From an optimization exercise on the open Yosys and OpenROAD flow, aimed at small area and a short achievable clock period; shortcuts taken in it are not production practice.
Where RTL was checked, it was by simulation tests only, not by an equivalence proof against the original.
The series may have gaps, and a smaller design here may also do less where the tests do not look.
Function not checked in runs 14 to 16: the RTL went through the layout flow alone.
Power is estimated from default activity; no workload was simulated.

Fig. 1: run 1, the metal 1 layer
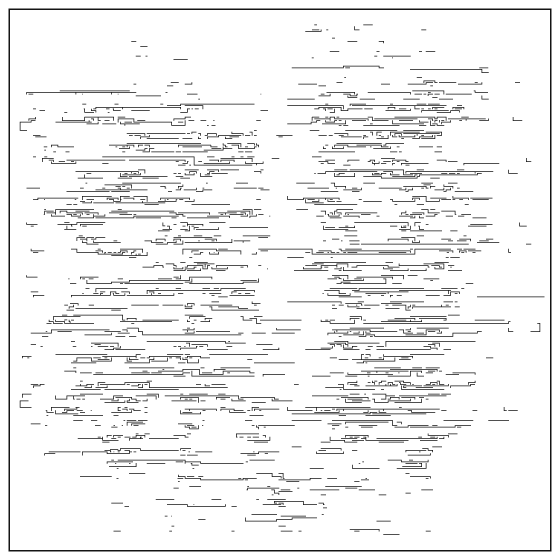
Fig. 2: run 1, the metal 2 layer
Scale bar: 20 µm.
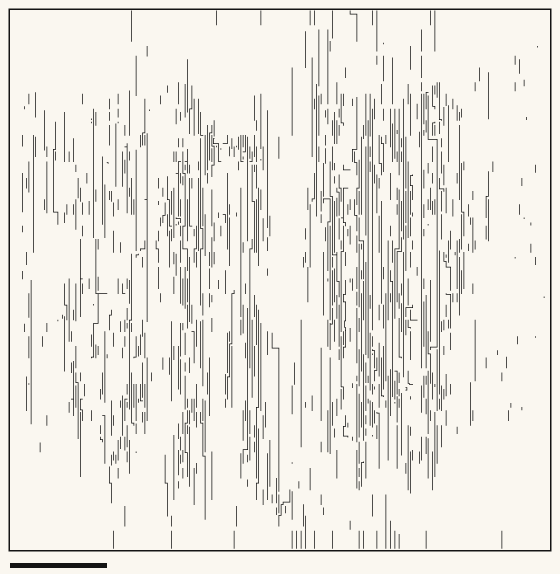
Fig. 3: run 1, the metal 3 layer
Scale bar: 20 µm.
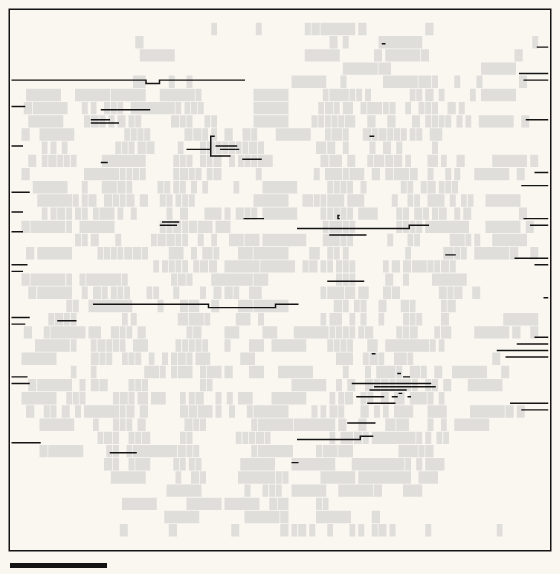
`flow/design.v`:
```
`timescale 1ns / 1ps
module entropy_encode_dc_coefficients #(parameter ADDER = 0) (
	input clk,
	input reset_n,
	input in_valid,
	input in_first,
	input [15:0] DcCoeff,
	output out_valid,
	output [31:0] codeword,
	output [5:0] codeword_length
);
reg first_pending;
wire is_first = in_first | first_pending;
wire take_first = in_valid & is_first;
reg [15:0] x1;
reg        v1, f1;
always @(posedge clk) begin
	if (!reset_n) begin
		first_pending <= 1'b1;
		v1 <= 1'b0;
	end else begin
		if (in_valid) first_pending <= 1'b0;
		v1 <= in_valid;
	end
	x1 <= DcCoeff;
	f1 <= is_first;
end
reg [15:0] prev;
reg        sgn;       
wire [15:0] pp = ~(x1 ^ prev);                           
wire [15:0] gg = sgn ? (~x1 & prev) : (x1 & ~prev);      
wire        eq = &pp;                                    
wire [15:0] g0 = {gg[15:1], gg[0] | pp[0]};
wire [16:0] c;
assign c[0] = 1'b1;
genvar b;
generate
	if (ADDER == 1) begin : g_ripple
		for (b = 0; b < 16; b = b + 1) begin : g_r
			assign c[b+1] = g0[b] | (pp[b] & c[b]);
		end
	end else begin : g_sklansky
		wire [15:0] G0 = g0, P0 = pp;
		wire [15:0] G1, P1, G2, P2, G3, P3, G4, P4;
		for (b = 0; b < 16; b = b + 1) begin : g_l0
			if (b & 1) begin : g_node
				assign G1[b] = G0[b] | (P0[b] & G0[((b >> 0) << 0) - 1]);
				assign P1[b] = P0[b] & P0[((b >> 0) << 0) - 1];
			end else begin : g_pass
				assign G1[b] = G0[b];
				assign P1[b] = P0[b];
			end
		end
		for (b = 0; b < 16; b = b + 1) begin : g_l1
			if (b & 2) begin : g_node
				assign G2[b] = G1[b] | (P1[b] & G1[((b >> 1) << 1) - 1]);
				assign P2[b] = P1[b] & P1[((b >> 1) << 1) - 1];
			end else begin : g_pass
				assign G2[b] = G1[b];
				assign P2[b] = P1[b];
			end
		end
		for (b = 0; b < 16; b = b + 1) begin : g_l2
			if (b & 4) begin : g_node
				assign G3[b] = G2[b] | (P2[b] & G2[((b >> 2) << 2) - 1]);
				assign P3[b] = P2[b] & P2[((b >> 2) << 2) - 1];
			end else begin : g_pass
				assign G3[b] = G2[b];
				assign P3[b] = P2[b];
			end
		end
		for (b = 0; b < 16; b = b + 1) begin : g_l3
			if (b & 8) begin : g_node
				assign G4[b] = G3[b] | (P3[b] & G3[((b >> 3) << 3) - 1]);
				assign P4[b] = P3[b] & P3[((b >> 3) << 3) - 1];
			end else begin : g_pass
				assign G4[b] = G3[b];
				assign P4[b] = P3[b];
			end
		end
		assign c[16:1] = G4;
	end
endgenerate
wire [15:0] e = pp ^ c[15:0];
wire        e16 = pp[15] ^ c[16];
wire [16:0] m = {e ^ {16{e16}}, e16};
wire d_neg = sgn ? (~e16 & ~eq) : e16;
always @(posedge clk) begin
	if (take_first) begin
		prev <= 16'h0;
		sgn <= 1'b0;
	end else if (v1) begin
		prev <= x1;
		sgn <= d_neg & ~f1;
	end
end
reg [16:0] m2;
reg        v2, f2;
reg [1:0]  cls;    
always @(posedge clk) begin
	if (!reset_n) v2 <= 1'b0;
	else v2 <= v1;
	m2 <= m;
	f2 <= f1;
end
wire [1:0] mcls = (m2 == 17'd0) ? 2'd0 :
                  (m2 <= 17'd2) ? 2'd1 :
                  (m2 <= 17'd4) ? 2'd2 : 2'd3;
always @(posedge clk) begin
	if (v2) cls <= f2 ? 2'd3 : mcls;
end
wire cF = f2;
wire c0 = ~f2 & (cls == 2'd0);
wire c1 = ~f2 & (cls == 2'd1);
wire c2 = ~f2 & (cls == 2'd2);
wire c3 = ~f2 & (cls == 2'd3);
wire mlt4 = (m2[16:2] == 15'd0);      
wire [17:0] lowk;     
assign lowk = cF ? 18'h1f : c1 ? 18'h1 : c3 ? 18'h7 : 18'h0;
wire [16:0] mm = m2 | lowk[16:0];
wire [17:0] cin;      
assign cin[0] = 1'b1;
genvar j;
generate for (j = 1; j < 18; j = j + 1) begin : g_carry
	assign cin[j] = &mm[j-1:0];
end endgenerate
wire inc = ~c2;
wire [17:0] s;
assign s[16:0] = m2 ^ (cin[16:0] & ~lowk[16:0] & {17{inc}});
assign s[17] = inc & cin[17];
wire [17:0] cw = {s[17:3], s[2] | (c2 & mlt4), s[1:0]};
wire [17:0] t;
generate for (j = 1; j < 18; j = j + 1) begin : g_therm
	if (j < 17) begin : g_or
		assign t[j] = (|m2[16:j]) | (inc & cin[j]) | (c2 & (j <= 2));
	end else begin : g_top
		assign t[j] = inc & cin[j];
	end
end endgenerate
assign t[0] = 1'b1;
wire [1:0] sh = cF ? 2'd2 : (c3 | (c2 & mlt4)) ? 2'd1 : 2'd0;
wire [19:0] tx = {2'b00, t};
wire [17:0] u = (sh == 2'd2) ? tx[19:2] : (sh == 2'd1) ? tx[18:1] : tx[17:0];
reg [4:0] half;
integer i;
always @(*) begin
	half = 5'd0;
	for (i = 1; i < 18; i = i + 1)
		if (u[i] & ~u[(i < 17) ? i + 1 : 17] | (i == 17 & u[17])) half = i;
end
wire [5:0] len = {half, c0 | (c2 & mlt4)};
reg        v3;
reg [17:0] cw3;
reg [5:0]  len3;
always @(posedge clk) begin
	if (!reset_n) v3 <= 1'b0;
	else v3 <= v2;
	cw3 <= cw;
	len3 <= len;
end
assign out_valid = v3;
assign codeword = {14'h0, cw3};
assign codeword_length = len3;
endmodule
```
`flow/flow/run.sh`:
```
#!/bin/bash
# The standard layout with two changes:
#  - the input and output ports are buffered with plain buffers instead of
#    the delay buffers buffer_ports picks by default;
#  - synthesis leaves adders to ABC instead of mapping them to full/half-adder
#    cells first (ADDER_MAP_FILE empty); registers are unchanged.
# make's full output goes to make.log in the work folder; ORFS keeps each
# tool's log under orfs/logs/.
set -euo pipefail
cd "$(dirname "$0")/.."
bash standard.sh "BUFFER_PORTS_ARGS=-buffer_cell sky130_fd_sc_hd__buf_2" "ADDER_MAP_FILE=" finish > make.log 2>&1
```
`flow/standard.sh`:
```
#!/bin/bash
# synth_recipe.tcl (not shown) runs the flow's synth.tcl, then flattens the netlist and writes it again
# the make line also repeats each setting of config.mk as NAME=value (left out here)
make -C /OpenROAD-flow-scripts/flow DESIGN_CONFIG=/design/flow/config.mk WORK_HOME=/design/flow/orfs CLKGATE_MAP_FILE= SYNTH_SCRIPT=/design/flow/synth_recipe.tcl "${@:-finish}"
```
`flow/config.mk`:
```
export PLATFORM = sky130hd
export DESIGN_NAME = entropy_encode_dc_coefficients
export DESIGN_NICKNAME = entropy_encode_dc_coefficients
export VERILOG_FILES = /design/flow/design.v
export SDC_FILE = /design/flow/constraint.sdc
export NUM_CORES = 4
export LEC_CHECK = 0
export ABC_AREA = 1
export CAP_MARGIN = 20
export CORE_MARGIN = 2
export CORE_UTILIZATION = 40
export SETUP_SLACK_MARGIN = 2.7
export SLEW_MARGIN = 20
```
`flow/constraint.sdc`:
```
create_clock -name core_clock -period 5.0 [get_ports {clk}]
set_input_delay 1.0000 -clock core_clock [delete_from_list [all_inputs] [get_ports {clk}]]
set_output_delay 1.0000 -clock core_clock [all_outputs]
set_load 0.01 [all_outputs]
```
==> run notes, run 1 <==
The run finished with no timing, DRC or antenna violations. The insertion delay of the later-clocked pin in the worst-skew pair came out at 0.35 ns. Synthesis produced 714 cells. The number of sequential storage elements is 82.

The setup TNS is 0 ns. The cell type with the highest aggregate area in the netlist is sky130_fd_sc_hd__dfxtp_1. The global-route wire length before repair came out at 16100 µm. The first detailed-routing pass ran for 6 iterations. The path with the worst hold slack has its endpoint at f2$_DFF_P_. After routing the design area is 0.00525 mm². On the critical path, the stage with the largest delay is an instance of sky130_fd_sc_hd__dfxtp_1. The root buffer cell is sky130_fd_sc_hd__clkbuf_16. Measured on the final layout, buffering overhead outside the clock network stands at 0.0506. The final worst setup slack came out at 2.92 ns. The final number of setup-violating endpoints came out at 0.

The xor/xnor share of the synthesized area came out at 0.0494. The critical setup path kind is reg -> reg. The share of the Yosys chip area taken by registers is 0.360.

The total power after layout is 2150 µW. The sequential cell area in the final layout is 0.00167 mm². The power dissipated in sequential cells is 885 µW. By area, the combinational part of the netlist is dominated by simple AND/OR/NAND/NOR gates. The residual DRC count came out at 0. The number of flip-flops in the largest register is 18. The number of buffers and inverters on the critical path is 2. The post-synthesis share of cell area spent on and, or, nand and nor gates came out at 0.377. The CTS buffer count is 9. The multiplexer share of the synthesized area came out at 0. The total of warnings raised by yosys came out at 1. The via count of the first global-routing pass is 3715.

STA puts the critical path data required time at 5.24 ns. The depth of the CTS H-tree came out at 3. The total of fill cells in the finished design is 1182.

The power consumed by combinational cells is 606 µW. The minimum setup slack among reg-to-reg paths came out at 2.92 ns. The post-route non-filler standard cell count is 910.

The count of standard-cell rows is 39. In this run the horizontal extent of the chip is 111 µm. The static leakage is 0.00279 µW. The count of clock-net buffers in the final layout is 10. The die covers 0.0124 mm².

The sequential fraction of design power is 0.412. Timing analysis after detailed placement gives a worst setup slack of 2.42 ns. The number of antenna repair diodes came out at 0. The number of buffers outside the clock class in the layout is 50. Walking the worst path, the cells encountered are nor2_2, nand2_2, inv_2, nand2_2, nor2_4, nand3_2, nand2_2, inv_2, nand3_1, nand2_1, nor2_1, or2_1, nand2_1, nor2_1, nand2_1. Across the VDD grid, the largest voltage drop is 0.000267 V. For met2 alone, demand over resource in global routing was 0.275. The library cell used most frequently in the layout, excluding fill and tap cells, is sky130_fd_sc_hd__nand2_1. sky130_fd_sc_hd__nand2_1 is the most common cell in the netlist. For this block, wires on met1 add up to 4440 µm. The combinational share of power is 0.282. The initial standard-cell utilization of the core came out at 0.407. The maximum number of pins on one net before global-route repair came out at 36.

The fmax came out at 482 MHz. The utilization after layout is 0.463. The layout overhead on the synthesized area came out at 13.8%. The fraction of layout cells with a size suffix above 1 came out at 0.150. Multi-input logic gates represent a cell area share of 0.451.

The startpoint identified for the worst register-to-register timing path is m2[16]$_DFF_P_. The clock tree skew after final layout is 0.00777 ns. The endpoint identified for the worst register-to-register timing path is len3[4]$_SDFF_PP0_.

The part of the cycle the worst path needs is 0.415. The mean post-synth cell area is 6.46 µm². The most heavily used metal layer in global routing is met2. For this block, the initial DRC count from the detailed router was 125. The met1 track demand over resource is 0.189. STA classifies the critical path startpoint as a flop.

TritonCTS built the clock tree. The kind of path behind the tightest hold check is reg -> reg. In this run, post-CTS repair resized a total of 3 instances.

The time the final worst path needs with I/O delays and setup came out at 2.08 ns. Buffers placed on the I/O ports in this run total 44. The largest registers in the layout are cw3 x18, m2 x17. The hold violation total from the final report is 0. The final route contains 4145 vias. The endpoint class of the critical path is a flop.

The family with the most delay on the worst path is simple AND/OR/NAND/NOR gates. The maximum clock insertion buffer count came out at 2. The count of inverters other than clock inverters in the layout came out at 123.

Of all power groups, the one with the highest power is registers. The peak fanout along the critical path came out at 10. The share of synthesized area in the top cell type comes to 0.347. The internal power came out at 1390 µW. After synthesis, the most frequently instantiated cells are sky130_fd_sc_hd__nand2_1 (210), sky130_fd_sc_hd__inv_1 (114), sky130_fd_sc_hd__nor2_1 (83). The hold slack came out at 0.361 ns.

Summed over the clock group, the power is 658 µW. The number of synthesized flops with an enable pin came out at 2. Detailed placement ended at an HPWL of 7430 µm. Across the run, the number of max-cap violations was 0.
Notes on Fig. 1 above:
share of all routed wire: 46%
nets with wire on the layer: 720

Notes on Fig. 2 above:
share of all routed wire: 48%
longest straight run: 56.4 µm

Notes on Fig. 3 above:
nets with wire on the layer: 54
share of all routed wire: 4.1%
longest straight run: 27.6 µm
Detailed Route WL: 9710 µm
met3 Use GR: 0.0430

Fig. 4: run 1, IR drop over the die
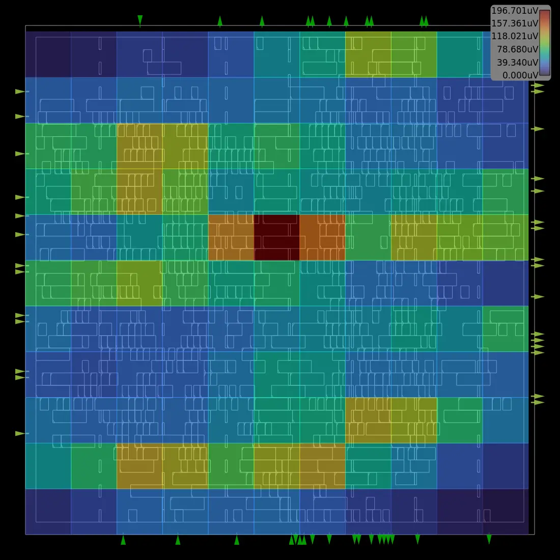

## Run 2: what changed since run 1
--- a/flow/config.mk
+++ b/flow/config.mk
@@ -10,4 +10,4 @@
 export CORE_MARGIN = 2
 export CORE_UTILIZATION = 40
-export SETUP_SLACK_MARGIN = 2.7
+export SETUP_SLACK_MARGIN = 3.0
 export SLEW_MARGIN = 20
Fig. 5: run 2, IR drop over the die
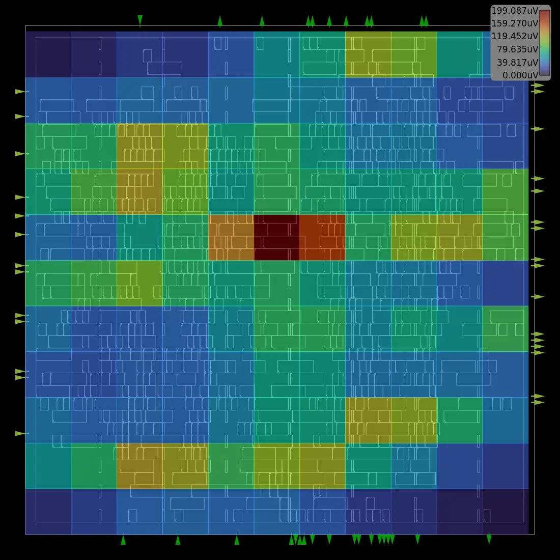
power after layout: 2270 µW
cell-internal power: 1450 µW
Power per Cell Area: 393 mW/mm²
reported net switching power: 824 µW

Fig. 6: run 2, the metal 1 layer
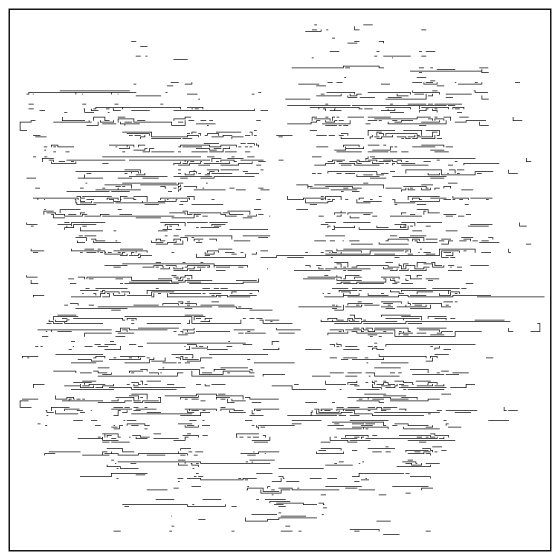
share of all routed wire: 44%
longest straight run: 33.6 µm
main direction: horizontal
wire length on this layer: 4560 µm
nets with wire on the layer: 731
met1 capacity usage during global routing: 0.195
Vias: 4282
Detailed Route WL: 10400 µm

==> run notes, run 2 <==
STA classifies the critical path startpoint as a flop. On the critical path the largest part of the delay comes from simple AND/OR/NAND/NOR gates. The power consumed by combinational cells came out at 712 µW.

The combinational share of power came out at 0.313. Headroom to the max-slew limit came out at 0.622. The largest registers in the layout are cw3 x18, m2 x17. The initial detailed-routing violation count is 131.

Summed over all nets, the half-perimeter wirelength after detailed placement is 7430 µm. After floorplanning, the core was divided into 39 placement rows. The kind of path behind the tightest hold check is reg -> reg. In this run the critical register-to-register path is launched from cls[1]$_SDFFCE_PP1P_. Buffers placed on the I/O ports in this run total 44.

The depth of the CTS H-tree is 3. The placed cell area is 0.00487 mm². The via count of the first global-routing pass is 3807.

The CTS buffer count is 9. The global-route wire length before repair is 16600 µm. The setup TNS came out at 0 ns. The post-route non-filler standard cell count is 926.

The max capacitance violation total is 0. The most heavily used metal layer in global routing is met2. The part of the Yosys area used for sequential elements is 0.360. The count of inverters other than clock inverters in the layout is 123. The xor/xnor share of the synthesized area came out at 0.0494. The power dissipated in sequential cells is 902 µW. The clock tree from TritonCTS is built. The flow ran to the end and the layout has no timing, DRC or antenna violations. The signal on the critical path passes through nand2_1, inv_2, nor2_4, nand2_2, nand2_4, nor2_4, buf_12, nand2_2, nand3_4, o21ai_2, nor2_1, nand2_1, nand2_1, nor2_1, nand3_1.

The static leakage came out at 0.00297 µW. The total clock network power is 657 µW. The insertion delay of the later-clocked pin in the worst-skew pair is 0.35 ns.

The final cell area excluding filler cells is 0.00578 mm². Each instance of the synthesized netlist takes up on average 6.46 µm². The met2 layer usage reported by global route is 0.278. Counting flops with a built-in enable in the synthesized netlist gives 2.

In the final layout, the share of cells above drive strength 1 is 0.264. Measured along the x axis, the die boundary spans 111 µm. The sequential fraction of design power is 0.397. There are 82 flip-flops and latches.

By instance count, the leading cell after synthesis is sky130_fd_sc_hd__nand2_1. The portion of the layout cell area used by clock cells is 0.0518. The initial standard-cell utilization of the core came out at 0.407. Across all register-to-register paths, the minimum setup slack is 3.05 ns.

Hold timing on the final database bottoms out at a slack of 0.364 ns. The number of flip-flops in the largest register is 18. The main combinational cell family by area after synthesis is simple AND/OR/NAND/NOR gates. The sequential cell area in the final layout is 0.00168 mm². The slowest stage of the critical path belongs to the cell sky130_fd_sc_hd__edfxtp_1. Using the TritonRoute via totals, the vias-per-cell ratio works out to 4.62.

The capturing point of the worst reg2reg path is len3[1]$_SDFF_PP1_. In the synthesized netlist, the cells that appear most often are sky130_fd_sc_hd__nand2_1 (210), sky130_fd_sc_hd__inv_1 (114), sky130_fd_sc_hd__nor2_1 (83). Counting stages on the worst path, the most repeated cell is sky130_fd_sc_hd__nand2_1. The fraction of final cell area spent on non-clock buffers in this run is 0.0758.

Of the total standard cell area in the layout, the multi-input combinational portion is 0.468. The total of warnings raised by yosys came out at 1. After detailed routing, the number of remaining DRC violations is 0. Entering global routing, the biggest net connects 36 pins.

Data on the critical path is required at its endpoint by 5.24 ns. The hold violation total from the final report came out at 0. The first-pass iteration count of the detailed router is 5. The leading power group is registers. The number of instances in the synthesized netlist came out at 714.

Of the total synthesized cell area, the portion taken by AND, OR, NAND and NOR gates is 0.377. The area enclosed by the die boundary is 0.0124 mm². The largest total area in the synthesized netlist belongs to sky130_fd_sc_hd__dfxtp_1.

The post-placement worst setup slack came out at 2.42 ns. The total of fill cells in the finished design came out at 1124. The clock tree skew after final layout came out at 0.00830 ns. The met3 track demand over resource is 0.0457. The quantity of gates resized following cts is 16. The part of the cycle the worst path needs is 0.389. The share of synthesized area in the top cell type comes to 0.347. The number of buffers outside the clock class in the layout is 67. CTS placed an instance of sky130_fd_sc_hd__clkbuf_16 at the clock tree root. Across the VDD grid, the largest voltage drop is 0.000283 V.

The time the final worst path needs with I/O delays and setup is 1.95 ns. The layout overhead on the synthesized area is 25.3%. The library cell used most frequently in the layout, excluding fill and tap cells, is sky130_fd_sc_hd__nand2_1. At the end of routability-driven placement, the weighted congestion stood at 0.866. The count of buffer and inverter cells on the critical path came out at 2.

After detailed routing, the wire length on met1 is 4560 µm. In this run the deepest clock path goes through 2 buffers. The final worst setup slack is 3.05 ns.

The final number of setup-violating endpoints is 0. The critical setup path kind is reg -> reg. The path with the worst hold slack has its endpoint at f2$_DFF_P_. Derived from the worst setup path, the maximum achievable clock frequency is 514 MHz. The share of total power dissipated in the clock network is 0.289. The utilization after layout came out at 0.510. STA classifies the critical path endpoint as a flop.

The multiplexer share of the synthesized area came out at 0. The peak fanout along the critical path is 7. The number of antenna repair diodes is 0. The count of clock-net buffers in the final layout is 10.
Fig. 7: run 2, the metal 2 layer
Scale bar: 20 µm.
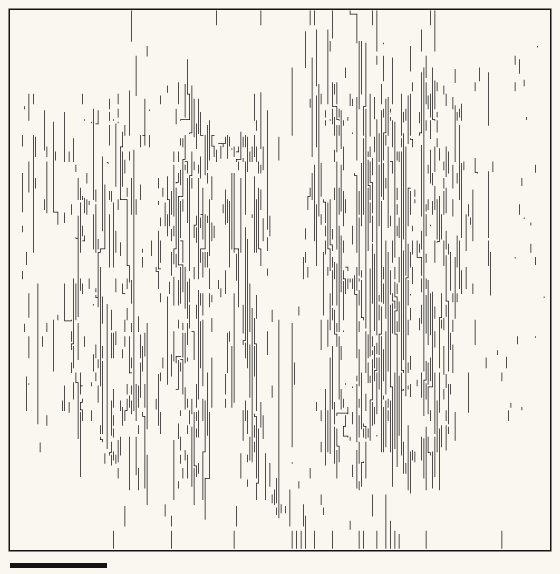

## Run 3: what changed since run 2
--- a/flow/config.mk
+++ b/flow/config.mk
@@ -10,4 +10,5 @@
 export CORE_MARGIN = 2
 export CORE_UTILIZATION = 40
+export CTS_BUF_LIST = sky130_fd_sc_hd__clkbuf_8
 export SETUP_SLACK_MARGIN = 3.0
 export SLEW_MARGIN = 20
Fig. 8: run 3, the metal 2 layer
Scale bar: 20 µm.
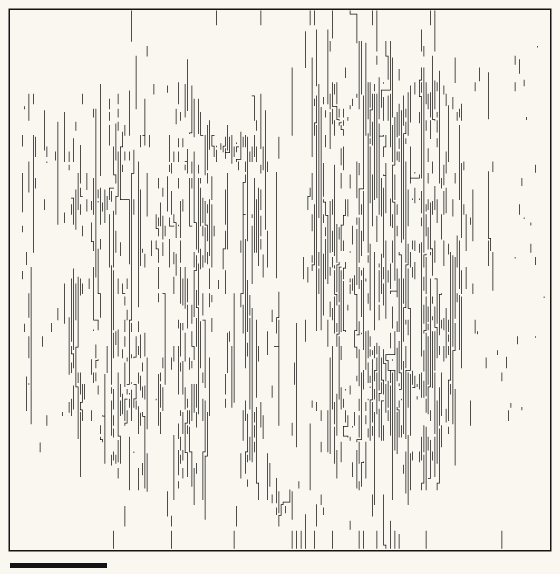
share of all routed wire: 50%
wire length on this layer: 5350 µm
longest straight run: 45.9 µm
nets with wire on the layer: 650
main direction: vertical

==> run notes, run 3 <==
The capturing point of the worst reg2reg path is len3[1]$_SDFF_PP1_. The hold slack is 0.368 ns. After detailed routing, the total wire length is 10800 µm. IR analysis of the VDD net gives a maximum drop of 0.000181 V.

Among all stages on the critical path, the largest delay is contributed by sky130_fd_sc_hd__edfxtp_1. At the end of routability-driven placement, the weighted congestion stood at 0.866. The die height is 111 µm.

The post-route non-filler standard cell count is 935. Timing would allow up to 510 MHz. The first-pass iteration count of the detailed router came out at 6. The biggest slice of the total power is consumed by registers. The time the final worst path needs with I/O delays and setup came out at 1.96 ns. The hold-fix buffer count after cts came out at 0.

The placed cell area came out at 0.00487 mm². The maximum number of pins on one net before global-route repair is 36. Of the post-synthesis cell area, the part taken by muxes is 0. Of the total standard cell area in the layout, the multi-input combinational portion is 0.473. The largest registers in the layout are cw3 x18, m2 x17. The final worst setup slack came out at 3.04 ns. The total clock network power came out at 500 µW. The peak fanout along the critical path came out at 5. The length of routed met2 wiring came out at 5350 µm.

The number of vias per cell came out at 4.68. The minimum setup slack among reg-to-reg paths is 3.04 ns. The power dissipated in sequential cells came out at 906 µW. sky130_fd_sc_hd__dfxtp_1 takes more of the synthesized area than any other cell. The floorplan step defined a core boundary enclosing 0.0113 mm².

The max capacitance violation total came out at 0. The worst setup path is launched from a flop. The mean post-synth cell area is 6.46 µm². The count of different cell masters after synthesis is 36.

The met2 layer usage reported by global route came out at 0.277. The library cell used most frequently in the layout, excluding fill and tap cells, is sky130_fd_sc_hd__nand2_1. For this run, the number of Yosys warnings is 1. The worst hold path terminates at f2$_DFF_P_. The initial standard-cell utilization of the core is 0.407. The ratio of total power to cell area came out at 370 mW/mm². The main combinational cell family by area after synthesis is simple AND/OR/NAND/NOR gates.

The share of total power dissipated in the clock network is 0.234. In the global route stage, met3 resource usage came out at 0.0381. The initial detailed-routing violation count is 110.

The fraction of layout cells with a size suffix above 1 is 0.282. From synthesis to final layout, the design area changed by 25.6%. The xor/xnor share of the synthesized area is 0.0494.

In this run the core area contains 39 standard-cell rows. The critical path required time came out at 5.27 ns. The quantity of gates resized following cts is 16. The clock reaches the later pin of the worst-skew pair after 0.38 ns.

Buffers inserted during clock tree synthesis total 9. The part of the Yosys area used for sequential elements came out at 0.360. The global-route wire length before repair is 16600 µm. Summed over all nets, the half-perimeter wirelength after detailed placement is 7430 µm. The number of antenna diodes in the final layout is 0. The part of the cycle the worst path needs is 0.392. The combinational share of power is 0.343. The final number of setup-violating endpoints is 0. The flow ran to the end and the layout has no timing, DRC or antenna violations.

The final-layout non-clock buffer area share is 0.0873. The total of fill cells in the finished design is 1112. Of the total synthesized cell area, the portion taken by AND, OR, NAND and NOR gates is 0.377. Input and output buffers added on the ports amount to 44.

The total via count after detailed routing is 4379. The net load switching power is 819 µW. By startpoint and endpoint, the worst setup path is classified as reg -> reg. The met1 track demand over resource is 0.194. The sequential fraction of design power is 0.423. The detailed-route wire length on metal 1 is 4620 µm.

Setup total negative slack on the finished layout was measured at 0 ns. The final cell area excluding filler cells is 0.00579 mm². The most common cell in the synthesized netlist is sky130_fd_sc_hd__nand2_1. The area enclosed by the die boundary came out at 0.0124 mm². The sequential cell area in the final layout is 0.00169 mm².

The synthesized design contains 2 enable-type register cells. The utilization after layout is 0.511. The most heavily used metal layer in global routing is met2.

The share of the synthesized area in the top cell type is 0.347. The number of sequential storage elements is 82. The depth of the CTS H-tree is 3.

Following the worst setup path forward leads to its endpoint at len3[1]$_SDFF_PP1_. The critical path goes through inv_2, nand2_4, nor2_4, buf_6, nand3_4, nand2_4, clkinvlp_4, nor2_4, nor2_2, nand2_1, nand3_2, nor2_2, nand3_1. Measured against its own limit, the worst slew margin works out to 0.572. The number of buffers outside the clock class in the layout came out at 76.

At the placement stage, the worst setup path has a slack of 2.42 ns. Counting instances in the post-synthesis netlist gives the leading cell types as sky130_fd_sc_hd__nand2_1 (210), sky130_fd_sc_hd__inv_1 (114), sky130_fd_sc_hd__nor2_1 (83). TritonCTS built the clock tree.

The residual DRC count is 0. The register with the most flip-flops in the layout has 18 of them. The top cell class by occupied area is multi-input gates.

The via count of the first global-routing pass is 3816. The number of antenna violations at the first check in global routing is 0. The static leakage is 0.00297 µW.

The area of the multi-input gates came out at 0.00274 mm². The longest clock path from root to sink contains 2 buffers. The worst register-to-register path begins at cls[0]$_SDFFCE_PP1P_.

The kind of path behind the tightest hold check is reg -> reg. The count of inverters other than clock inverters in the layout is 123. The clock tree skew after final layout is 0.0133 ns.

The hold violation total from the final report came out at 0. Per report_power, the Combinational row totals 735 µW. The cell sitting at the root of the clock tree is a sky130_fd_sc_hd__clkbuf_8. The worst setup path is captured at a flop. The kind of cell with the highest combined delay along the critical path is simple AND/OR/NAND/NOR gates.

Cell internal power was estimated by the tool at 1320 µW. For this run, the post-layout net count is 807. The portion of the layout cell area used by clock cells is 0.0350. The number of instances in the synthesized netlist came out at 714. Together, buffers and inverters on the worst path number 3. After layout, the clock buffer instance count stands at 9. The die outline width is 111 µm. The total power after layout is 2140 µW.
Fig. 9: run 3, the metal 4 layer
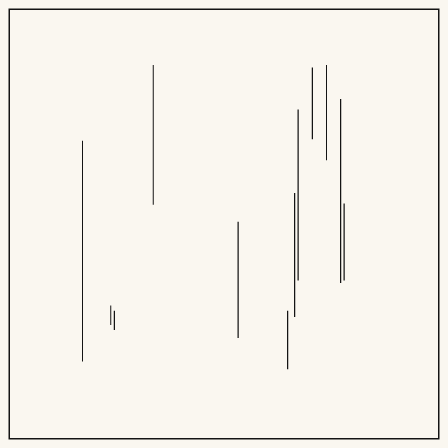
nets with wire on the layer: 10
longest straight run: 57.1 µm
main direction: vertical
share of all routed wire: 3.1%

Fig. 10: run 3, the metal 3 layer
Scale bar: 20 µm.
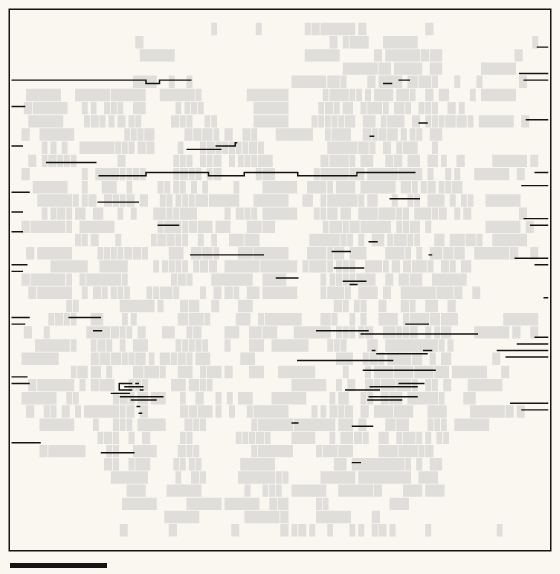

## Run 4: what changed since run 3
--- a/flow/config.mk
+++ b/flow/config.mk
@@ -10,5 +10,4 @@
 export CORE_MARGIN = 2
 export CORE_UTILIZATION = 40
-export CTS_BUF_LIST = sky130_fd_sc_hd__clkbuf_8
-export SETUP_SLACK_MARGIN = 3.0
+export SETUP_SLACK_MARGIN = 3.3
 export SLEW_MARGIN = 20
Fig. 11: run 4, the metal 3 layer
Scale bar: 20 µm.
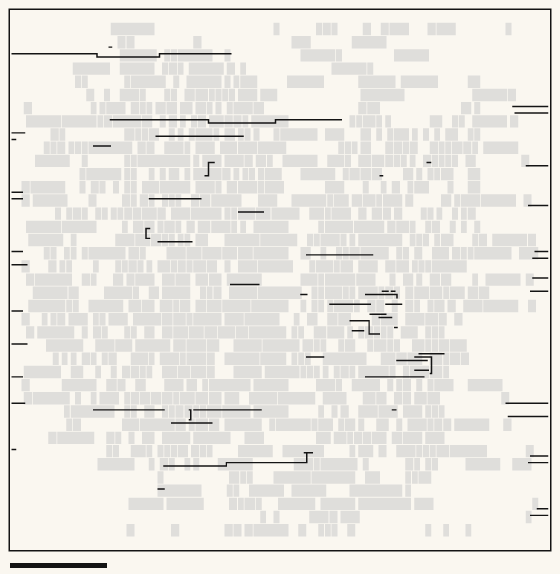
wire length on this layer: 403 µm
share of all routed wire: 3.4%
longest straight run: 20.2 µm
met3 Use GR: 0.0452
Detailed Route WL: 11700 µm

Fig. 12: run 4, the metal 2 layer
Scale bar: 20 µm.
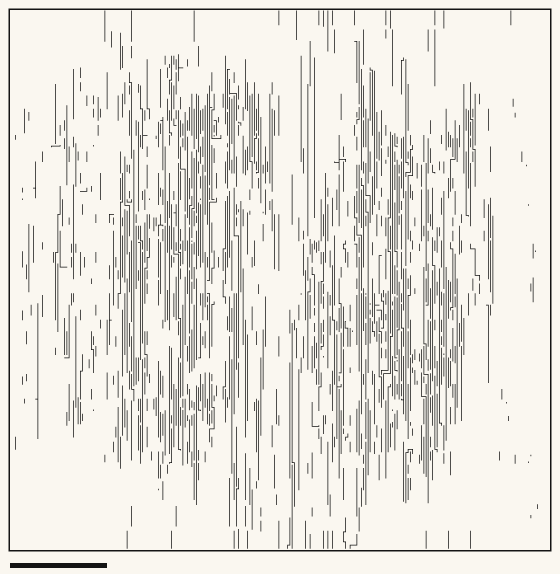
nets with wire on the layer: 683
share of all routed wire: 53%
longest straight run: 48.6 µm
Vias: 4501
met2 track utilization from global routing: 0.308

==> run notes, run 4 <==
Of the cells placed in the final design, the portion with a size suffix greater than 1 is 0.405. The die outline width came out at 111 µm. In this run the worst path has a maximum fanout of 5.

The fmax came out at 521 MHz. The count of different cell masters after synthesis is 36. The residual DRC count is 0. For this run, the number of Yosys warnings is 1. With fillers left out, the area of the finished cells amounts to 0.00658 mm². The sequential fraction of design power came out at 0.370. The length of routed met2 wiring is 6200 µm. The maximum number of pins on one net before global-route repair came out at 36. The hold violation total from the final report is 0. The largest registers in the layout are cw3 x18, m2 x17. Of the total synthesized cell area, the portion taken by XOR and XNOR cells is 0.0494. Once routing completed, OpenROAD measured the worst setup slack at 3.08 ns. The ratio of total power to cell area came out at 376 mW/mm². The power consumed by combinational cells came out at 893 µW. The endpoint class of the critical path is a flop. The detailed-route wire length on metal 1 came out at 4880 µm. The critical path ends at len3[1]$_SDFF_PP1_. The maximum clock insertion buffer count came out at 2. Multi-input logic gates represent a cell area share of 0.467. The count of inverters other than clock inverters in the layout is 124.

The initial detailed-routing violation count came out at 202. The hold slack came out at 0.343 ns. By count the netlist is led by sky130_fd_sc_hd__nand2_1 (210), sky130_fd_sc_hd__inv_1 (114), sky130_fd_sc_hd__nor2_1 (83). The part of the cycle the worst path needs came out at 0.384.

Counting every instance in the synthesized netlist gives 714. Of the synthesized area, sequential elements account for 0.360. The count of input and output buffers came out at 44. A synthesized cell averages 6.46 µm². The area of the multi-input gates is 0.00307 mm². Across the routed clock network, the largest skew measured is 0.00609 ns. The count of standard-cell rows came out at 39.

The most common cell after layout, fill and taps aside is sky130_fd_sc_hd__nand2_1. The number of nets at the end of the flow is 839. TritonCTS built the clock tree. The post-synthesis share of cell area spent on and, or, nand and nor gates is 0.377. The setup TNS is 0 ns.

The number of vias per cell came out at 4.65. Compared with the post-synthesis result, the final layout area differs by 42.6%. Setup violations remaining at the end of the flow were counted as 0. The share of the synthesized area in the top cell type is 0.347. The run finished with no timing, DRC or antenna violations. The post-route non-filler standard cell count is 967.

The signal on the critical path passes through nor2_2, nand2_2, inv_2, nand2_2, nor2_4, nand3_4, nand2_4, inv_1, nor2_1, nor2_1, nand2_2, nand3_2, nor2_4, nand3_1. In this run the critical register-to-register path is captured at len3[1]$_SDFF_PP1_. The static leakage is 0.00335 µW. The count of clock-net buffers in the final layout came out at 11. The initial standard-cell utilization of the core came out at 0.407. The post-DP HPWL came out at 7290 µm. The quantity of gates resized following cts is 100. The area enclosed by the die boundary came out at 0.0124 mm². The CTS buffer count came out at 9. The total power after layout is 2470 µW.

The total of fill cells in the finished design came out at 999. The post-placement worst setup slack came out at 2.43 ns. The critical path's slowest cell is sky130_fd_sc_hd__dfxtp_2. The hold-fix buffer count after cts is 0. The sequential cell area in the final layout came out at 0.00171 mm². The total clock network power came out at 663 µW.

The worst setup path is launched from a flop. The portion of the layout cell area used by clock cells is 0.0453. The normalized max-slew margin came out at 0.613. The insertion delay of the later-clocked pin in the worst-skew pair came out at 0.35 ns. The critical setup path kind is reg -> reg. The tree is rooted in a sky130_fd_sc_hd__clkbuf_16. The analysis attributes to net switching a power of 878 µW.
Fig. 13: run 4, IR drop over the die
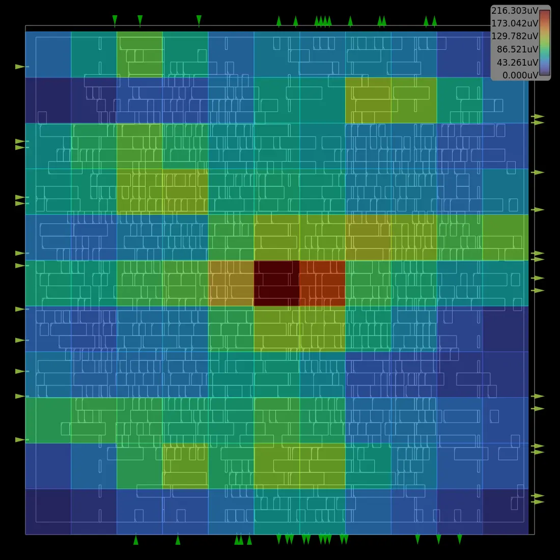

## Run 5: what changed since run 4
--- a/flow/config.mk
+++ b/flow/config.mk
@@ -10,4 +10,4 @@
 export CORE_MARGIN = 2
 export CORE_UTILIZATION = 40
-export SETUP_SLACK_MARGIN = 3.3
+export SETUP_SLACK_MARGIN = 2.3
 export SLEW_MARGIN = 20
Fig. 14: run 5, IR drop over the die
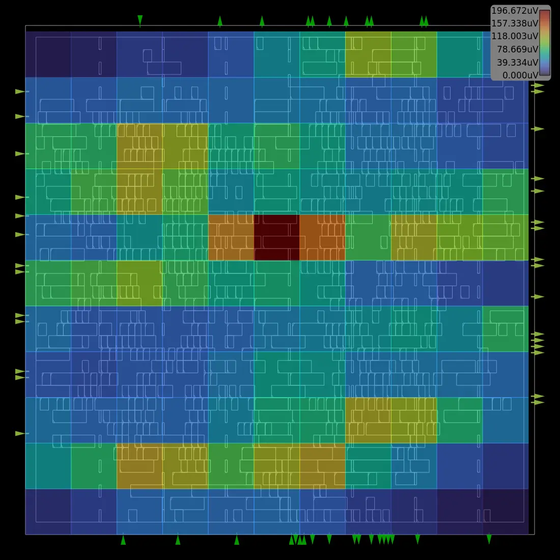
reported net switching power: 749 µW
power after layout: 2130 µW
Power per Cell Area: 413 mW/mm²
cell-internal power: 1390 µW

==> run notes, run 5 <==
The most heavily used metal layer in global routing is met2. The largest registers in the layout are cw3 x18, m2 x17. CTS placed an instance of sky130_fd_sc_hd__clkbuf_16 at the clock tree root.

The final worst setup slack is 2.66 ns. Each instance of the synthesized netlist takes up on average 6.46 µm². Counting both buffers and inverters, the worst setup path holds a total of 2. The floorplan step defined a core boundary enclosing 0.0113 mm². The max capacitance violation total is 0. The quantity of gates resized following cts is 0. The worst setup path is of the reg -> reg kind. Entering global routing, the biggest net connects 36 pins. The most common cell after layout, fill and taps aside is sky130_fd_sc_hd__nand2_1. The count of inverters other than clock inverters in the layout came out at 123. The share of the synthesized area in the top cell type came out at 0.347. The number of synthesized flops with an enable pin is 2.

After legalization and detailed placement, the total HPWL measured 7430 µm. The layout overhead on the synthesized area is 12.1%. The main combinational cell family by area after synthesis is simple AND/OR/NAND/NOR gates.

The met2 layer usage reported by global route is 0.275. The insertion delay of the later-clocked pin in the worst-skew pair came out at 0.35 ns. The worst setup path is captured at a flop. Among all stages on the critical path, the largest delay is contributed by sky130_fd_sc_hd__dfxtp_2.

Port buffering added 44 buffers. The share of total power dissipated in the clock network is 0.308. The maximum clock insertion buffer count came out at 2.

The normalized max-slew margin came out at 0.566. The cell family contributing the most delay on the critical path is simple AND/OR/NAND/NOR gates. Counting the fill cells in the layout gives 1194. The number of nets at the end of the flow is 775. The critical path required time came out at 5.24 ns. The static leakage is 0.00276 µW.

The hold slack is 0.364 ns. Before CTS, the worst setup slack after placement is 2.42 ns. The multiplexer share of the synthesized area is 0. The endpoint of the worst setup timing path is len3[4]$_SDFF_PP0_.

The length of routed met2 wiring is 4410 µm. The initial detailed-routing violation count came out at 143. The placed cell area came out at 0.00487 mm². The CTS buffer count is 9. The top cell class by occupied area is multi-input gates. The cell with the most instances after synthesis is sky130_fd_sc_hd__nand2_1. The via count of the first global-routing pass came out at 3715. The share of total power dissipated in sequential elements is 0.416. The congestion estimate from routability-driven global placement came to 0.866. The multi-input gate share of the layout cell area is 0.453. The met3 track demand over resource came out at 0.0430. In this run the core area contains 39 standard-cell rows. The flow ran to the end and the layout has no timing, DRC or antenna violations. In the synthesized netlist, the cells that appear most often are sky130_fd_sc_hd__nand2_1 (210), sky130_fd_sc_hd__inv_1 (114), sky130_fd_sc_hd__nor2_1 (83). The area of the multi-input gates came out at 0.00234 mm².
Fig. 15: run 5, the metal 1 layer
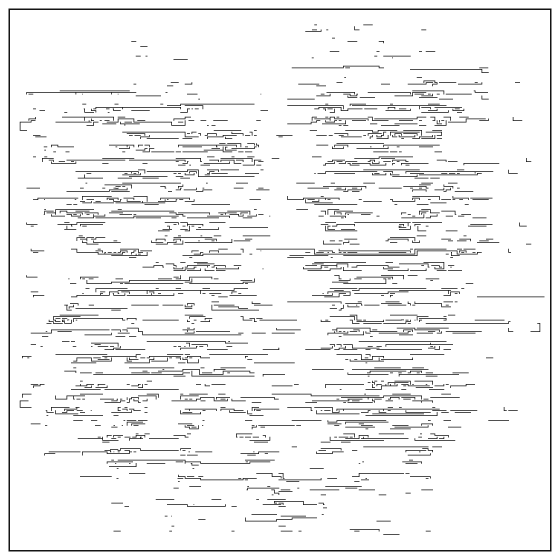
wire length on this layer: 4360 µm
longest straight run: 23.9 µm
main direction: horizontal
nets with wire on the layer: 709
share of all routed wire: 47%
Detailed Route WL: 9380 µm
Vias: 4108
met1 capacity usage during global routing: 0.189

Fig. 16: run 5, the whole layout, all layers
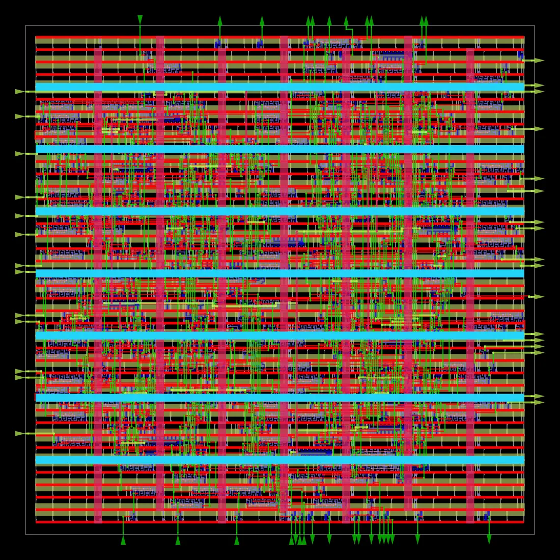

## Run 6: what changed since run 5
--- a/flow/design.v
+++ b/flow/design.v
@@ -12,6 +12,6 @@
 reg first_pending;
 wire is_first = in_first | first_pending;
-wire take_first = in_valid & is_first;
 reg [15:0] x1;
+reg [15:0] pp;        
 reg        v1, f1;
 always @(posedge clk) begin
@@ -23,11 +23,10 @@
 		v1 <= in_valid;
 	end
-	x1 <= DcCoeff;
+	if (in_valid) x1 <= DcCoeff;
+	pp <= ~(DcCoeff ^ (x1 & {16{~is_first}}));
 	f1 <= is_first;
 end
-reg [15:0] prev;
 reg        sgn;       
-wire [15:0] pp = ~(x1 ^ prev);                           
-wire [15:0] gg = sgn ? (~x1 & prev) : (x1 & ~prev);      
+wire [15:0] gg = ~pp & (x1 ^ {16{sgn}});
 wire        eq = &pp;                                    
 wire [15:0] g0 = {gg[15:1], gg[0] | pp[0]};
@@ -87,11 +86,6 @@
 wire d_neg = sgn ? (~e16 & ~eq) : e16;
 always @(posedge clk) begin
-	if (take_first) begin
-		prev <= 16'h0;
-		sgn <= 1'b0;
-	end else if (v1) begin
-		prev <= x1;
-		sgn <= d_neg & ~f1;
-	end
+	if (in_valid & is_first) sgn <= 1'b0;
+	else if (v1) sgn <= d_neg & ~f1;
 end
 reg [16:0] m2;
--- a/flow/config.mk
+++ b/flow/config.mk
@@ -10,4 +10,4 @@
 export CORE_MARGIN = 2
 export CORE_UTILIZATION = 40
-export SETUP_SLACK_MARGIN = 2.3
+export SETUP_SLACK_MARGIN = 2.7
 export SLEW_MARGIN = 20
Fig. 17: run 6, the whole layout, all layers
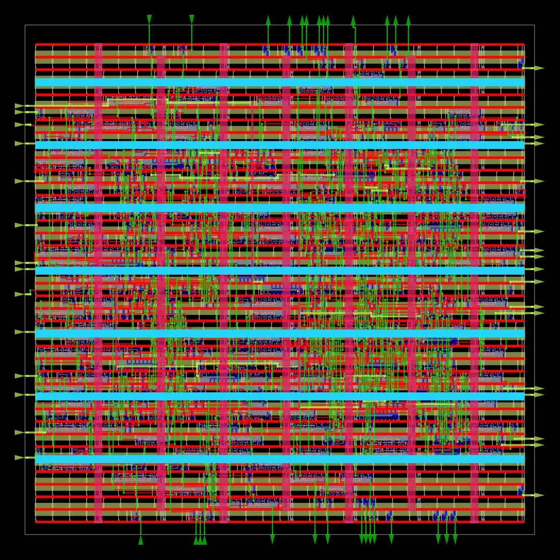
Boundary Pins: 59
DIE AREA: 0.0122 mm²

==> run notes, run 6 <==
The flow ran to the end and the layout has no timing, DRC or antenna violations. The final worst setup slack came out at 2.86 ns. The family with the most delay on the worst path is simple AND/OR/NAND/NOR gates. Of all cell types, the one taking the most synthesized area is sky130_fd_sc_hd__dfxtp_1. The capturing point of the worst reg2reg path is len3[1]$_SDFF_PP1_. The global routing stage identified its most utilized layer as met2. The hold-fix buffer count after cts is 0. For this run, the number of Yosys warnings is 1. The congestion estimate from routability-driven global placement came to 0.877. The library cell used most frequently in the layout, excluding fill and tap cells, is sky130_fd_sc_hd__nand2_1. The number of instances in the synthesized netlist is 611.

For this design the ratio of total power to cell area is 414 mW/mm². The detailed-route wire length on metal 1 is 4010 µm. Clock tree synthesis inserted a total of 9 buffers. The kind of path behind the tightest hold check is reg -> reg. The part of the cycle the worst path needs is 0.427. In this run the worst path has a maximum fanout of 13. The number of antenna repair diodes is 0. Of the total synthesized cell area, the portion taken by XOR and XNOR cells is 0.110.

The insertion delay of the later-clocked pin in the worst-skew pair came out at 0.34 ns. The first-pass iteration count of the detailed router came out at 4. The via count of the first global-routing pass is 3469.

The post-synthesis share of cell area spent on and, or, nand and nor gates came out at 0.341. The post-placement worst setup slack came out at 2.33 ns. The die outline width came out at 110 µm.

The number of antenna violations at the first check in global routing came out at 0. The length of routed met2 wiring is 4190 µm. Dividing the detail-routed via count by the number of cells gives 4.52.

Multi-input logic gates represent a cell area share of 0.449. TritonCTS built the clock tree. The share of the synthesized area in the top cell type came out at 0.283. The hold path endpoint is f2$_DFF_P_. Summed over all sequential cells, the power is 933 µW.

In the post-synthesis netlist, the cell with the most instances is sky130_fd_sc_hd__nand2_1. The hold violation total from the final report is 0. The fraction of final cell area spent on clock buffers and inverters in this run is 0.0555. Entering global routing, the biggest net connects 23 pins. The power consumed by combinational cells came out at 554 µW.

The net load switching power is 707 µW. The placed cell area came out at 0.00481 mm². The internal power came out at 1410 µW. Sorting the synthesized cells by how often they occur yields sky130_fd_sc_hd__nand2_1 (168), sky130_fd_sc_hd__nor2_1 (70), sky130_fd_sc_hd__inv_1 (67). The number of flip-flops in the largest register came out at 18. The largest share of the power goes to registers. In the final design, more cell area goes to multi-input gates than to any other class.

The critical path's slowest cell is sky130_fd_sc_hd__dfxtp_1. The most critical setup path has its endpoint at len3[1]$_SDFF_PP1_. The count of buffer and inverter cells on the critical path came out at 1. Walking the worst path, the cells encountered are nor2_1, nand2_1, nor2_2, nand3_2, nand2_4, inv_1, nor2_1, nor2_1, nand2_1, nand2_1, nor3_1, nand3_1. The total power after layout came out at 2120 µW. The final number of setup-violating endpoints came out at 0.

The normalized max-slew margin is 0.569. Buffers placed on the I/O ports in this run total 44. The final layout contains 677 nets. The critical path required time is 5.21 ns. The residual DRC count is 0. After synthesis, the largest family of logic cells by area is simple AND/OR/NAND/NOR gates.

The area of the multi-input gates came out at 0.00230 mm². The number of synthesized flops with an enable pin is 18. The critical setup path kind is reg -> reg.

The hold slack is 0.350 ns.
Fig. 18: run 6, the metal 2 layer
Scale bar: 20 µm.
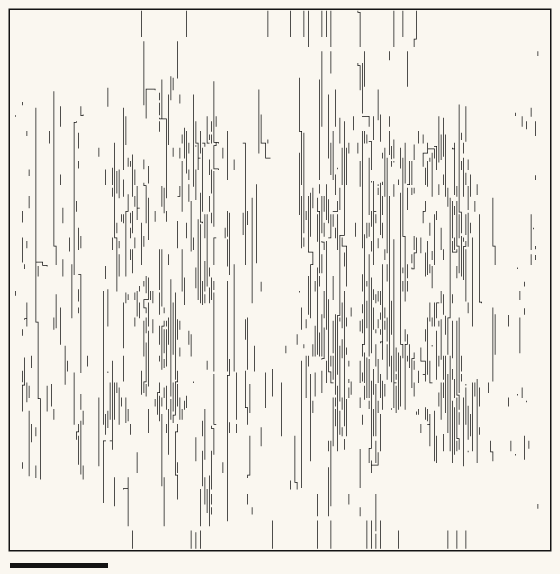
share of all routed wire: 48%
main direction: vertical
wire length on this layer: 4190 µm
nets with wire on the layer: 519
longest straight run: 43.7 µm
Detailed Route WL: 8670 µm
met2 track utilization from global routing: 0.271
Vias: 3626

Fig. 19: run 6, the metal 3 layer
Scale bar: 20 µm.
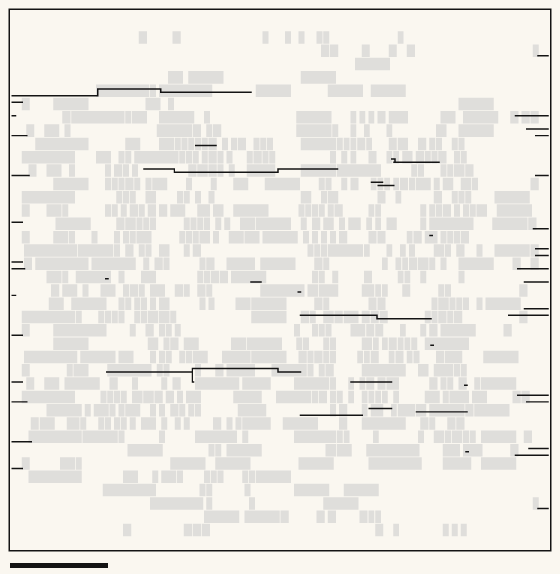

## Run 7: what changed since run 6
--- a/flow/config.mk
+++ b/flow/config.mk
@@ -10,4 +10,4 @@
 export CORE_MARGIN = 2
 export CORE_UTILIZATION = 40
-export SETUP_SLACK_MARGIN = 2.7
+export SETUP_SLACK_MARGIN = 2.9
 export SLEW_MARGIN = 20
Fig. 20: run 7, the metal 3 layer
Scale bar: 20 µm.
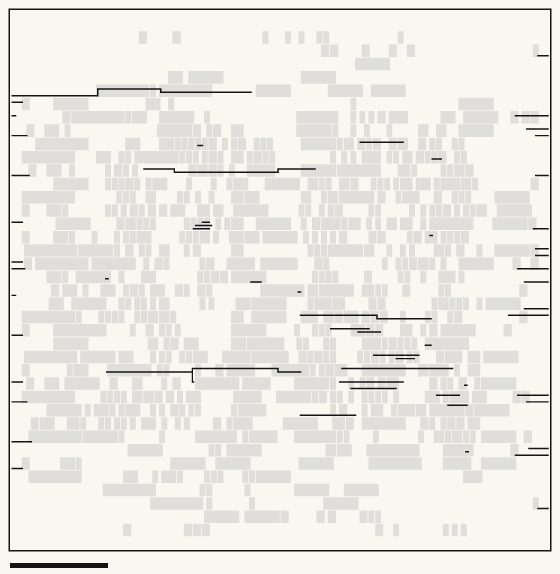
main direction: horizontal
wire length on this layer: 374 µm
nets with wire on the layer: 46
share of all routed wire: 4.1%
longest straight run: 22.5 µm

==> run notes, run 7 <==
The flow ran to the end and the layout has no timing, DRC or antenna violations. The routed design uses 4440 µm of met2 wire. The signal on the critical path passes through o21ai_4, nand2_4, nor2_8, nand2_8, nor2_8, a21oi_1, nand2_1, nand2_1, nor2_4, o21ai_1, nor2_2, nand2_1. For this run, global-route usage on met2 was measured as 0.271. For this design, the CTS-stage hold fixing added 0 buffers. The synthesized design spends more area on one cell type than any other, namely sky130_fd_sc_hd__dfxtp_1.

The peak fanout along the critical path is 8. The post-placement worst setup slack is 2.33 ns. The cell with the most instances after synthesis is sky130_fd_sc_hd__nand2_1.

The most critical setup path has its endpoint at len3[4]$_SDFF_PP0_. The xor/xnor share of the synthesized area is 0.110. The family with the most delay on the worst path is simple AND/OR/NAND/NOR gates. The share of the synthesized area in the top cell type came out at 0.283.

The completed layout was analyzed and its total power is 2170 µW. The mean post-synth cell area came out at 7.40 µm². In this run, the number of DRC markers left after iteration 0 of detailed routing was 106. The number of synthesized flops with an enable pin is 18.

The quantity of gates resized following cts came out at 8. Clock skew on the completed layout was measured at 0.00550 ns. The first-pass iteration count of the detailed router came out at 5. The global routing stage identified its most utilized layer as met2. After synthesis, the largest family of logic cells by area is simple AND/OR/NAND/NOR gates. The multiplexer share of the synthesized area is 0.

Among all cell classes, the greatest summed area belongs to multi-input gates. The setup TNS came out at 0 ns. The worst register-to-register path ends at len3[4]$_SDFF_PP0_. The final worst setup slack came out at 3.02 ns. Summing all placed instances gives a cell area of 0.00481 mm². The count of different cell masters after synthesis is 41. For this run, global-route usage on met3 was measured as 0.0441. STA classifies the critical path startpoint as a flop.

Leaving out fill and tap cells, the most frequent cells in the layout are sky130_fd_sc_hd__nand2_1 (164), sky130_fd_sc_hd__nor2_1 (69), sky130_fd_sc_hd__inv_1 (67). The worst setup path is of the reg -> reg kind. The final number of setup-violating endpoints came out at 0. Cell internal power was estimated by the tool at 1440 µW. The hold violation total from the final report is 0. The minimum setup slack among reg-to-reg paths is 3.02 ns. The via count of the first global-routing pass came to 3477. The count of inverters other than clock inverters in the layout came out at 79. The number of flip-flops in the largest register came out at 18. The insertion delay of the later-clocked pin in the worst-skew pair is 0.34 ns.

For this design the top-level I/O count stands at 59. The multi-input gate share of the layout cell area came out at 0.441. The largest individual stage delay along the critical path comes from the cell sky130_fd_sc_hd__edfxtp_1. The area growth from synthesis to layout is 18.8%.

The part of the total power dissipated in the clock network came out at 0.291. The critical path required time came out at 5.23 ns. The die covers 0.0122 mm². The total wire length after detailed routing came out at 9040 µm. The power consumed by combinational cells is 599 µW. The post-synthesis share of cell area spent on and, or, nand and nor gates is 0.341. Of the synthesized area, sequential elements account for 0.403.

The number of sequential storage elements is 82. The count of clock-net buffers in the final layout is 13. The residual DRC count came out at 0. The ratio of total power to cell area is 403 mW/mm².

The maximum number of pins on one net before global-route repair is 23. CTS built an H-tree with a depth of 3. The tool flagged a number of max-cap violations equal to 0.

The count of input and output buffers came out at 44. The multi-input combinational cells in the finished layout cover a total of 0.00237 mm². The combinational share of power came out at 0.277. The total of fill cells in the finished design came out at 1110. The tightest min-delay check is of the reg -> reg type. The static leakage came out at 0.00262 µW. For this configuration, the core starts out at a cell density of 0.414. The CTS buffer count is 9. The group that draws the most power in this run is registers. The endpoint class of the critical path is a flop. The number of antenna violations at the first check in global routing came out at 0. The number of instances in the synthesized netlist is 611. Routability-driven placement finished with a final weighted congestion of 0.877. The root buffer cell is sky130_fd_sc_hd__clkbuf_16.

The portion of the layout cell area used by clock cells came out at 0.0529. For this run, global-route usage on met1 was measured as 0.184. The maximum clock insertion buffer count came out at 2. The detailed-route wire length on metal 1 is 4080 µm. For the finished layout, the period the worst path requires is 1.98 ns.

The critical register-to-register path startpoint is cls[1]$_SDFFCE_PP1P_. The clock tree from TritonCTS is built. The sequential cell area in the final layout is 0.00184 mm². Dividing the final minimum period by the clock period gives 0.397.

The largest registers in the layout are cw3 x18, m2 x17. In this run the standard cell core region covers 0.0109 mm². The net load switching power is 726 µW.

The number of buffers outside the clock class in the layout is 64. The number of vias per cell came out at 4.58. The fraction of layout cells with a size suffix above 1 came out at 0.207. At the end of the flow, the number of nets in the layout was 697. The first global-routing pass estimated 14800 µm of wire. The power dissipated in sequential cells came out at 938 µW. The number of antenna repair diodes came out at 0.

The post-DP HPWL came out at 6790 µm. The final cell area excluding filler cells came out at 0.00537 mm². The hold slack came out at 0.351 ns.

The library cell used most frequently in the layout, excluding fill and tap cells, is sky130_fd_sc_hd__nand2_1. For this run, the number of Yosys warnings is 1. After synthesis, the most frequently instantiated cells are sky130_fd_sc_hd__nand2_1 (168), sky130_fd_sc_hd__nor2_1 (70), sky130_fd_sc_hd__inv_1 (67).

The routed layout has 3767 vias.
Fig. 21: run 7, the whole layout, all layers
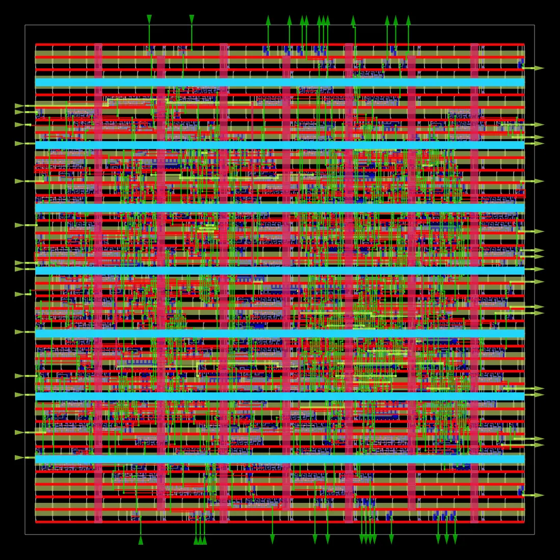
die width: 110 µm
num rows: 38
final instance count without filler cells: 822
overall die height: 110 µm
share of the core filled with cells: 0.491

Fig. 22: run 7, the metal 1 layer
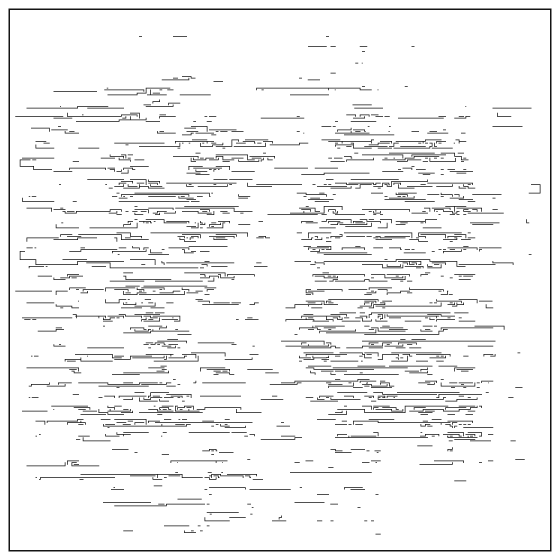

## Run 8: what changed since run 7
--- a/flow/config.mk
+++ b/flow/config.mk
@@ -10,4 +10,4 @@
 export CORE_MARGIN = 2
 export CORE_UTILIZATION = 40
-export SETUP_SLACK_MARGIN = 2.9
+export SETUP_SLACK_MARGIN = 3.05
 export SLEW_MARGIN = 20
Fig. 23: run 8, the metal 1 layer
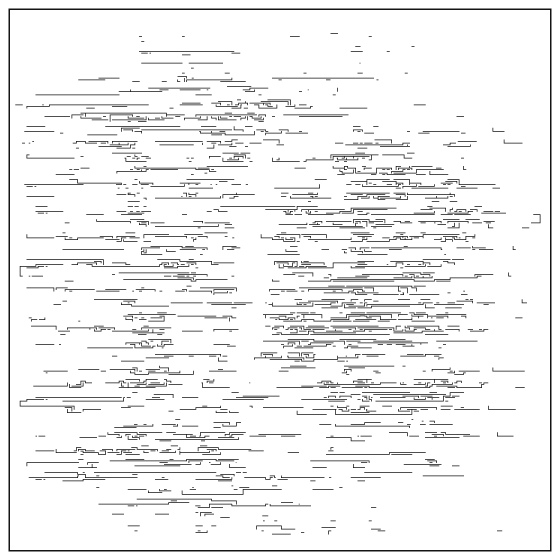
main direction: horizontal
longest straight run: 24.8 µm
wire length on this layer: 4260 µm
nets with wire on the layer: 636
share of all routed wire: 46%

==> run notes, run 8 <==
The post-synthesis share of cell area spent on and, or, nand and nor gates came out at 0.341. The maximum clock insertion buffer count is 2. The top cell class by occupied area is multi-input gates.

The quantity of gates resized following cts came out at 17. The largest registers in the layout are cw3 x18, m2 x17. The portion of the layout cell area used by clock cells came out at 0.0623. The power consumed by combinational cells came out at 608 µW. The mean post-synth cell area came out at 7.40 µm². The total of fill cells in the finished design came out at 1075. Of the total standard cell area in the layout, the multi-input combinational portion is 0.451. The commonest cells after synthesis are sky130_fd_sc_hd__nand2_1 (168), sky130_fd_sc_hd__nor2_1 (70), sky130_fd_sc_hd__inv_1 (67). Across the whole layout, storage elements account for 0.00183 mm². The main combinational cell family by area after synthesis is simple AND/OR/NAND/NOR gates. On the critical path the largest part of the delay comes from simple AND/OR/NAND/NOR gates. The peak ir drop on the vdd network is 0.000187 V. Leaving out fill and tap cells, the most frequent cell in the layout is sky130_fd_sc_hd__nand2_1.

The share of the synthesized area in the top cell type came out at 0.283. The via count of the first global-routing pass is 3414. The fmax is 500 MHz. The number of buffers outside the clock class in the layout came out at 59. The total power after layout is 2260 µW. The met3 track demand over resource is 0.0494. The most frequent cell on the critical path is sky130_fd_sc_hd__nand2_1. STA classifies the critical path startpoint as a flop.

The smallest clock period supported by the final layout is computed as 2.00 ns. The final cell area excluding filler cells came out at 0.00551 mm². The number of vias per cell is 4.58. The hold slack is 0.344 ns. The multiplexer share of the synthesized area is 0. The sequential fraction of design power came out at 0.410.

The total clock network power is 726 µW. The number of synthesized flops with an enable pin came out at 18. The initial detailed-routing violation count is 123. The post-placement worst setup slack came out at 2.67 ns. For this run, the number of Yosys warnings is 1. The final worst setup slack is 3.00 ns. The area of the multi-input gates is 0.00248 mm². TritonCTS built the clock tree. The minimum setup slack among reg-to-reg paths is 3.00 ns. The critical path's slowest cell is sky130_fd_sc_hd__edfxtp_1. The flow ran to the end and the layout has no timing, DRC or antenna violations. The post-route non-filler standard cell count is 817. The design has 82 sequential cells.

Once layout is complete, the utilization of the core stands at 0.504. Internal power comes to 1530 µW. In this run the most used layer during global routing was met2. The global placement routability congestion is 0.962. The share of total power dissipated in combinational logic is 0.269.

The critical path goes through nand2_4, nand2_4, nor2_4, nor2_8, buf_4, o21ai_0, nand2_1, nand2_1, nand3_1, o21ai_0, nand2_1, nor2_1, nand2_1. The number of top-level pins is 59. The count of standard-cell rows came out at 38. The maximum number of pins on one net before global-route repair is 23. The number of antenna violations at the first check in global routing came out at 0. The depth of the CTS H-tree came out at 3.

The ratio of total power to cell area came out at 411 mW/mm². In the finished layout, the clock tree contains a buffer count of 13.
Fig. 24: run 8, the metal 2 layer
Scale bar: 20 µm.
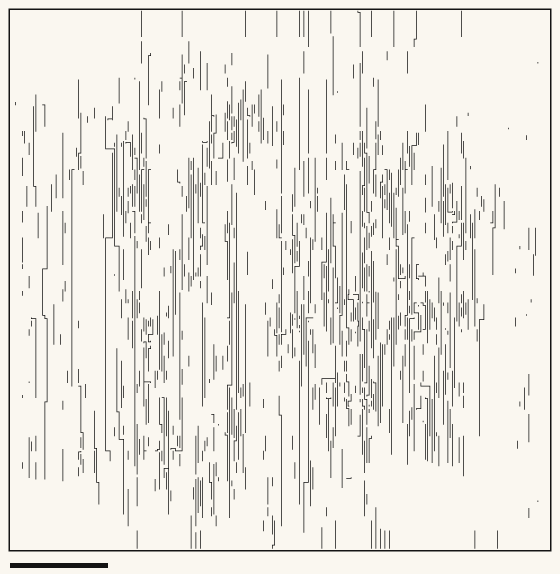
share of all routed wire: 47%
nets with wire on the layer: 525
met2 track utilization from global routing: 0.258
Vias: 3738
Detailed Route WL: 9270 µm

Fig. 25: run 8, the whole layout, all layers
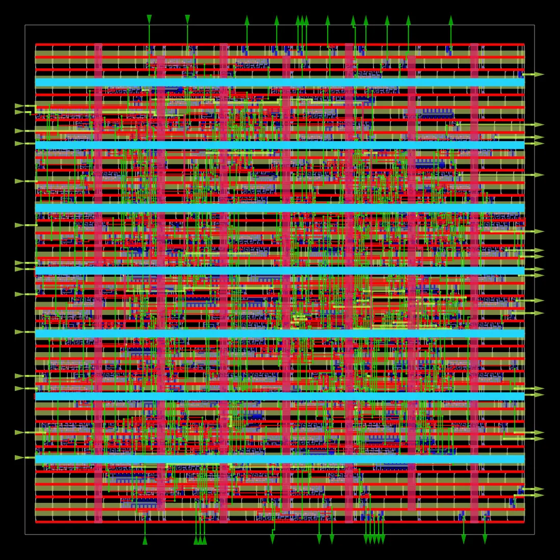

## Run 9: what changed since run 8
--- a/flow/config.mk
+++ b/flow/config.mk
@@ -9,5 +9,7 @@
 export CAP_MARGIN = 20
 export CORE_MARGIN = 2
-export CORE_UTILIZATION = 40
-export SETUP_SLACK_MARGIN = 3.05
+export CORE_UTILIZATION = 65
+export CTS_CLUSTER_DIAMETER = 200
+export CTS_CLUSTER_SIZE = 50
+export SETUP_SLACK_MARGIN = 2.9
 export SLEW_MARGIN = 20
Fig. 26: run 9, the whole layout, all layers
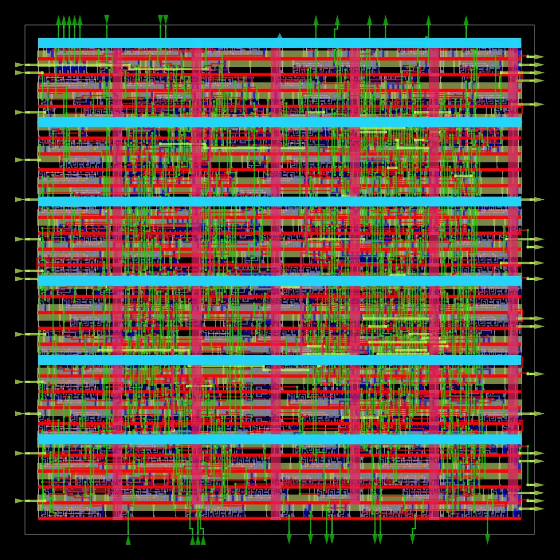
Detailed Route WL: 8560 µm
num rows: 30
die width: 87.4 µm
share of the core filled with cells: 0.751

==> run notes, run 9 <==
By area, the class that comes first in the final layout consists of multi-input gates. The ratio of total power to cell area came out at 386 mW/mm². The fraction of layout cells with a size suffix above 1 came out at 0.192. The time the final worst path needs with I/O delays and setup is 2.04 ns.

The portion of the layout cell area used by clock cells came out at 0.0372. STA classifies the critical path endpoint as a flop. The hold-fix buffer count after cts came out at 0. The post-route non-filler standard cell count is 753.

The core region is 0.00676 mm². In the global route stage, met3 resource usage came out at 0.0578. The max capacitance violation total is 0.

The path with the worst hold slack has its endpoint at f2$_DFF_P_. The minimum setup slack among reg-to-reg paths is 2.96 ns. In this run the critical register-to-register path is launched from cls[1]$_SDFFCE_PP1P_. The number of buffers and inverters on the critical path is 0. The depth of the CTS H-tree is 3. The number of nets at the end of the flow came out at 688. The flow ran to the end and the layout has no timing, DRC or antenna violations. The power consumed by combinational cells is 572 µW.

The signal on the critical path passes through o21ai_4, nand2_4, nor2_8, nand2_8, nor2_8, a21oi_2, nand2_1, nand2_1, nor2_2, o21ai_1, nor2_2, nand2_1. The share of total power dissipated in sequential elements is 0.475. The met1 track demand over resource is 0.272. In this run the tool buffered the top-level ports with 44 buffer cells. The area of the multi-input gates is 0.00234 mm². The peak fanout along the critical path came out at 8. In this run the clock root is driven by a sky130_fd_sc_hd__clkbuf_8. The part of the cycle the worst path needs is 0.408. The top cell types in the final layout, fill and taps aside, are sky130_fd_sc_hd__nand2_1 (164), sky130_fd_sc_hd__nor2_1 (68), sky130_fd_sc_hd__inv_1 (67). The family with the most delay on the worst path is simple AND/OR/NAND/NOR gates. The via count of the first global-routing pass came out at 3411.

In this run the worst setup path terminates at len3[4]$_SDFF_PP0_. Yosys instantiated no cell more often than sky130_fd_sc_hd__nand2_1. The total clock network power is 456 µW.

The most heavily used metal layer in global routing is met2. The share of the synthesized area in the top cell type is 0.283. The number of antenna violations at the first check in global routing is 0.

TritonCTS built the clock tree. There are 82 flip-flops and latches. The layout overhead on the synthesized area came out at 12.3%. The design draws 1960 µW. The number of vias per cell is 5.03. The global-route wire length before repair is 14100 µm. The detailed-route wire length on metal 1 is 3770 µm. The final number of setup-violating endpoints came out at 0. The xor/xnor share of the synthesized area is 0.110. The hold violation total from the final report is 0. The sequential cell area in the final layout came out at 0.00183 mm². The total via count after detailed routing is 3789. The number of flip-flops in the largest register came out at 18.

In this run the deepest clock path goes through 2 buffers. The wire-length estimate of the detail-placed layout is 6300 µm. The count of inverters other than clock inverters in the layout is 79. The largest registers in the layout are cw3 x18, m2 x17. Of the total synthesized cell area, the portion taken by AND, OR, NAND and NOR gates is 0.341. The initial detailed-routing violation count is 159. The number of gates resized after CTS was 8. The count of clock-net buffers in the final layout is 11.

The final worst setup slack is 2.96 ns. In the synthesized netlist, the cells that appear most often are sky130_fd_sc_hd__nand2_1 (168), sky130_fd_sc_hd__nor2_1 (70), sky130_fd_sc_hd__inv_1 (67). In this run the critical register-to-register path is captured at len3[4]$_SDFF_PP0_. The number of synthesized flops with an enable pin is 18. The final-layout non-clock buffer area share is 0.0604. The main combinational cell family by area after synthesis is simple AND/OR/NAND/NOR gates. The static leakage came out at 0.00251 µW.

By instance count, the cell type seen most on the critical path is sky130_fd_sc_hd__nand2_1. The initial standard-cell utilization of the core came out at 0.669. Among all stages on the critical path, the largest delay is contributed by sky130_fd_sc_hd__edfxtp_1. The multi-input gate share of the layout cell area is 0.462.
Fig. 27: run 9, the metal 3 layer
Scale bar: 20 µm.
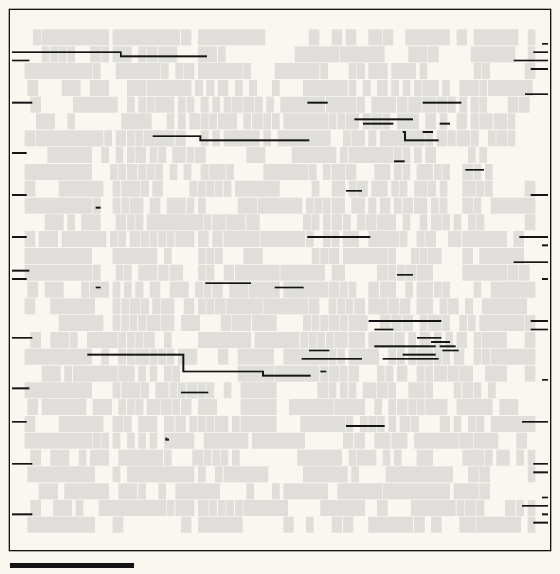
longest straight run: 17.5 µm
wire length on this layer: 311 µm
nets with wire on the layer: 55

Fig. 28: run 9, the metal 1 layer
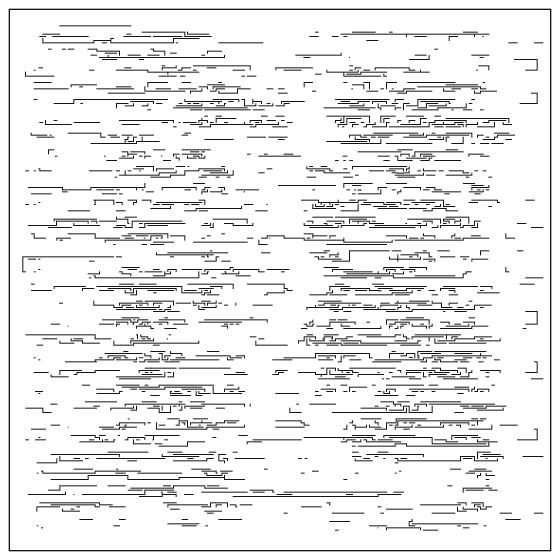

## Run 10: what changed since run 9
--- a/flow/config.mk
+++ b/flow/config.mk
@@ -6,5 +6,5 @@
 export NUM_CORES = 4
 export LEC_CHECK = 0
-export ABC_AREA = 1
+export ABC_AREA = 0
 export CAP_MARGIN = 20
 export CORE_MARGIN = 2
Fig. 29: run 10, the metal 1 layer
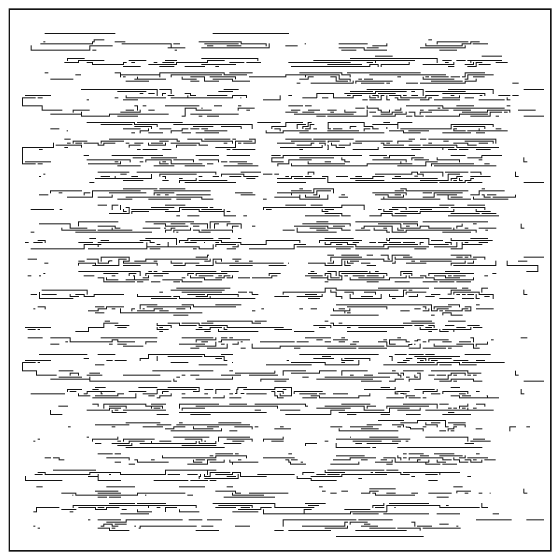
wire length on this layer: 5040 µm
longest straight run: 20.2 µm
main direction: horizontal
share of all routed wire: 37%
nets with wire on the layer: 549

==> run notes, run 10 <==
For this run, the share of the core covered by cells in the final layout is 0.881. The minimum setup slack among reg-to-reg paths came out at 2.54 ns. The critical register-to-register path startpoint is cls[1]$_SDFFCE_PP1P_. The met3 track demand over resource came out at 0.0812.

Summing all multi-input logic gate instances after layout gives 0.00303 mm². STA classifies the critical path endpoint as a flop. The hold path endpoint is f2$_DFF_P_. In this design, the largest share of critical-path delay is due to simple AND/OR/NAND/NOR gates. Detailed placement finished with a half-perimeter wire length of 6700 µm. In this design, the critical path's most frequently occurring cell is sky130_fd_sc_hd__buf_4. The final number of setup-violating endpoints came out at 0.

The time the final worst path needs with I/O delays and setup is 2.46 ns. The main combinational cell family by area after synthesis is simple AND/OR/NAND/NOR gates. For this run, the number of Yosys warnings is 1. The number of antenna repair diodes is 0. The number of top-level pins is 59.

Of the total power, the clock network draws 0.224. The initial standard-cell utilization of the core came out at 0.679. After technology mapping, the gate count stands at 504. The setup TNS came out at 0 ns. The global routing stage identified its most utilized layer as met2. The global-route wire length before repair is 17400 µm. The critical path in this run is classified as reg -> reg. The die outline width came out at 88.7 µm. The run finished with no timing, DRC or antenna violations. TritonCTS built the clock tree. The filler cells instantiated in the layout total 315. The power consumed by combinational cells is 852 µW.

The mean post-synth cell area came out at 9.25 µm². The total clock network power is 555 µW. Summed over all cells, the static leakage comes to 0.00237 µW. Counting plain and timing-repair buffers in the layout gives 101.

For this run, the register share of the synthesized area comes to 0.391. In the final layout, the share of cells above drive strength 1 is 0.378. The power dissipated in sequential cells is 1070 µW. The post-placement worst setup slack came out at 1.92 ns. The multiplexer share of the synthesized area is 0.00456.

The detailed-route wire length on metal 1 came out at 5040 µm. The count of inverters other than clock inverters in the layout is 19. The via count of the first global-routing pass came to 3775. The internal power is 1540 µW. The root buffer cell chosen for the clock tree is sky130_fd_sc_hd__clkbuf_8. TritonCTS created 9 clock buffers.

In the detailed route, the total length drawn on met2 is 6740 µm. The first-pass iteration count of the detailed router is 6. The sequential cell area in the final layout is 0.00185 mm².

The final-layout non-clock buffer area share is 0.124. The insertion delay of the later-clocked pin in the worst-skew pair came out at 0.37 ns. In the routed design, unresolved DRC markers number 0. Synthesis instantiated 79 different standard cells from the library. The floorplan step defined a die boundary enclosing 0.00787 mm². The share of synthesized area in the top cell type comes to 0.275. The ratio of total power to cell area is 410 mW/mm².

The finished cells cover 0.00605 mm². The hold-fix buffer count after cts came out at 0. The top cell class by occupied area is multi-input gates. The count of clock-net buffers in the final layout came out at 9. The number of synthesized flops with an enable pin came out at 18.

The peak ir drop on the vdd network came out at 0.000217 V. The leading power group is registers. The die height is 88.7 µm. The commonest cells after synthesis are sky130_fd_sc_hd__dfxtp_1 (64), sky130_fd_sc_hd__nand2_1 (51), sky130_fd_sc_hd__nor2_1 (36). The normalized max-slew margin came out at 0.655. The register with the most flip-flops in the layout has 18 of them.

Of all cell types, the one taking the most synthesized area is sky130_fd_sc_hd__dfxtp_1. The clock tree skew after final layout is 0.0156 ns. The critical path goes through nand2b_4, buf_4, a211oi_4, buf_4, a31oi_1, nand3b_1, o311ai_2, nor4_4, nand4b_1. The xor/xnor share of the synthesized area is 0.130. Across the run, the number of max-cap violations was 0.

The multi-input gate share of the layout cell area is 0.500. Setup slack on the critical path of the routed design comes to 2.54 ns. The maximum clock insertion buffer count is 2.

Leaving out fill and tap cells, the most frequent cells in the layout are sky130_fd_sc_hd__nand2_1 (51), sky130_fd_sc_hd__dfxtp_1 (47), sky130_fd_sc_hd__buf_2 (44), sky130_fd_sc_hd__buf_4 (44), sky130_fd_sc_hd__nor2_1 (34). Static timing analysis puts the maximum clock frequency at 407 MHz. For this design the total switching power over the nets is 939 µW. The part of the cycle the worst path needs is 0.491. In this run the worst setup path terminates at len3[1]$_SDFF_PP1_. The placed cell area came out at 0.00477 mm². Routability-driven placement finished with a final weighted congestion of 0.922. The number of sequential storage elements is 82. The number of buffers and inverters on the critical path is 2.

In the routed layout, each cell is associated on average with a via count of 6.47. Leaving out fill and tap cells, the most frequent cell in the layout is sky130_fd_sc_hd__nand2_1. At the end of the flow, the number of nets in the layout was 608. The depth of the CTS H-tree came out at 3. The critical path required time came out at 5.25 ns. The number of antenna violations at the first check in global routing came to 0. The peak fanout along the critical path came out at 6.

The count of standard-cell rows came out at 30. Entering global routing, the biggest net connects 21 pins. The capturing point of the worst reg2reg path is len3[1]$_SDFF_PP1_. The layout overhead on the synthesized area is 29.8%. The combinational share of power came out at 0.344. The slowest stage of the critical path is the sky130_fd_sc_hd__edfxtp_1 cell. The met1 track demand over resource is 0.335. STA classifies the critical path startpoint as a flop.
Fig. 30: run 10, the metal 2 layer
Scale bar: 20 µm.
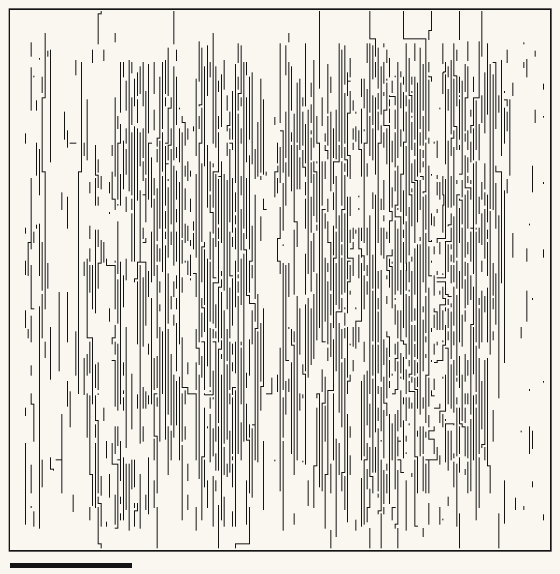
share of all routed wire: 49%
wire length on this layer: 6740 µm
main direction: vertical
nets with wire on the layer: 545
longest straight run: 38.9 µm
Detailed Route WL: 13800 µm
met2 track utilization from global routing: 0.478
Vias: 4458

Fig. 31: run 10, the metal 3 layer
Scale bar: 20 µm.
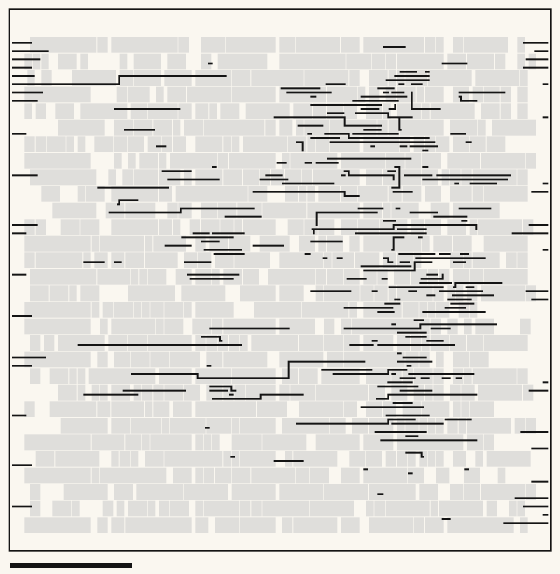

## Run 11: what changed since run 10
--- a/flow/config.mk
+++ b/flow/config.mk
@@ -6,5 +6,5 @@
 export NUM_CORES = 4
 export LEC_CHECK = 0
-export ABC_AREA = 0
+export ABC_AREA = 1
 export CAP_MARGIN = 20
 export CORE_MARGIN = 2
@@ -12,4 +12,4 @@
 export CTS_CLUSTER_DIAMETER = 200
 export CTS_CLUSTER_SIZE = 50
-export SETUP_SLACK_MARGIN = 2.9
+export SETUP_SLACK_MARGIN = 2.6
 export SLEW_MARGIN = 20
Fig. 32: run 11, the metal 3 layer
Scale bar: 20 µm.
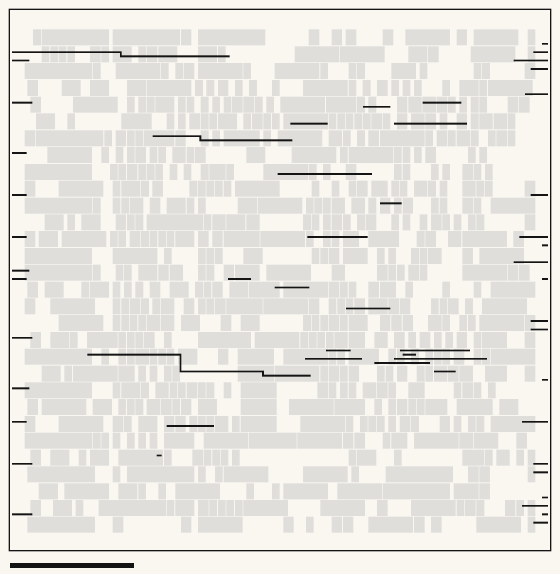
wire length on this layer: 307 µm
longest straight run: 17.5 µm
nets with wire on the layer: 45

Fig. 33: run 11, the whole layout, all layers
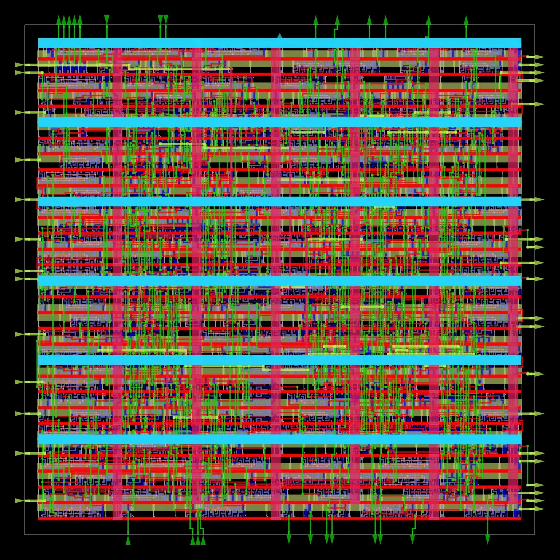
overall die height: 87.4 µm
DIE AREA: 0.00764 mm²
share of the core filled with cells: 0.729

==> run notes, run 11 <==
The number of flip-flops in the largest register is 18. Routability-driven placement finished with a final weighted congestion of 0.900. The count of clock-net buffers in the final layout came out at 11. Leaving out the clock tree, the finished layout contains an inverter count of 79.

The global-route wire length before repair came out at 14100 µm. The post-synthesis share of cell area spent on and, or, nand and nor gates is 0.341. Of the total power, registers draw 0.480.

The flow ran to the end and the layout has no timing, DRC or antenna violations. In the routed layout, each cell is associated on average with a via count of 4.92. The peak ir drop on the vdd network came out at 0.000222 V. The core region area came out at 0.00676 mm². The hold-fix buffer count after cts came out at 0. The hold path endpoint is f2$_DFF_P_. The die outline width came out at 87.4 µm.

The first-pass iteration count of the detailed router is 4. For the final routed database, the setup TNS stands at 0 ns. The longest clock path from root to sink contains 2 buffers. The number of buffers outside the clock class in the layout came out at 44. The number of antenna violations at the first check in global routing came out at 0. The fraction of layout cells with a size suffix above 1 is 0.166. The layout overhead on the synthesized area is 8.97%. The tree is rooted in a sky130_fd_sc_hd__clkbuf_8. The via count of the first global-routing pass is 3414. The total clock network power is 457 µW. The number of antenna repair diodes is 0. The total via count after detailed routing is 3648. The clock tree skew after final layout is 0.00997 ns. The layer flagged by global routing as most heavily used is met2.

The max capacitance violation total came out at 0. In the layout the commonest cells are sky130_fd_sc_hd__nand2_1 (167), sky130_fd_sc_hd__nor2_1 (69), sky130_fd_sc_hd__inv_1 (67). The worst path in the final design needs a cycle of 2.15 ns, including I/O delays and setup. The fmax came out at 465 MHz. The count of buffers added on input and output ports is 44. By count the netlist is led by sky130_fd_sc_hd__nand2_1 (168), sky130_fd_sc_hd__nor2_1 (70), sky130_fd_sc_hd__inv_1 (67).

The area of the multi-input gates came out at 0.00229 mm². In the final layout, the registers with the most flip-flops are cw3 x18, m2 x17. The largest share of the power goes to registers. The ratio of total power to cell area is 392 mW/mm².

The part of the total power dissipated in the clock network came out at 0.237. The power dissipated in sequential cells is 927 µW. The final worst setup slack came out at 2.85 ns. The initial standard-cell utilization of the core is 0.669. The internal power is 1250 µW. The cell type with the highest aggregate area in the netlist is sky130_fd_sc_hd__dfxtp_1. Among the stages of the critical path, the cell type that occurs most often is sky130_fd_sc_hd__nand2_1.

The mean post-synth cell area is 7.40 µm². Of the post-synthesis cell area, the dominant cell type holds 0.283. The portion of the layout cell area used by clock cells came out at 0.0383. The initialized floorplan defines 30 standard-cell rows. The sequential cell area in the final layout came out at 0.00183 mm².

The critical path required time is 5.25 ns. The static leakage is 0.00244 µW. The part of the cycle the worst path needs is 0.430. Traced cell by cell, the critical path runs through inv_4, nand3_2, nand2_4, nor2_8, nand2_4, inv_2, nand2_1, nand2_1, nand2_1, o21ai_2, inv_2, nand2_2, nand2_1, nor2_2, nand2_1. The type of origin of the critical path is a flop.

The post-route non-filler standard cell count came out at 741. By area, multi-input gates come first. The number of nets at the end of the flow is 676.
Fig. 34: run 11, the metal 2 layer
Scale bar: 20 µm.
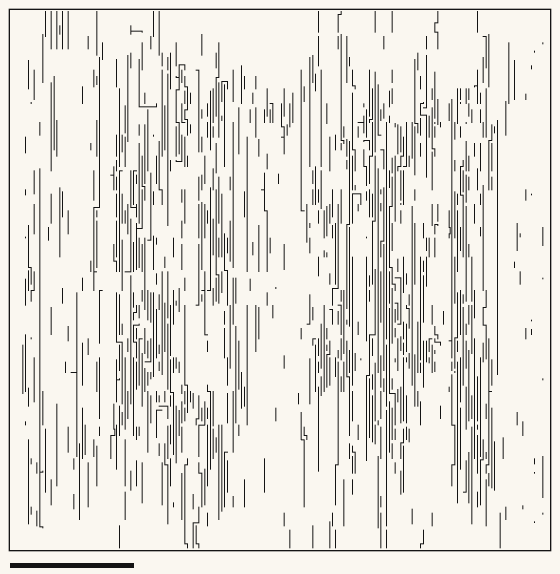

## Run 12: what changed since run 11
--- a/flow/config.mk
+++ b/flow/config.mk
@@ -12,4 +12,4 @@
 export CTS_CLUSTER_DIAMETER = 200
 export CTS_CLUSTER_SIZE = 50
-export SETUP_SLACK_MARGIN = 2.6
+export SETUP_SLACK_MARGIN = 2.8
 export SLEW_MARGIN = 20
Fig. 35: run 12, the metal 2 layer
Scale bar: 20 µm.
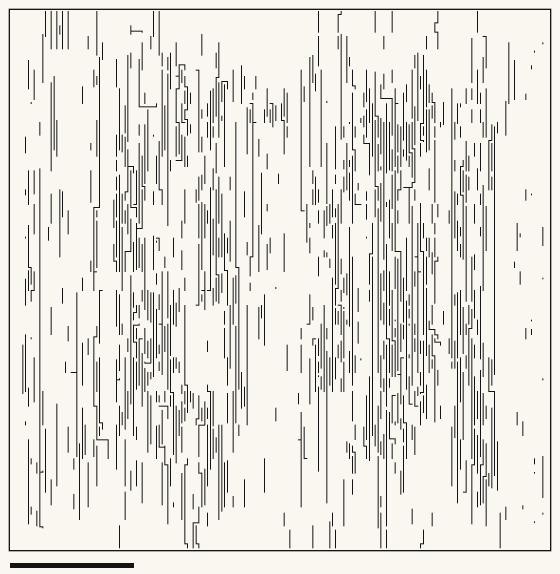
longest straight run: 58.0 µm
wire length on this layer: 4160 µm
met2 track utilization from global routing: 0.413
Vias: 3699
Detailed Route WL: 8220 µm

Fig. 36: run 12, the metal 4 layer
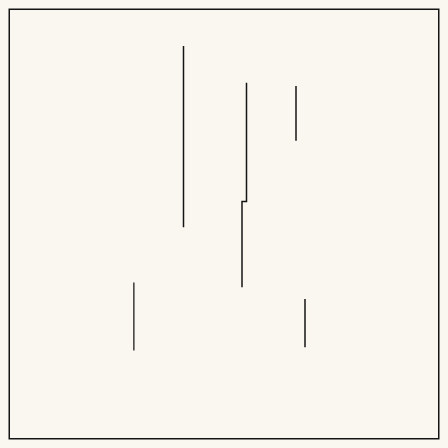
wire length on this layer: 113 µm
main direction: vertical

==> run notes, run 12 <==
The flow ran to the end and the layout has no timing, DRC or antenna violations. The via count of the first global-routing pass is 3414. The post-route non-filler standard cell count came out at 744. The top cell class by occupied area is multi-input gates.

The count of clock-net buffers in the final layout came out at 11. The total clock network power came out at 456 µW. The number of nets at the end of the flow is 679.

Summed over all nets, the switching power comes to 687 µW. By instance count, the leading cell after synthesis is sky130_fd_sc_hd__nand2_1. The final-layout non-clock buffer area share came out at 0.0471.

The final number of setup-violating endpoints is 0. In this run, distinct cell masters in the synthesized netlist total 41. At the end of routability-driven placement, the weighted congestion stood at 0.900.

The utilization after layout came out at 0.739. Buffers inserted during clock tree synthesis total 9. The critical path required time is 5.23 ns. The initial detailed-routing violation count came out at 145.

Across all hold checks on the routed design, the worst slack comes to 0.346 ns. The maximum number of pins on one net before global-route repair came out at 23. The family with the most delay on the worst path is simple AND/OR/NAND/NOR gates. The fmax is 494 MHz.

The total of fill cells in the finished design came out at 559. Of the total synthesized cell area, the portion taken by XOR and XNOR cells is 0.110. The portion of synthesized area spent on multiplexers is 0. The die is 87.4 µm wide. The max capacitance violation total came out at 0. The part of the Yosys area used for sequential elements came out at 0.403. The startpoint identified for the worst register-to-register timing path is m2[16]$_DFF_P_. The main combinational cell family by area after synthesis is simple AND/OR/NAND/NOR gates. The total of warnings raised by yosys is 1. The most frequent cell on the critical path is sky130_fd_sc_hd__nor2_1. The worst setup path is of the reg -> reg kind. The count of buffer and inverter cells on the critical path is 1. The first-pass iteration count of the detailed router is 4.

59 I/O pins were placed. The insertion delay of the later-clocked pin in the worst-skew pair is 0.36 ns. The setup TNS came out at 0 ns.

The kind of path behind the tightest hold check is reg -> reg. In the final routing, the length of wire on met1 measures 3600 µm. For met3 alone, demand over resource in global routing was 0.0550.

The area of the multi-input gates came out at 0.00234 mm². In this run the tool buffered the top-level ports with 44 buffer cells. Of the total power, the clock network draws 0.235.

The number of buffers outside the clock class in the layout is 46. Of the cells placed in the final design, the portion with a size suffix greater than 1 is 0.176. Counting the inverters off the clock network in the layout gives 79. A synthesized cell averages 7.40 µm². Summed over all combinational cells, the power is 559 µW. The die covers 0.00764 mm².

For this configuration, the core starts out at a cell density of 0.669. The internal power came out at 1250 µW. Sequential cells placed in the final layout were counted as 82. Of all cell types, the one taking the most synthesized area is sky130_fd_sc_hd__dfxtp_1.
Fig. 37: run 12, the metal 3 layer
Scale bar: 20 µm.
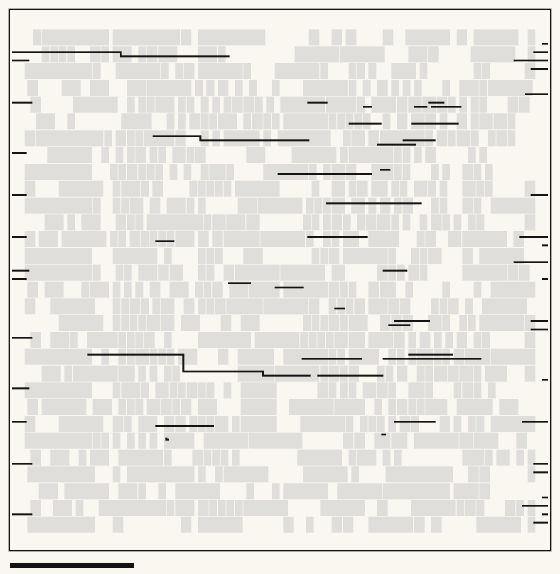

## Run 13: what changed since run 12
--- a/flow/flow/run.sh
+++ b/flow/flow/run.sh
@@ -9,3 +9,3 @@
 set -euo pipefail
 cd "$(dirname "$0")/.."
-bash standard.sh "BUFFER_PORTS_ARGS=-buffer_cell sky130_fd_sc_hd__buf_2" "ADDER_MAP_FILE=" finish > make.log 2>&1
+bash standard.sh "BUFFER_PORTS_ARGS=-buffer_cell sky130_fd_sc_hd__buf_1" "ADDER_MAP_FILE=" finish > make.log 2>&1
Fig. 38: run 13, the metal 3 layer
Scale bar: 20 µm.
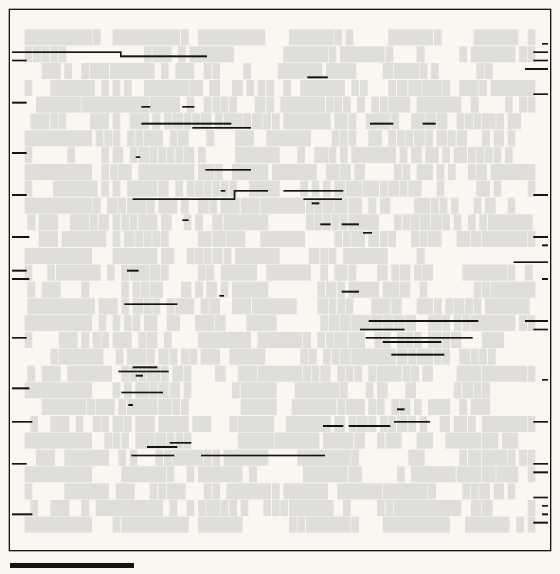
share of all routed wire: 3.9%
longest straight run: 19.8 µm
nets with wire on the layer: 57

Fig. 39: run 13, the metal 1 layer
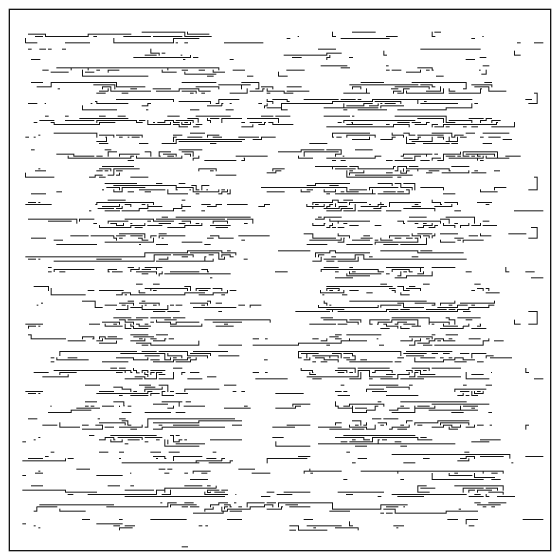
wire length on this layer: 3690 µm
main direction: horizontal
nets with wire on the layer: 628
met1 capacity usage during global routing: 0.287
Detailed Route WL: 8490 µm

==> run notes, run 13 <==
The flow ran to the end and the layout has no timing, DRC or antenna violations. The final number of setup-violating endpoints is 0. The most heavily used metal layer in global routing is met2. The capturing point of the worst reg2reg path is len3[1]$_SDFF_PP1_. The number of vias per cell is 5.05. The total power after layout came out at 1950 µW.

The finished cells cover 0.00500 mm². The part of the Yosys area used for sequential elements came out at 0.403. The area enclosed by the die boundary came out at 0.00764 mm². By area, the combinational part of the netlist is dominated by simple AND/OR/NAND/NOR gates. The count of inverters other than clock inverters in the layout came out at 79. The H-tree was split into 3 levels. The path class of the tightest hold or removal check is reg -> reg. The type of origin of the critical path is a flop. STA puts the critical path data required time at 5.24 ns. The ratio of total power to cell area came out at 390 mW/mm². The slowest stage of the critical path belongs to the cell sky130_fd_sc_hd__dfxtp_2.

The hold-fix buffer count after cts came out at 0. 0 antenna diodes ended up in the layout. The number of sequential storage elements came out at 82. The number of top-level pins came out at 59. The insertion delay of the later-clocked pin in the worst-skew pair is 0.36 ns.

The number of flip-flops in the largest register came out at 18. The post-route non-filler standard cell count is 750. For this run, design rule violations remaining after detail routing come to 0. The layout has 12 clock buffers. The power dissipated in sequential cells is 930 µW. The multi-input gate share of the layout cell area is 0.468. The final-layout non-clock buffer area share is 0.0463. The post-DP HPWL is 6390 µm. The family with the most delay on the worst path is simple AND/OR/NAND/NOR gates. The filler cells instantiated in the layout total 541. The number of buffers outside the clock class in the layout came out at 52. The met2 layer usage reported by global route came out at 0.408. The fmax is 504 MHz.

The utilization after layout came out at 0.740. Input and output buffers added on the ports amount to 44. Before CTS, the worst setup slack after placement is 2.42 ns.

The length of routed met2 wiring is 4310 µm. The first-pass iteration count of the detailed router came out at 7. The combinational share of power came out at 0.279.

The placed cell area is 0.00467 mm². The core region area is 0.00676 mm². The multiplexer share of the synthesized area came out at 0.

The sequential cell area in the final layout came out at 0.00183 mm². TritonCTS built the clock tree. The count of standard-cell rows is 30. Of the total synthesized cell area, the portion taken by XOR and XNOR cells is 0.110. The die height is 87.4 µm. The first global-routing pass estimated 14200 µm of wire. For the final routed database, the setup TNS stands at 0 ns. The maximum clock insertion buffer count is 2. In the post-synthesis netlist, the cell with the most instances is sky130_fd_sc_hd__nand2_1.

The met3 track demand over resource came out at 0.0427. In this run the power spent charging and discharging nets is 698 µW. The number of instances in the synthesized netlist came out at 611.

The largest registers in the layout are cw3 x18, m2 x17. The minimum setup slack among reg-to-reg paths is 3.01 ns. The count of buffer and inverter cells on the critical path is 1. The quantity of gates resized following cts came out at 4. Counting flops with a built-in enable in the synthesized netlist gives 18.

Across the VDD grid, the largest voltage drop is 0.000290 V. The worst setup path is of the reg -> reg kind. Of the total power, registers draw 0.477. Of the total power, the clock network draws 0.244. The max capacitance violation total is 0.

By area, multi-input gates come first. The leading power group is registers. The root buffer cell is sky130_fd_sc_hd__clkbuf_8.

The most common cell after layout, fill and taps aside is sky130_fd_sc_hd__nand2_1. The clock network consumes a total of 475 µW. From synthesis to final layout, the design area changed by 10.6%. The time the final worst path needs with I/O delays and setup is 1.99 ns. The total of warnings raised by yosys is 1. The hold violation total from the final report is 0.
Fig. 40: run 13, IR drop over the die
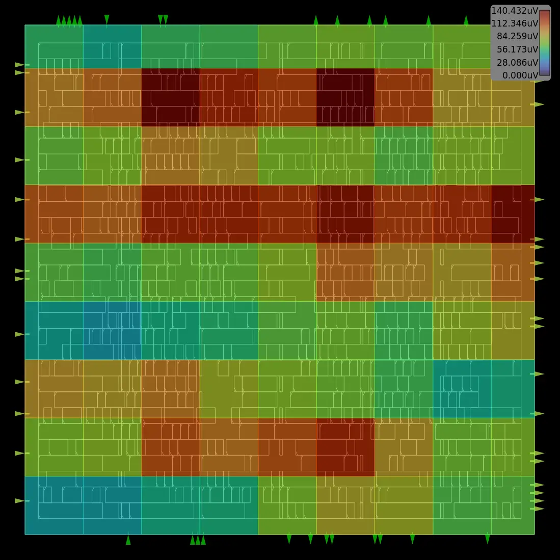

## Run 14: what changed since run 13
--- a/flow/design.v
+++ b/flow/design.v
@@ -101,12 +101,16 @@
                   (m2 <= 17'd2) ? 2'd1 :
                   (m2 <= 17'd4) ? 2'd2 : 2'd3;
+wire [1:0] ncls = ~v2 ? cls : f2 ? 2'd3 : mcls;
 always @(posedge clk) begin
 	if (v2) cls <= f2 ? 2'd3 : mcls;
 end
+reg c0, c1, c2, c3;
+always @(posedge clk) begin
+	c0 <= ~f1 & (ncls == 2'd0);
+	c1 <= ~f1 & (ncls == 2'd1);
+	c2 <= ~f1 & (ncls == 2'd2);
+	c3 <= ~f1 & (ncls == 2'd3);
+end
 wire cF = f2;
-wire c0 = ~f2 & (cls == 2'd0);
-wire c1 = ~f2 & (cls == 2'd1);
-wire c2 = ~f2 & (cls == 2'd2);
-wire c3 = ~f2 & (cls == 2'd3);
 wire mlt4 = (m2[16:2] == 15'd0);      
 wire [17:0] lowk;     
--- a/flow/flow/run.sh
+++ b/flow/flow/run.sh
@@ -9,3 +9,3 @@
 set -euo pipefail
 cd "$(dirname "$0")/.."
-bash standard.sh "BUFFER_PORTS_ARGS=-buffer_cell sky130_fd_sc_hd__buf_1" "ADDER_MAP_FILE=" finish > make.log 2>&1
+bash standard.sh "BUFFER_PORTS_ARGS=-buffer_cell sky130_fd_sc_hd__buf_2" "ADDER_MAP_FILE=" finish > make.log 2>&1
Fig. 41: run 14, IR drop over the die
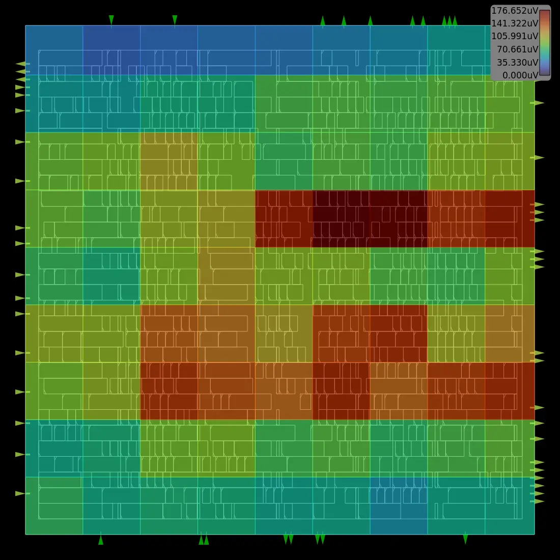
cell-internal power: 1310 µW
power after layout: 2110 µW
Power per Cell Area: 404 mW/mm²

Fig. 42: run 14, the metal 1 layer
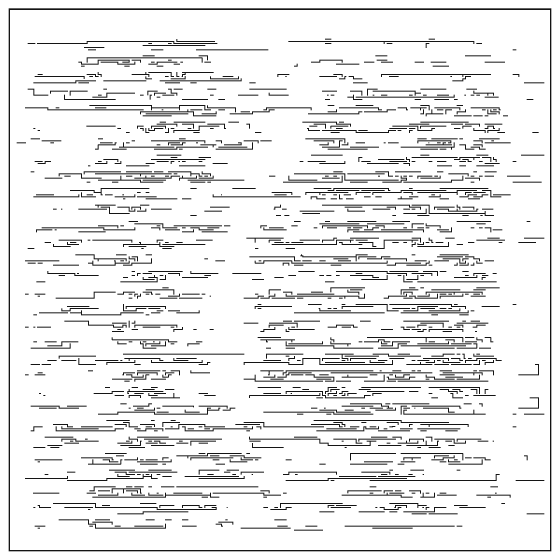
wire length on this layer: 4200 µm
longest straight run: 30.4 µm

==> run notes, run 14 <==
The multi-input combinational cells in the finished layout cover a total of 0.00240 mm². The portion of the layout cell area used by clock cells is 0.0368. Of the total power, the clock network draws 0.231. The worst hold path terminates at f2$_DFF_P_.

The worst setup path is of the reg -> reg kind. Leaving out fill and tap cells, the most frequent cells in the layout are sky130_fd_sc_hd__nand2_1 (193), sky130_fd_sc_hd__inv_1 (80), sky130_fd_sc_hd__nor2_1 (67). The portion of synthesized area spent on multiplexers is 0. The count of clock-net buffers in the final layout came out at 9.

The worst setup path startpoint is f2$_DFF_P_. The count of different cell masters after synthesis is 39. The fraction of layout cells with a size suffix above 1 is 0.169. For this design the static power due to leakage is 0.00263 µW. The number of antenna violations at the first check in global routing came to 0.

The power consumed by combinational cells is 657 µW. The count of standard-cell rows is 30. The count of inverters other than clock inverters in the layout came out at 86. VDD sags by at most 0.000321 V.

The mean post-synth cell area came out at 7.19 µm². Subtracting the final worst setup slack from the clock period gives 2.05 ns. In this run the post-CTS setup repair buffer count came out at 6. The die is 88.6 µm wide. The count of input and output buffers is 44. After synthesis, the largest family of logic cells by area is simple AND/OR/NAND/NOR gates. The critical path's slowest cell is sky130_fd_sc_hd__dfxtp_4. The final cell area excluding filler cells is 0.00524 mm².

The total of warnings raised by yosys came out at 1. The final worst setup slack is 2.95 ns. The post-synthesis share of cell area spent on and, or, nand and nor gates is 0.336. The die height is 88.6 µm. The minimum setup slack among reg-to-reg paths came out at 2.95 ns. The post-placement worst setup slack is 2.14 ns. The combinational share of power is 0.311. The number of synthesized flops with an enable pin came out at 16.

The hold violation total from the final report is 0. The peak fanout along the critical path came out at 10. The count of buffer and inverter cells on the critical path came out at 2. The residual DRC count is 0. The hold-fix buffer count after cts is 0. The number of flip-flops in the largest register is 18.

Summed over all nets, the switching power comes to 806 µW. The maximum number of pins on one net before global-route repair is 19. The hold slack came out at 0.393 ns. In the global route stage, met1 resource usage came out at 0.321. Across all layers, the routed design uses 4143 vias. The utilization after layout is 0.762. The met3 track demand over resource is 0.0485. The first global-routing pass estimated 17100 µm of wire. By count the netlist is led by sky130_fd_sc_hd__nand2_1 (195), sky130_fd_sc_hd__inv_1 (81), sky130_fd_sc_hd__nor2_1 (73).

The area enclosed by the die boundary came out at 0.00785 mm². The total wire length after detailed routing came out at 10300 µm. The length of routed met2 wiring is 5280 µm.

STA puts the critical path data required time at 5.31 ns. In the routed layout, each cell is associated on average with a via count of 5.15. At the later pin of the worst-skew pair, clock insertion delay measures 0.37 ns. The family with the most delay on the worst path is simple AND/OR/NAND/NOR gates.

The area growth from synthesis to layout is 12.5%. The most common cell after layout, fill and taps aside is sky130_fd_sc_hd__nand2_1. TritonCTS built the clock tree. The endpoint of the worst setup timing path is len3[2]$_SDFF_PP0_.

The net count of the finished layout is 724. The critical register-to-register path startpoint is f2$_DFF_P_. Once the clock tree was built, the resizer swapped 6 gates to a different size. The part of the Yosys area used for sequential elements is 0.404.

For this block, the initial DRC count from the detailed router was 160. By instance count, the leading cell after synthesis is sky130_fd_sc_hd__nand2_1. Sequential cells consume a total of 970 µW. The cell that appears most often on the critical path is sky130_fd_sc_hd__nand2_1. The final-layout non-clock buffer area share came out at 0.0578. The top cell class by occupied area is multi-input gates. The flow ran to the end and the layout has no timing, DRC or antenna violations. The worst setup path is launched from a flop.

The endpoint class of the critical path is a flop. The share of the synthesized area in the top cell type is 0.301. The biggest area contributor in the post-synthesis netlist is sky130_fd_sc_hd__dfxtp_1. The switching fraction of total power is 0.382. The core region area is 0.00687 mm². The finished layout holds 805 standard cells, fillers aside. The number of instances in the synthesized netlist came out at 647.

The part of the cycle the worst path needs came out at 0.409. The post-DP HPWL is 7770 µm. The path class of the tightest hold or removal check is reg -> reg. The normalized max-slew margin came out at 0.518. The signal on the critical path passes through clkinvlp_4, nand3_2, nand2_2, nor2_1, nand3_1, nand2_1, nor2_1, nor3_1, nand2_1, nand2_1, inv_1, nand3_1. The number of sequential storage elements came out at 86. After routing, the total negative slack on setup checks comes to 0 ns. Counting plain and timing-repair buffers in the layout gives 55. The maximum clock insertion buffer count came out at 2.

The total of fill cells in the finished design is 535. The final number of setup-violating endpoints came out at 0. The number of top-level pins came out at 59. The most heavily used metal layer in global routing is met2. The fmax is 489 MHz.

Routability-driven placement finished with a final weighted congestion of 0.971. The via count of the first global-routing pass is 3950. For this configuration, the core starts out at a cell density of 0.678. The largest registers in the layout are cw3 x18, m2 x17.

Registers take 0.00189 mm². The multi-input gate share of the layout cell area is 0.458. For this block, wires on met1 add up to 4200 µm.

Max-cap violations in this run came to 0. The number of antenna repair diodes came out at 0. The placed cell area is 0.00488 mm². The met2 layer usage reported by global route came out at 0.501. The total clock network power came out at 487 µW. The dominant power group in this design is registers. The depth of the CTS H-tree is 3. The clock tree skew after final layout is 0.0156 ns.
Fig. 43: run 14, the whole layout, all layers
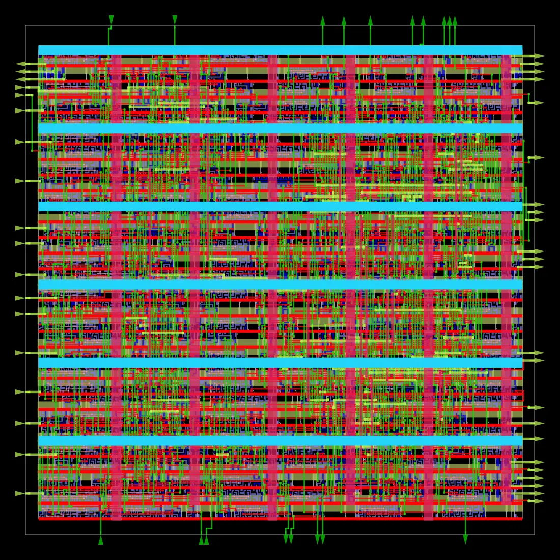

## Run 15: what changed since run 14
--- a/flow/design.v
+++ b/flow/design.v
@@ -101,16 +101,12 @@
                   (m2 <= 17'd2) ? 2'd1 :
                   (m2 <= 17'd4) ? 2'd2 : 2'd3;
-wire [1:0] ncls = ~v2 ? cls : f2 ? 2'd3 : mcls;
 always @(posedge clk) begin
 	if (v2) cls <= f2 ? 2'd3 : mcls;
 end
-reg c0, c1, c2, c3;
-always @(posedge clk) begin
-	c0 <= ~f1 & (ncls == 2'd0);
-	c1 <= ~f1 & (ncls == 2'd1);
-	c2 <= ~f1 & (ncls == 2'd2);
-	c3 <= ~f1 & (ncls == 2'd3);
-end
 wire cF = f2;
+wire c0 = ~f2 & (cls == 2'd0);
+wire c1 = ~f2 & (cls == 2'd1);
+wire c2 = ~f2 & (cls == 2'd2);
+wire c3 = ~f2 & (cls == 2'd3);
 wire mlt4 = (m2[16:2] == 15'd0);      
 wire [17:0] lowk;     
@@ -128,23 +124,15 @@
 assign s[17] = inc & cin[17];
 wire [17:0] cw = {s[17:3], s[2] | (c2 & mlt4), s[1:0]};
-wire [17:0] t;
-generate for (j = 1; j < 18; j = j + 1) begin : g_therm
-	if (j < 17) begin : g_or
-		assign t[j] = (|m2[16:j]) | (inc & cin[j]) | (c2 & (j <= 2));
-	end else begin : g_top
-		assign t[j] = inc & cin[j];
-	end
-end endgenerate
-assign t[0] = 1'b1;
-wire [1:0] sh = cF ? 2'd2 : (c3 | (c2 & mlt4)) ? 2'd1 : 2'd0;
-wire [19:0] tx = {2'b00, t};
-wire [17:0] u = (sh == 2'd2) ? tx[19:2] : (sh == 2'd1) ? tx[18:1] : tx[17:0];
-reg [4:0] half;
+wire [16:0] w = m2 | {12'b0, cF, cF, cF | c3 | c2, cF | c3, cF | c3 | c1};
+wire all1 = inc & w[0] & (&(~w[16:1] | w[15:0]));
+reg [4:0] flw;
 integer i;
 always @(*) begin
-	half = 5'd0;
-	for (i = 1; i < 18; i = i + 1)
-		if (u[i] & ~u[(i < 17) ? i + 1 : 17] | (i == 17 & u[17])) half = i;
+	flw = 5'd0;
+	for (i = 1; i < 17; i = i + 1)
+		if (w[i]) flw = i;
 end
+wire [1:0] sh = cF ? 2'd2 : (c3 | (c2 & mlt4)) ? 2'd1 : 2'd0;
+wire [4:0] half = flw + {4'b0, all1} - {3'b0, sh};
 wire [5:0] len = {half, c0 | (c2 & mlt4)};
 reg        v3;
Fig. 44: run 15, the whole layout, all layers
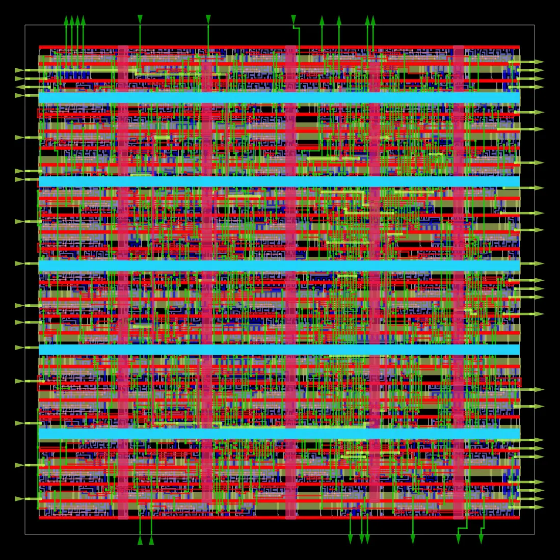
DIE AREA: 0.00680 mm²
die width: 82.5 µm

==> run notes, run 15 <==
Of the total synthesized cell area, the portion taken by XOR and XNOR cells is 0.133. The total wire length after detailed routing is 7540 µm. The met1 track demand over resource came out at 0.261. On the critical path the largest part of the delay comes from simple AND/OR/NAND/NOR gates. The via count of the first global-routing pass was 2816. The part of the total power dissipated in the clock network is 0.220. The number of synthesized flops with an enable pin came out at 18. The layout has 11 clock buffers.

The layout has 416 filler cells. The count of different cell masters after synthesis is 39. In the global route stage, met3 resource usage came out at 0.0522. The switching fraction of total power is 0.362. The part of the Yosys area used for sequential elements came out at 0.455. Summed over all nets, wire length on met2 after detailed routing comes to 3900 µm. The hold violation total from the final report is 0.

The hold slack is 0.355 ns. The initial standard-cell utilization of the core is 0.676. The final cell area excluding filler cells is 0.00466 mm². The fraction of layout cells with a size suffix above 1 came out at 0.239. By instance count, the leading cell after synthesis is sky130_fd_sc_hd__nand2_1.

The clock arrives with 0.00864 ns of skew. The global placement routability congestion came out at 0.897. For the sequential group, total power comes out at 967 µW. The depth of the CTS H-tree is 3. The critical path starts at cls[0]$_SDFFCE_PP1P_. In the final design, more cell area goes to multi-input gates than to any other class. The core region area is 0.00592 mm². The largest total area in the synthesized netlist belongs to sky130_fd_sc_hd__dfxtp_1. The hold path endpoint is f2$_DFF_P_. The final layout contains a sequential cell count of 82. The multi-input gate share of the layout cell area is 0.423. The first-pass iteration count of the detailed router came out at 4. Headroom to the max-slew limit came out at 0.537. After synthesis, the share of cell area in mux cells is 0. The detailed router put a total of 3210 µm of wire on met1.

The fmax came out at 446 MHz. The capturing point of the worst reg2reg path is len3[3]$_DFF_P_. The number of vias per cell came out at 4.99.

The combinational share of power came out at 0.324. The sequential fraction of design power came out at 0.456. In the layout the commonest cells are sky130_fd_sc_hd__nand2_1 (102), sky130_fd_sc_hd__dfxtp_1 (62), sky130_fd_sc_hd__nor2_1 (50). The initial detailed-routing violation count came out at 151. The critical path required time is 5.25 ns. STA classifies the critical path startpoint as a flop. The number of antenna violations at the first check in global routing is 0.

The total clock network power is 466 µW. The time the final worst path needs with I/O delays and setup came out at 2.24 ns. The number of buffers and inverters on the critical path is 1.

The run finished with no timing, DRC or antenna violations. Of all power groups, the one with the highest power is registers. The layout overhead on the synthesized area came out at 16.5%. The count of inverters other than clock inverters in the layout is 59.

The post-route non-filler standard cell count came out at 624. The post-CTS setup repair buffer count is 9. Power attributed to combinational cells is 686 µW. The setup TNS is 0 ns. Of the post-synthesis cell area, the dominant cell type holds 0.320. The mean post-synth cell area came out at 8.27 µm². The insertion delay of the later-clocked pin in the worst-skew pair is 0.35 ns. The number of gates resized after CTS was 10.

For this run, design rule violations remaining after detail routing come to 0. In this run the clock root is driven by a sky130_fd_sc_hd__clkbuf_8. The endpoint class of the critical path is a flop. The number of top-level pins is 59. During placement, the flow inserted port buffers numbering 44. The maximum number of pins on one net before global-route repair came out at 20. After technology mapping, the gate count stands at 484. Registers take 0.00183 mm².

In this run the power density over the cells is 455 mW/mm². The number of nets at the end of the flow came out at 564. Leaving out fill and tap cells, the most frequent cell in the layout is sky130_fd_sc_hd__nand2_1. Max-cap violations in this run came to 0.

TritonCTS built the clock tree. In this run the cell area measured after placement is 0.00420 mm². The final number of setup-violating endpoints came out at 0. The worst-case IR drop observed on VDD is 0.000260 V. The CTS buffer count came out at 9. The area of the multi-input gates is 0.00197 mm². The static leakage came out at 0.00217 µW. Of all the cell area in the finished design, non-clock buffers hold 0.0749. The total of warnings raised by yosys came out at 1. Counting instances in the post-synthesis netlist gives the leading cell types as sky130_fd_sc_hd__nand2_1 (109), sky130_fd_sc_hd__dfxtp_1 (64), sky130_fd_sc_hd__nor2_1 (53). The largest registers in the layout are cw3 x18, m2 x17.

The critical path ends at len3[3]$_DFF_P_. The most heavily used metal layer in global routing is met2. The number of antenna repair diodes came out at 0. The worst setup path is of the reg -> reg kind. The count of standard-cell rows came out at 28.
Fig. 45: run 15, the metal 2 layer
Scale bar: 20 µm.
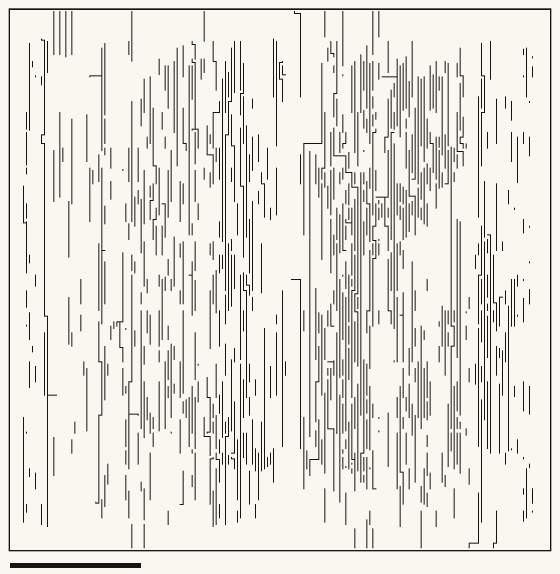
share of all routed wire: 52%
nets with wire on the layer: 470
wire length on this layer: 3900 µm
longest straight run: 43.5 µm
main direction: vertical
Vias: 3116
met2 track utilization from global routing: 0.406

Fig. 46: run 15, the metal 1 layer
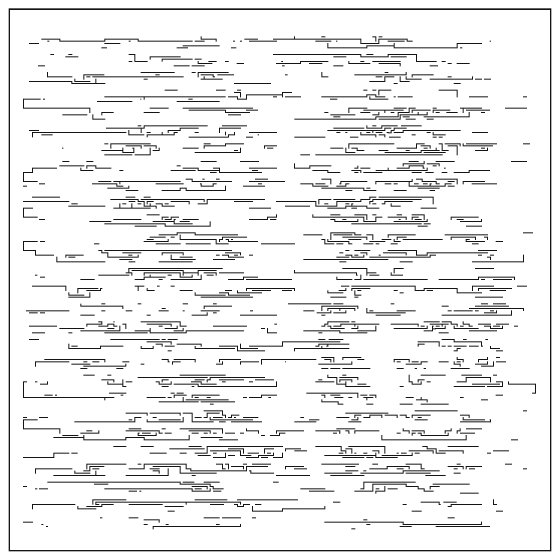

## Run 16: what changed since run 15
--- a/flow/config.mk
+++ b/flow/config.mk
@@ -12,4 +12,4 @@
 export CTS_CLUSTER_DIAMETER = 200
 export CTS_CLUSTER_SIZE = 50
-export SETUP_SLACK_MARGIN = 2.8
+export SETUP_SLACK_MARGIN = 2.6
 export SLEW_MARGIN = 20
Fig. 47: run 16, the metal 1 layer
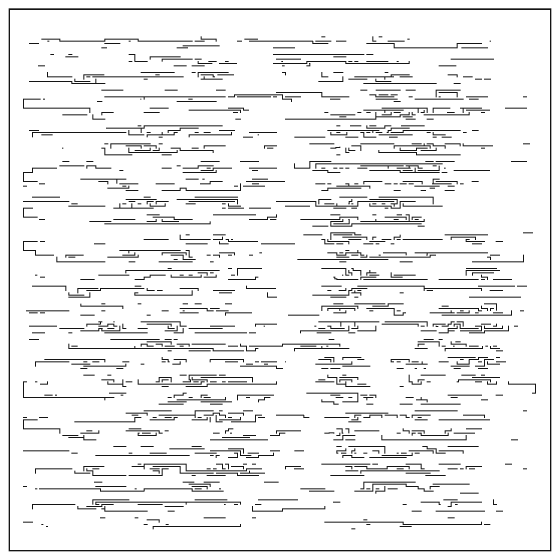
main direction: horizontal
longest straight run: 22.1 µm
share of all routed wire: 43%
wire length on this layer: 3040 µm
nets with wire on the layer: 491
Detailed Route WL: 7020 µm
met1 capacity usage during global routing: 0.254
Vias: 3045

Fig. 48: run 16, the whole layout, all layers
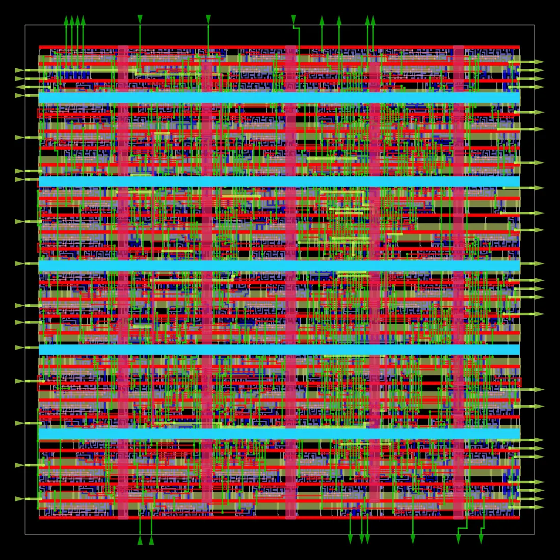
Finished Cell Area: 0.00448 mm²
final instance count without filler cells: 616
overall die height: 82.5 µm

==> run notes, run 16 <==
The residual DRC count came out at 0. Before CTS, the worst setup slack after placement is 2.15 ns. In the final layout, the multi-input gates occupy 0.00188 mm². The largest individual stage delay along the critical path comes from the cell sky130_fd_sc_hd__edfxtp_1. Adding up every negative setup slack in the final design gives 0 ns. The time the final worst path needs with I/O delays and setup came out at 2.29 ns.

The detailed router finished its first iteration with 156 violations. The number of antenna violations at the first check in global routing came out at 0. In the final layout, the registers with the most flip-flops are cw3 x18, m2 x17. The family with the most delay on the worst path is simple AND/OR/NAND/NOR gates. The sequential cells in the finished layout cover a total of 0.00183 mm². The maximum clock insertion buffer count came out at 2. By area, the combinational part of the netlist is dominated by simple AND/OR/NAND/NOR gates. The count of standard-cell rows came out at 28. Summed over all instances, the cell type with the most area after synthesis is sky130_fd_sc_hd__dfxtp_1. Among the stages of the critical path, the cell type that occurs most often is sky130_fd_sc_hd__nand2_1. The fmax came out at 438 MHz.

The core region area is 0.00592 mm². Of all power groups, the one with the highest power is registers. The endpoint of the worst setup timing path is len3[5]$_DFF_P_. The mean post-synth cell area is 8.27 µm².

The total clock network power is 463 µW. The maximum number of pins on one net before global-route repair is 20. The detailed-route wire length on metal 1 is 3040 µm. The met2 layer usage reported by global route came out at 0.391. The post-synthesis share of cell area spent on and, or, nand and nor gates is 0.244. The number of antenna repair diodes came out at 0.

Tracing the worst setup path back leads to its startpoint at cls[0]$_SDFFCE_PP1P_. The clock tree skew after final layout came out at 0.00815 ns. Measured on the final layout, buffering overhead outside the clock network stands at 0.0608. The commonest cells after synthesis are sky130_fd_sc_hd__nand2_1 (109), sky130_fd_sc_hd__dfxtp_1 (64), sky130_fd_sc_hd__nor2_1 (53).

The number of top-level pins came out at 59. The number of sequential storage elements is 82. The hold path endpoint is f2$_DFF_P_. The hold violation total from the final report came out at 0. The post-CTS setup repair buffer count came out at 1.

The die outline width is 82.5 µm. The fraction of final cell area spent on clock buffers and inverters in this run is 0.0416. The number of buffers outside the clock class in the layout came out at 51.

The critical setup path kind is reg -> reg. By instance count, the leading cell after synthesis is sky130_fd_sc_hd__nand2_1. In this run the most used layer during global routing was met2.

The normalized max-slew margin is 0.538. Traced cell by cell, the critical path runs through nand2_2, nand2_4, nor2_4, nand3_2, nand2_1, nand2_1, nand2_1, nand2_1, nand2_1, nand2_1, nand2_1, nand2_1, nand2_1, nand2_1, nand2_1, nand2_1, nand2_2, nand3b_1, nand2_4, nand2_4, o21ai_2, nand2_1, nor2_1. The part of the cycle the worst path needs came out at 0.457. The peak fanout along the critical path is 4.

Multi-input combinational cells in the finished layout were counted as 333. Setup slack closes at 2.71 ns. Power attributed to combinational cells is 646 µW.

The hold slack came out at 0.354 ns. The H-tree was split into 3 levels. The worst setup path is captured at a flop.

The number of synthesized flops with an enable pin is 18. The multi-input gate share of the layout cell area came out at 0.419. The initial standard-cell utilization of the core came out at 0.676. The capturing point of the worst reg2reg path is len3[5]$_DFF_P_. The part of the total power dissipated in the clock network is 0.223. In the final layout, the share of cells above drive strength 1 is 0.201. The run finished with no timing, DRC or antenna violations.

The utilization after layout came out at 0.757. The global placement routability congestion is 0.897. The total of warnings raised by yosys is 1. The worst setup path is launched from a flop. The kind of path behind the tightest hold check is reg -> reg. Clock tree synthesis selected as its root buffer the cell sky130_fd_sc_hd__clkbuf_8.

The via count of the first global-routing pass is 2767. TritonCTS built the clock tree. The minimum setup slack among reg-to-reg paths came out at 2.71 ns.

Once placement finished, the instance area stood at 0.00420 mm². The insertion delay of the later-clocked pin in the worst-skew pair is 0.35 ns. The count of placed standard cells including taps is 593. The critical register-to-register path startpoint is cls[0]$_SDFFCE_PP1P_.

The met3 track demand over resource came out at 0.0543. From synthesis to final layout, the design area changed by 12.0%. The share of the synthesized area in the top cell type is 0.320. The count of input and output buffers came out at 44. The hold-fix buffer count after cts is 0.

The CTS buffer count came out at 9. Of the total synthesized cell area, the portion taken by XOR and XNOR cells is 0.133. The first-pass iteration count of the detailed router came out at 5. The length of routed met2 wiring is 3570 µm. The internal power is 1330 µW. The count of buffer and inverter cells on the critical path came out at 0. Of the total power, combinational logic draws 0.311.

The quantity of gates resized following cts came out at 2. The most common cell after layout, fill and taps aside is sky130_fd_sc_hd__nand2_1. The total power after layout is 2080 µW. The number of flip-flops in the largest register came out at 18. The global-route wire length before repair came out at 11500 µm. The part of the Yosys area used for sequential elements is 0.455.

The worst-case IR drop observed on VDD is 0.000258 V. The static leakage came out at 0.00210 µW. Counting the fill cells in the layout gives 455. The power dissipated in sequential cells is 966 µW. The number of nets at the end of the flow is 556. The count of inverters other than clock inverters in the layout came out at 59. The number of vias per cell came out at 4.94.

The count of different cell masters after synthesis is 39. The sequential fraction of design power came out at 0.466. The max capacitance violation total is 0. The post-DP HPWL is 5280 µm.

The multiplexer share of the synthesized area came out at 0. Of the total power, the share spent switching nets is 0.357. The area enclosed by the die boundary is 0.00680 mm².

==> what the ideal ports hide <==
How much do the figures lean on ideal ports? The routed layouts below were timed once more, with nothing changed but the port constraints. Step 1 sets driving cells, clkbuf_16 on the clock port and buf_2 on the other inputs (assumed; they add their load-dependent delay and slew). Step 2, shift: input delay + t, output delay - t, t = (earliest + latest rising clock arrival at the registers) / 2. This alone moves slack from input paths to output paths. a / b / c = ideal ports / drivers / drivers and shift; a / b = the first two.
run	t (ns)	setup slack, ns	slew at the worst register clock pin (ns)	cell pins on the clock port's net
run 1	0.383	2.925 / 2.925 / 2.726	0.07 / 0.07	1
run 2	0.384	3.055 / 3.055 / 2.957	0.07 / 0.07	1
run 3	0.410	3.038 / 3.038 / 2.731	0.10 / 0.10	1
run 4	0.384	3.082 / 3.082 / 2.907	0.06 / 0.06	1
run 5	0.384	2.660 / 2.660 / 2.660	0.07 / 0.07	1
run 6	0.376	2.863 / 2.863 / 2.863	0.06 / 0.06	1
run 7	0.376	3.017 / 3.017 / 2.949	0.06 / 0.06	1
run 8	0.374	3.000 / 3.000 / 2.857	0.06 / 0.06	1
run 9	0.382	2.959 / 2.959 / 2.897	0.09 / 0.09	1
run 10	0.393	2.544 / 2.544 / 2.544	0.09 / 0.09	1
run 11	0.382	2.849 / 2.849 / 2.849	0.09 / 0.09	1
run 12	0.381	2.977 / 2.977 / 2.890	0.09 / 0.09	1
run 13	0.379	3.014 / 3.014 / 2.807	0.09 / 0.09	1
run 14	0.395	2.955 / 2.955 / 2.874	0.11 / 0.11	1
run 15	0.376	2.758 / 2.758 / 2.758	0.09 / 0.09	1
run 16	0.371	2.714 / 2.714 / 2.714	0.08 / 0.08	1
After both steps setup and hold are still met in every run listed. The setup slack of run 3, which loses most, moves by 0.000 ns with the drivers and by -0.307 ns with both steps.
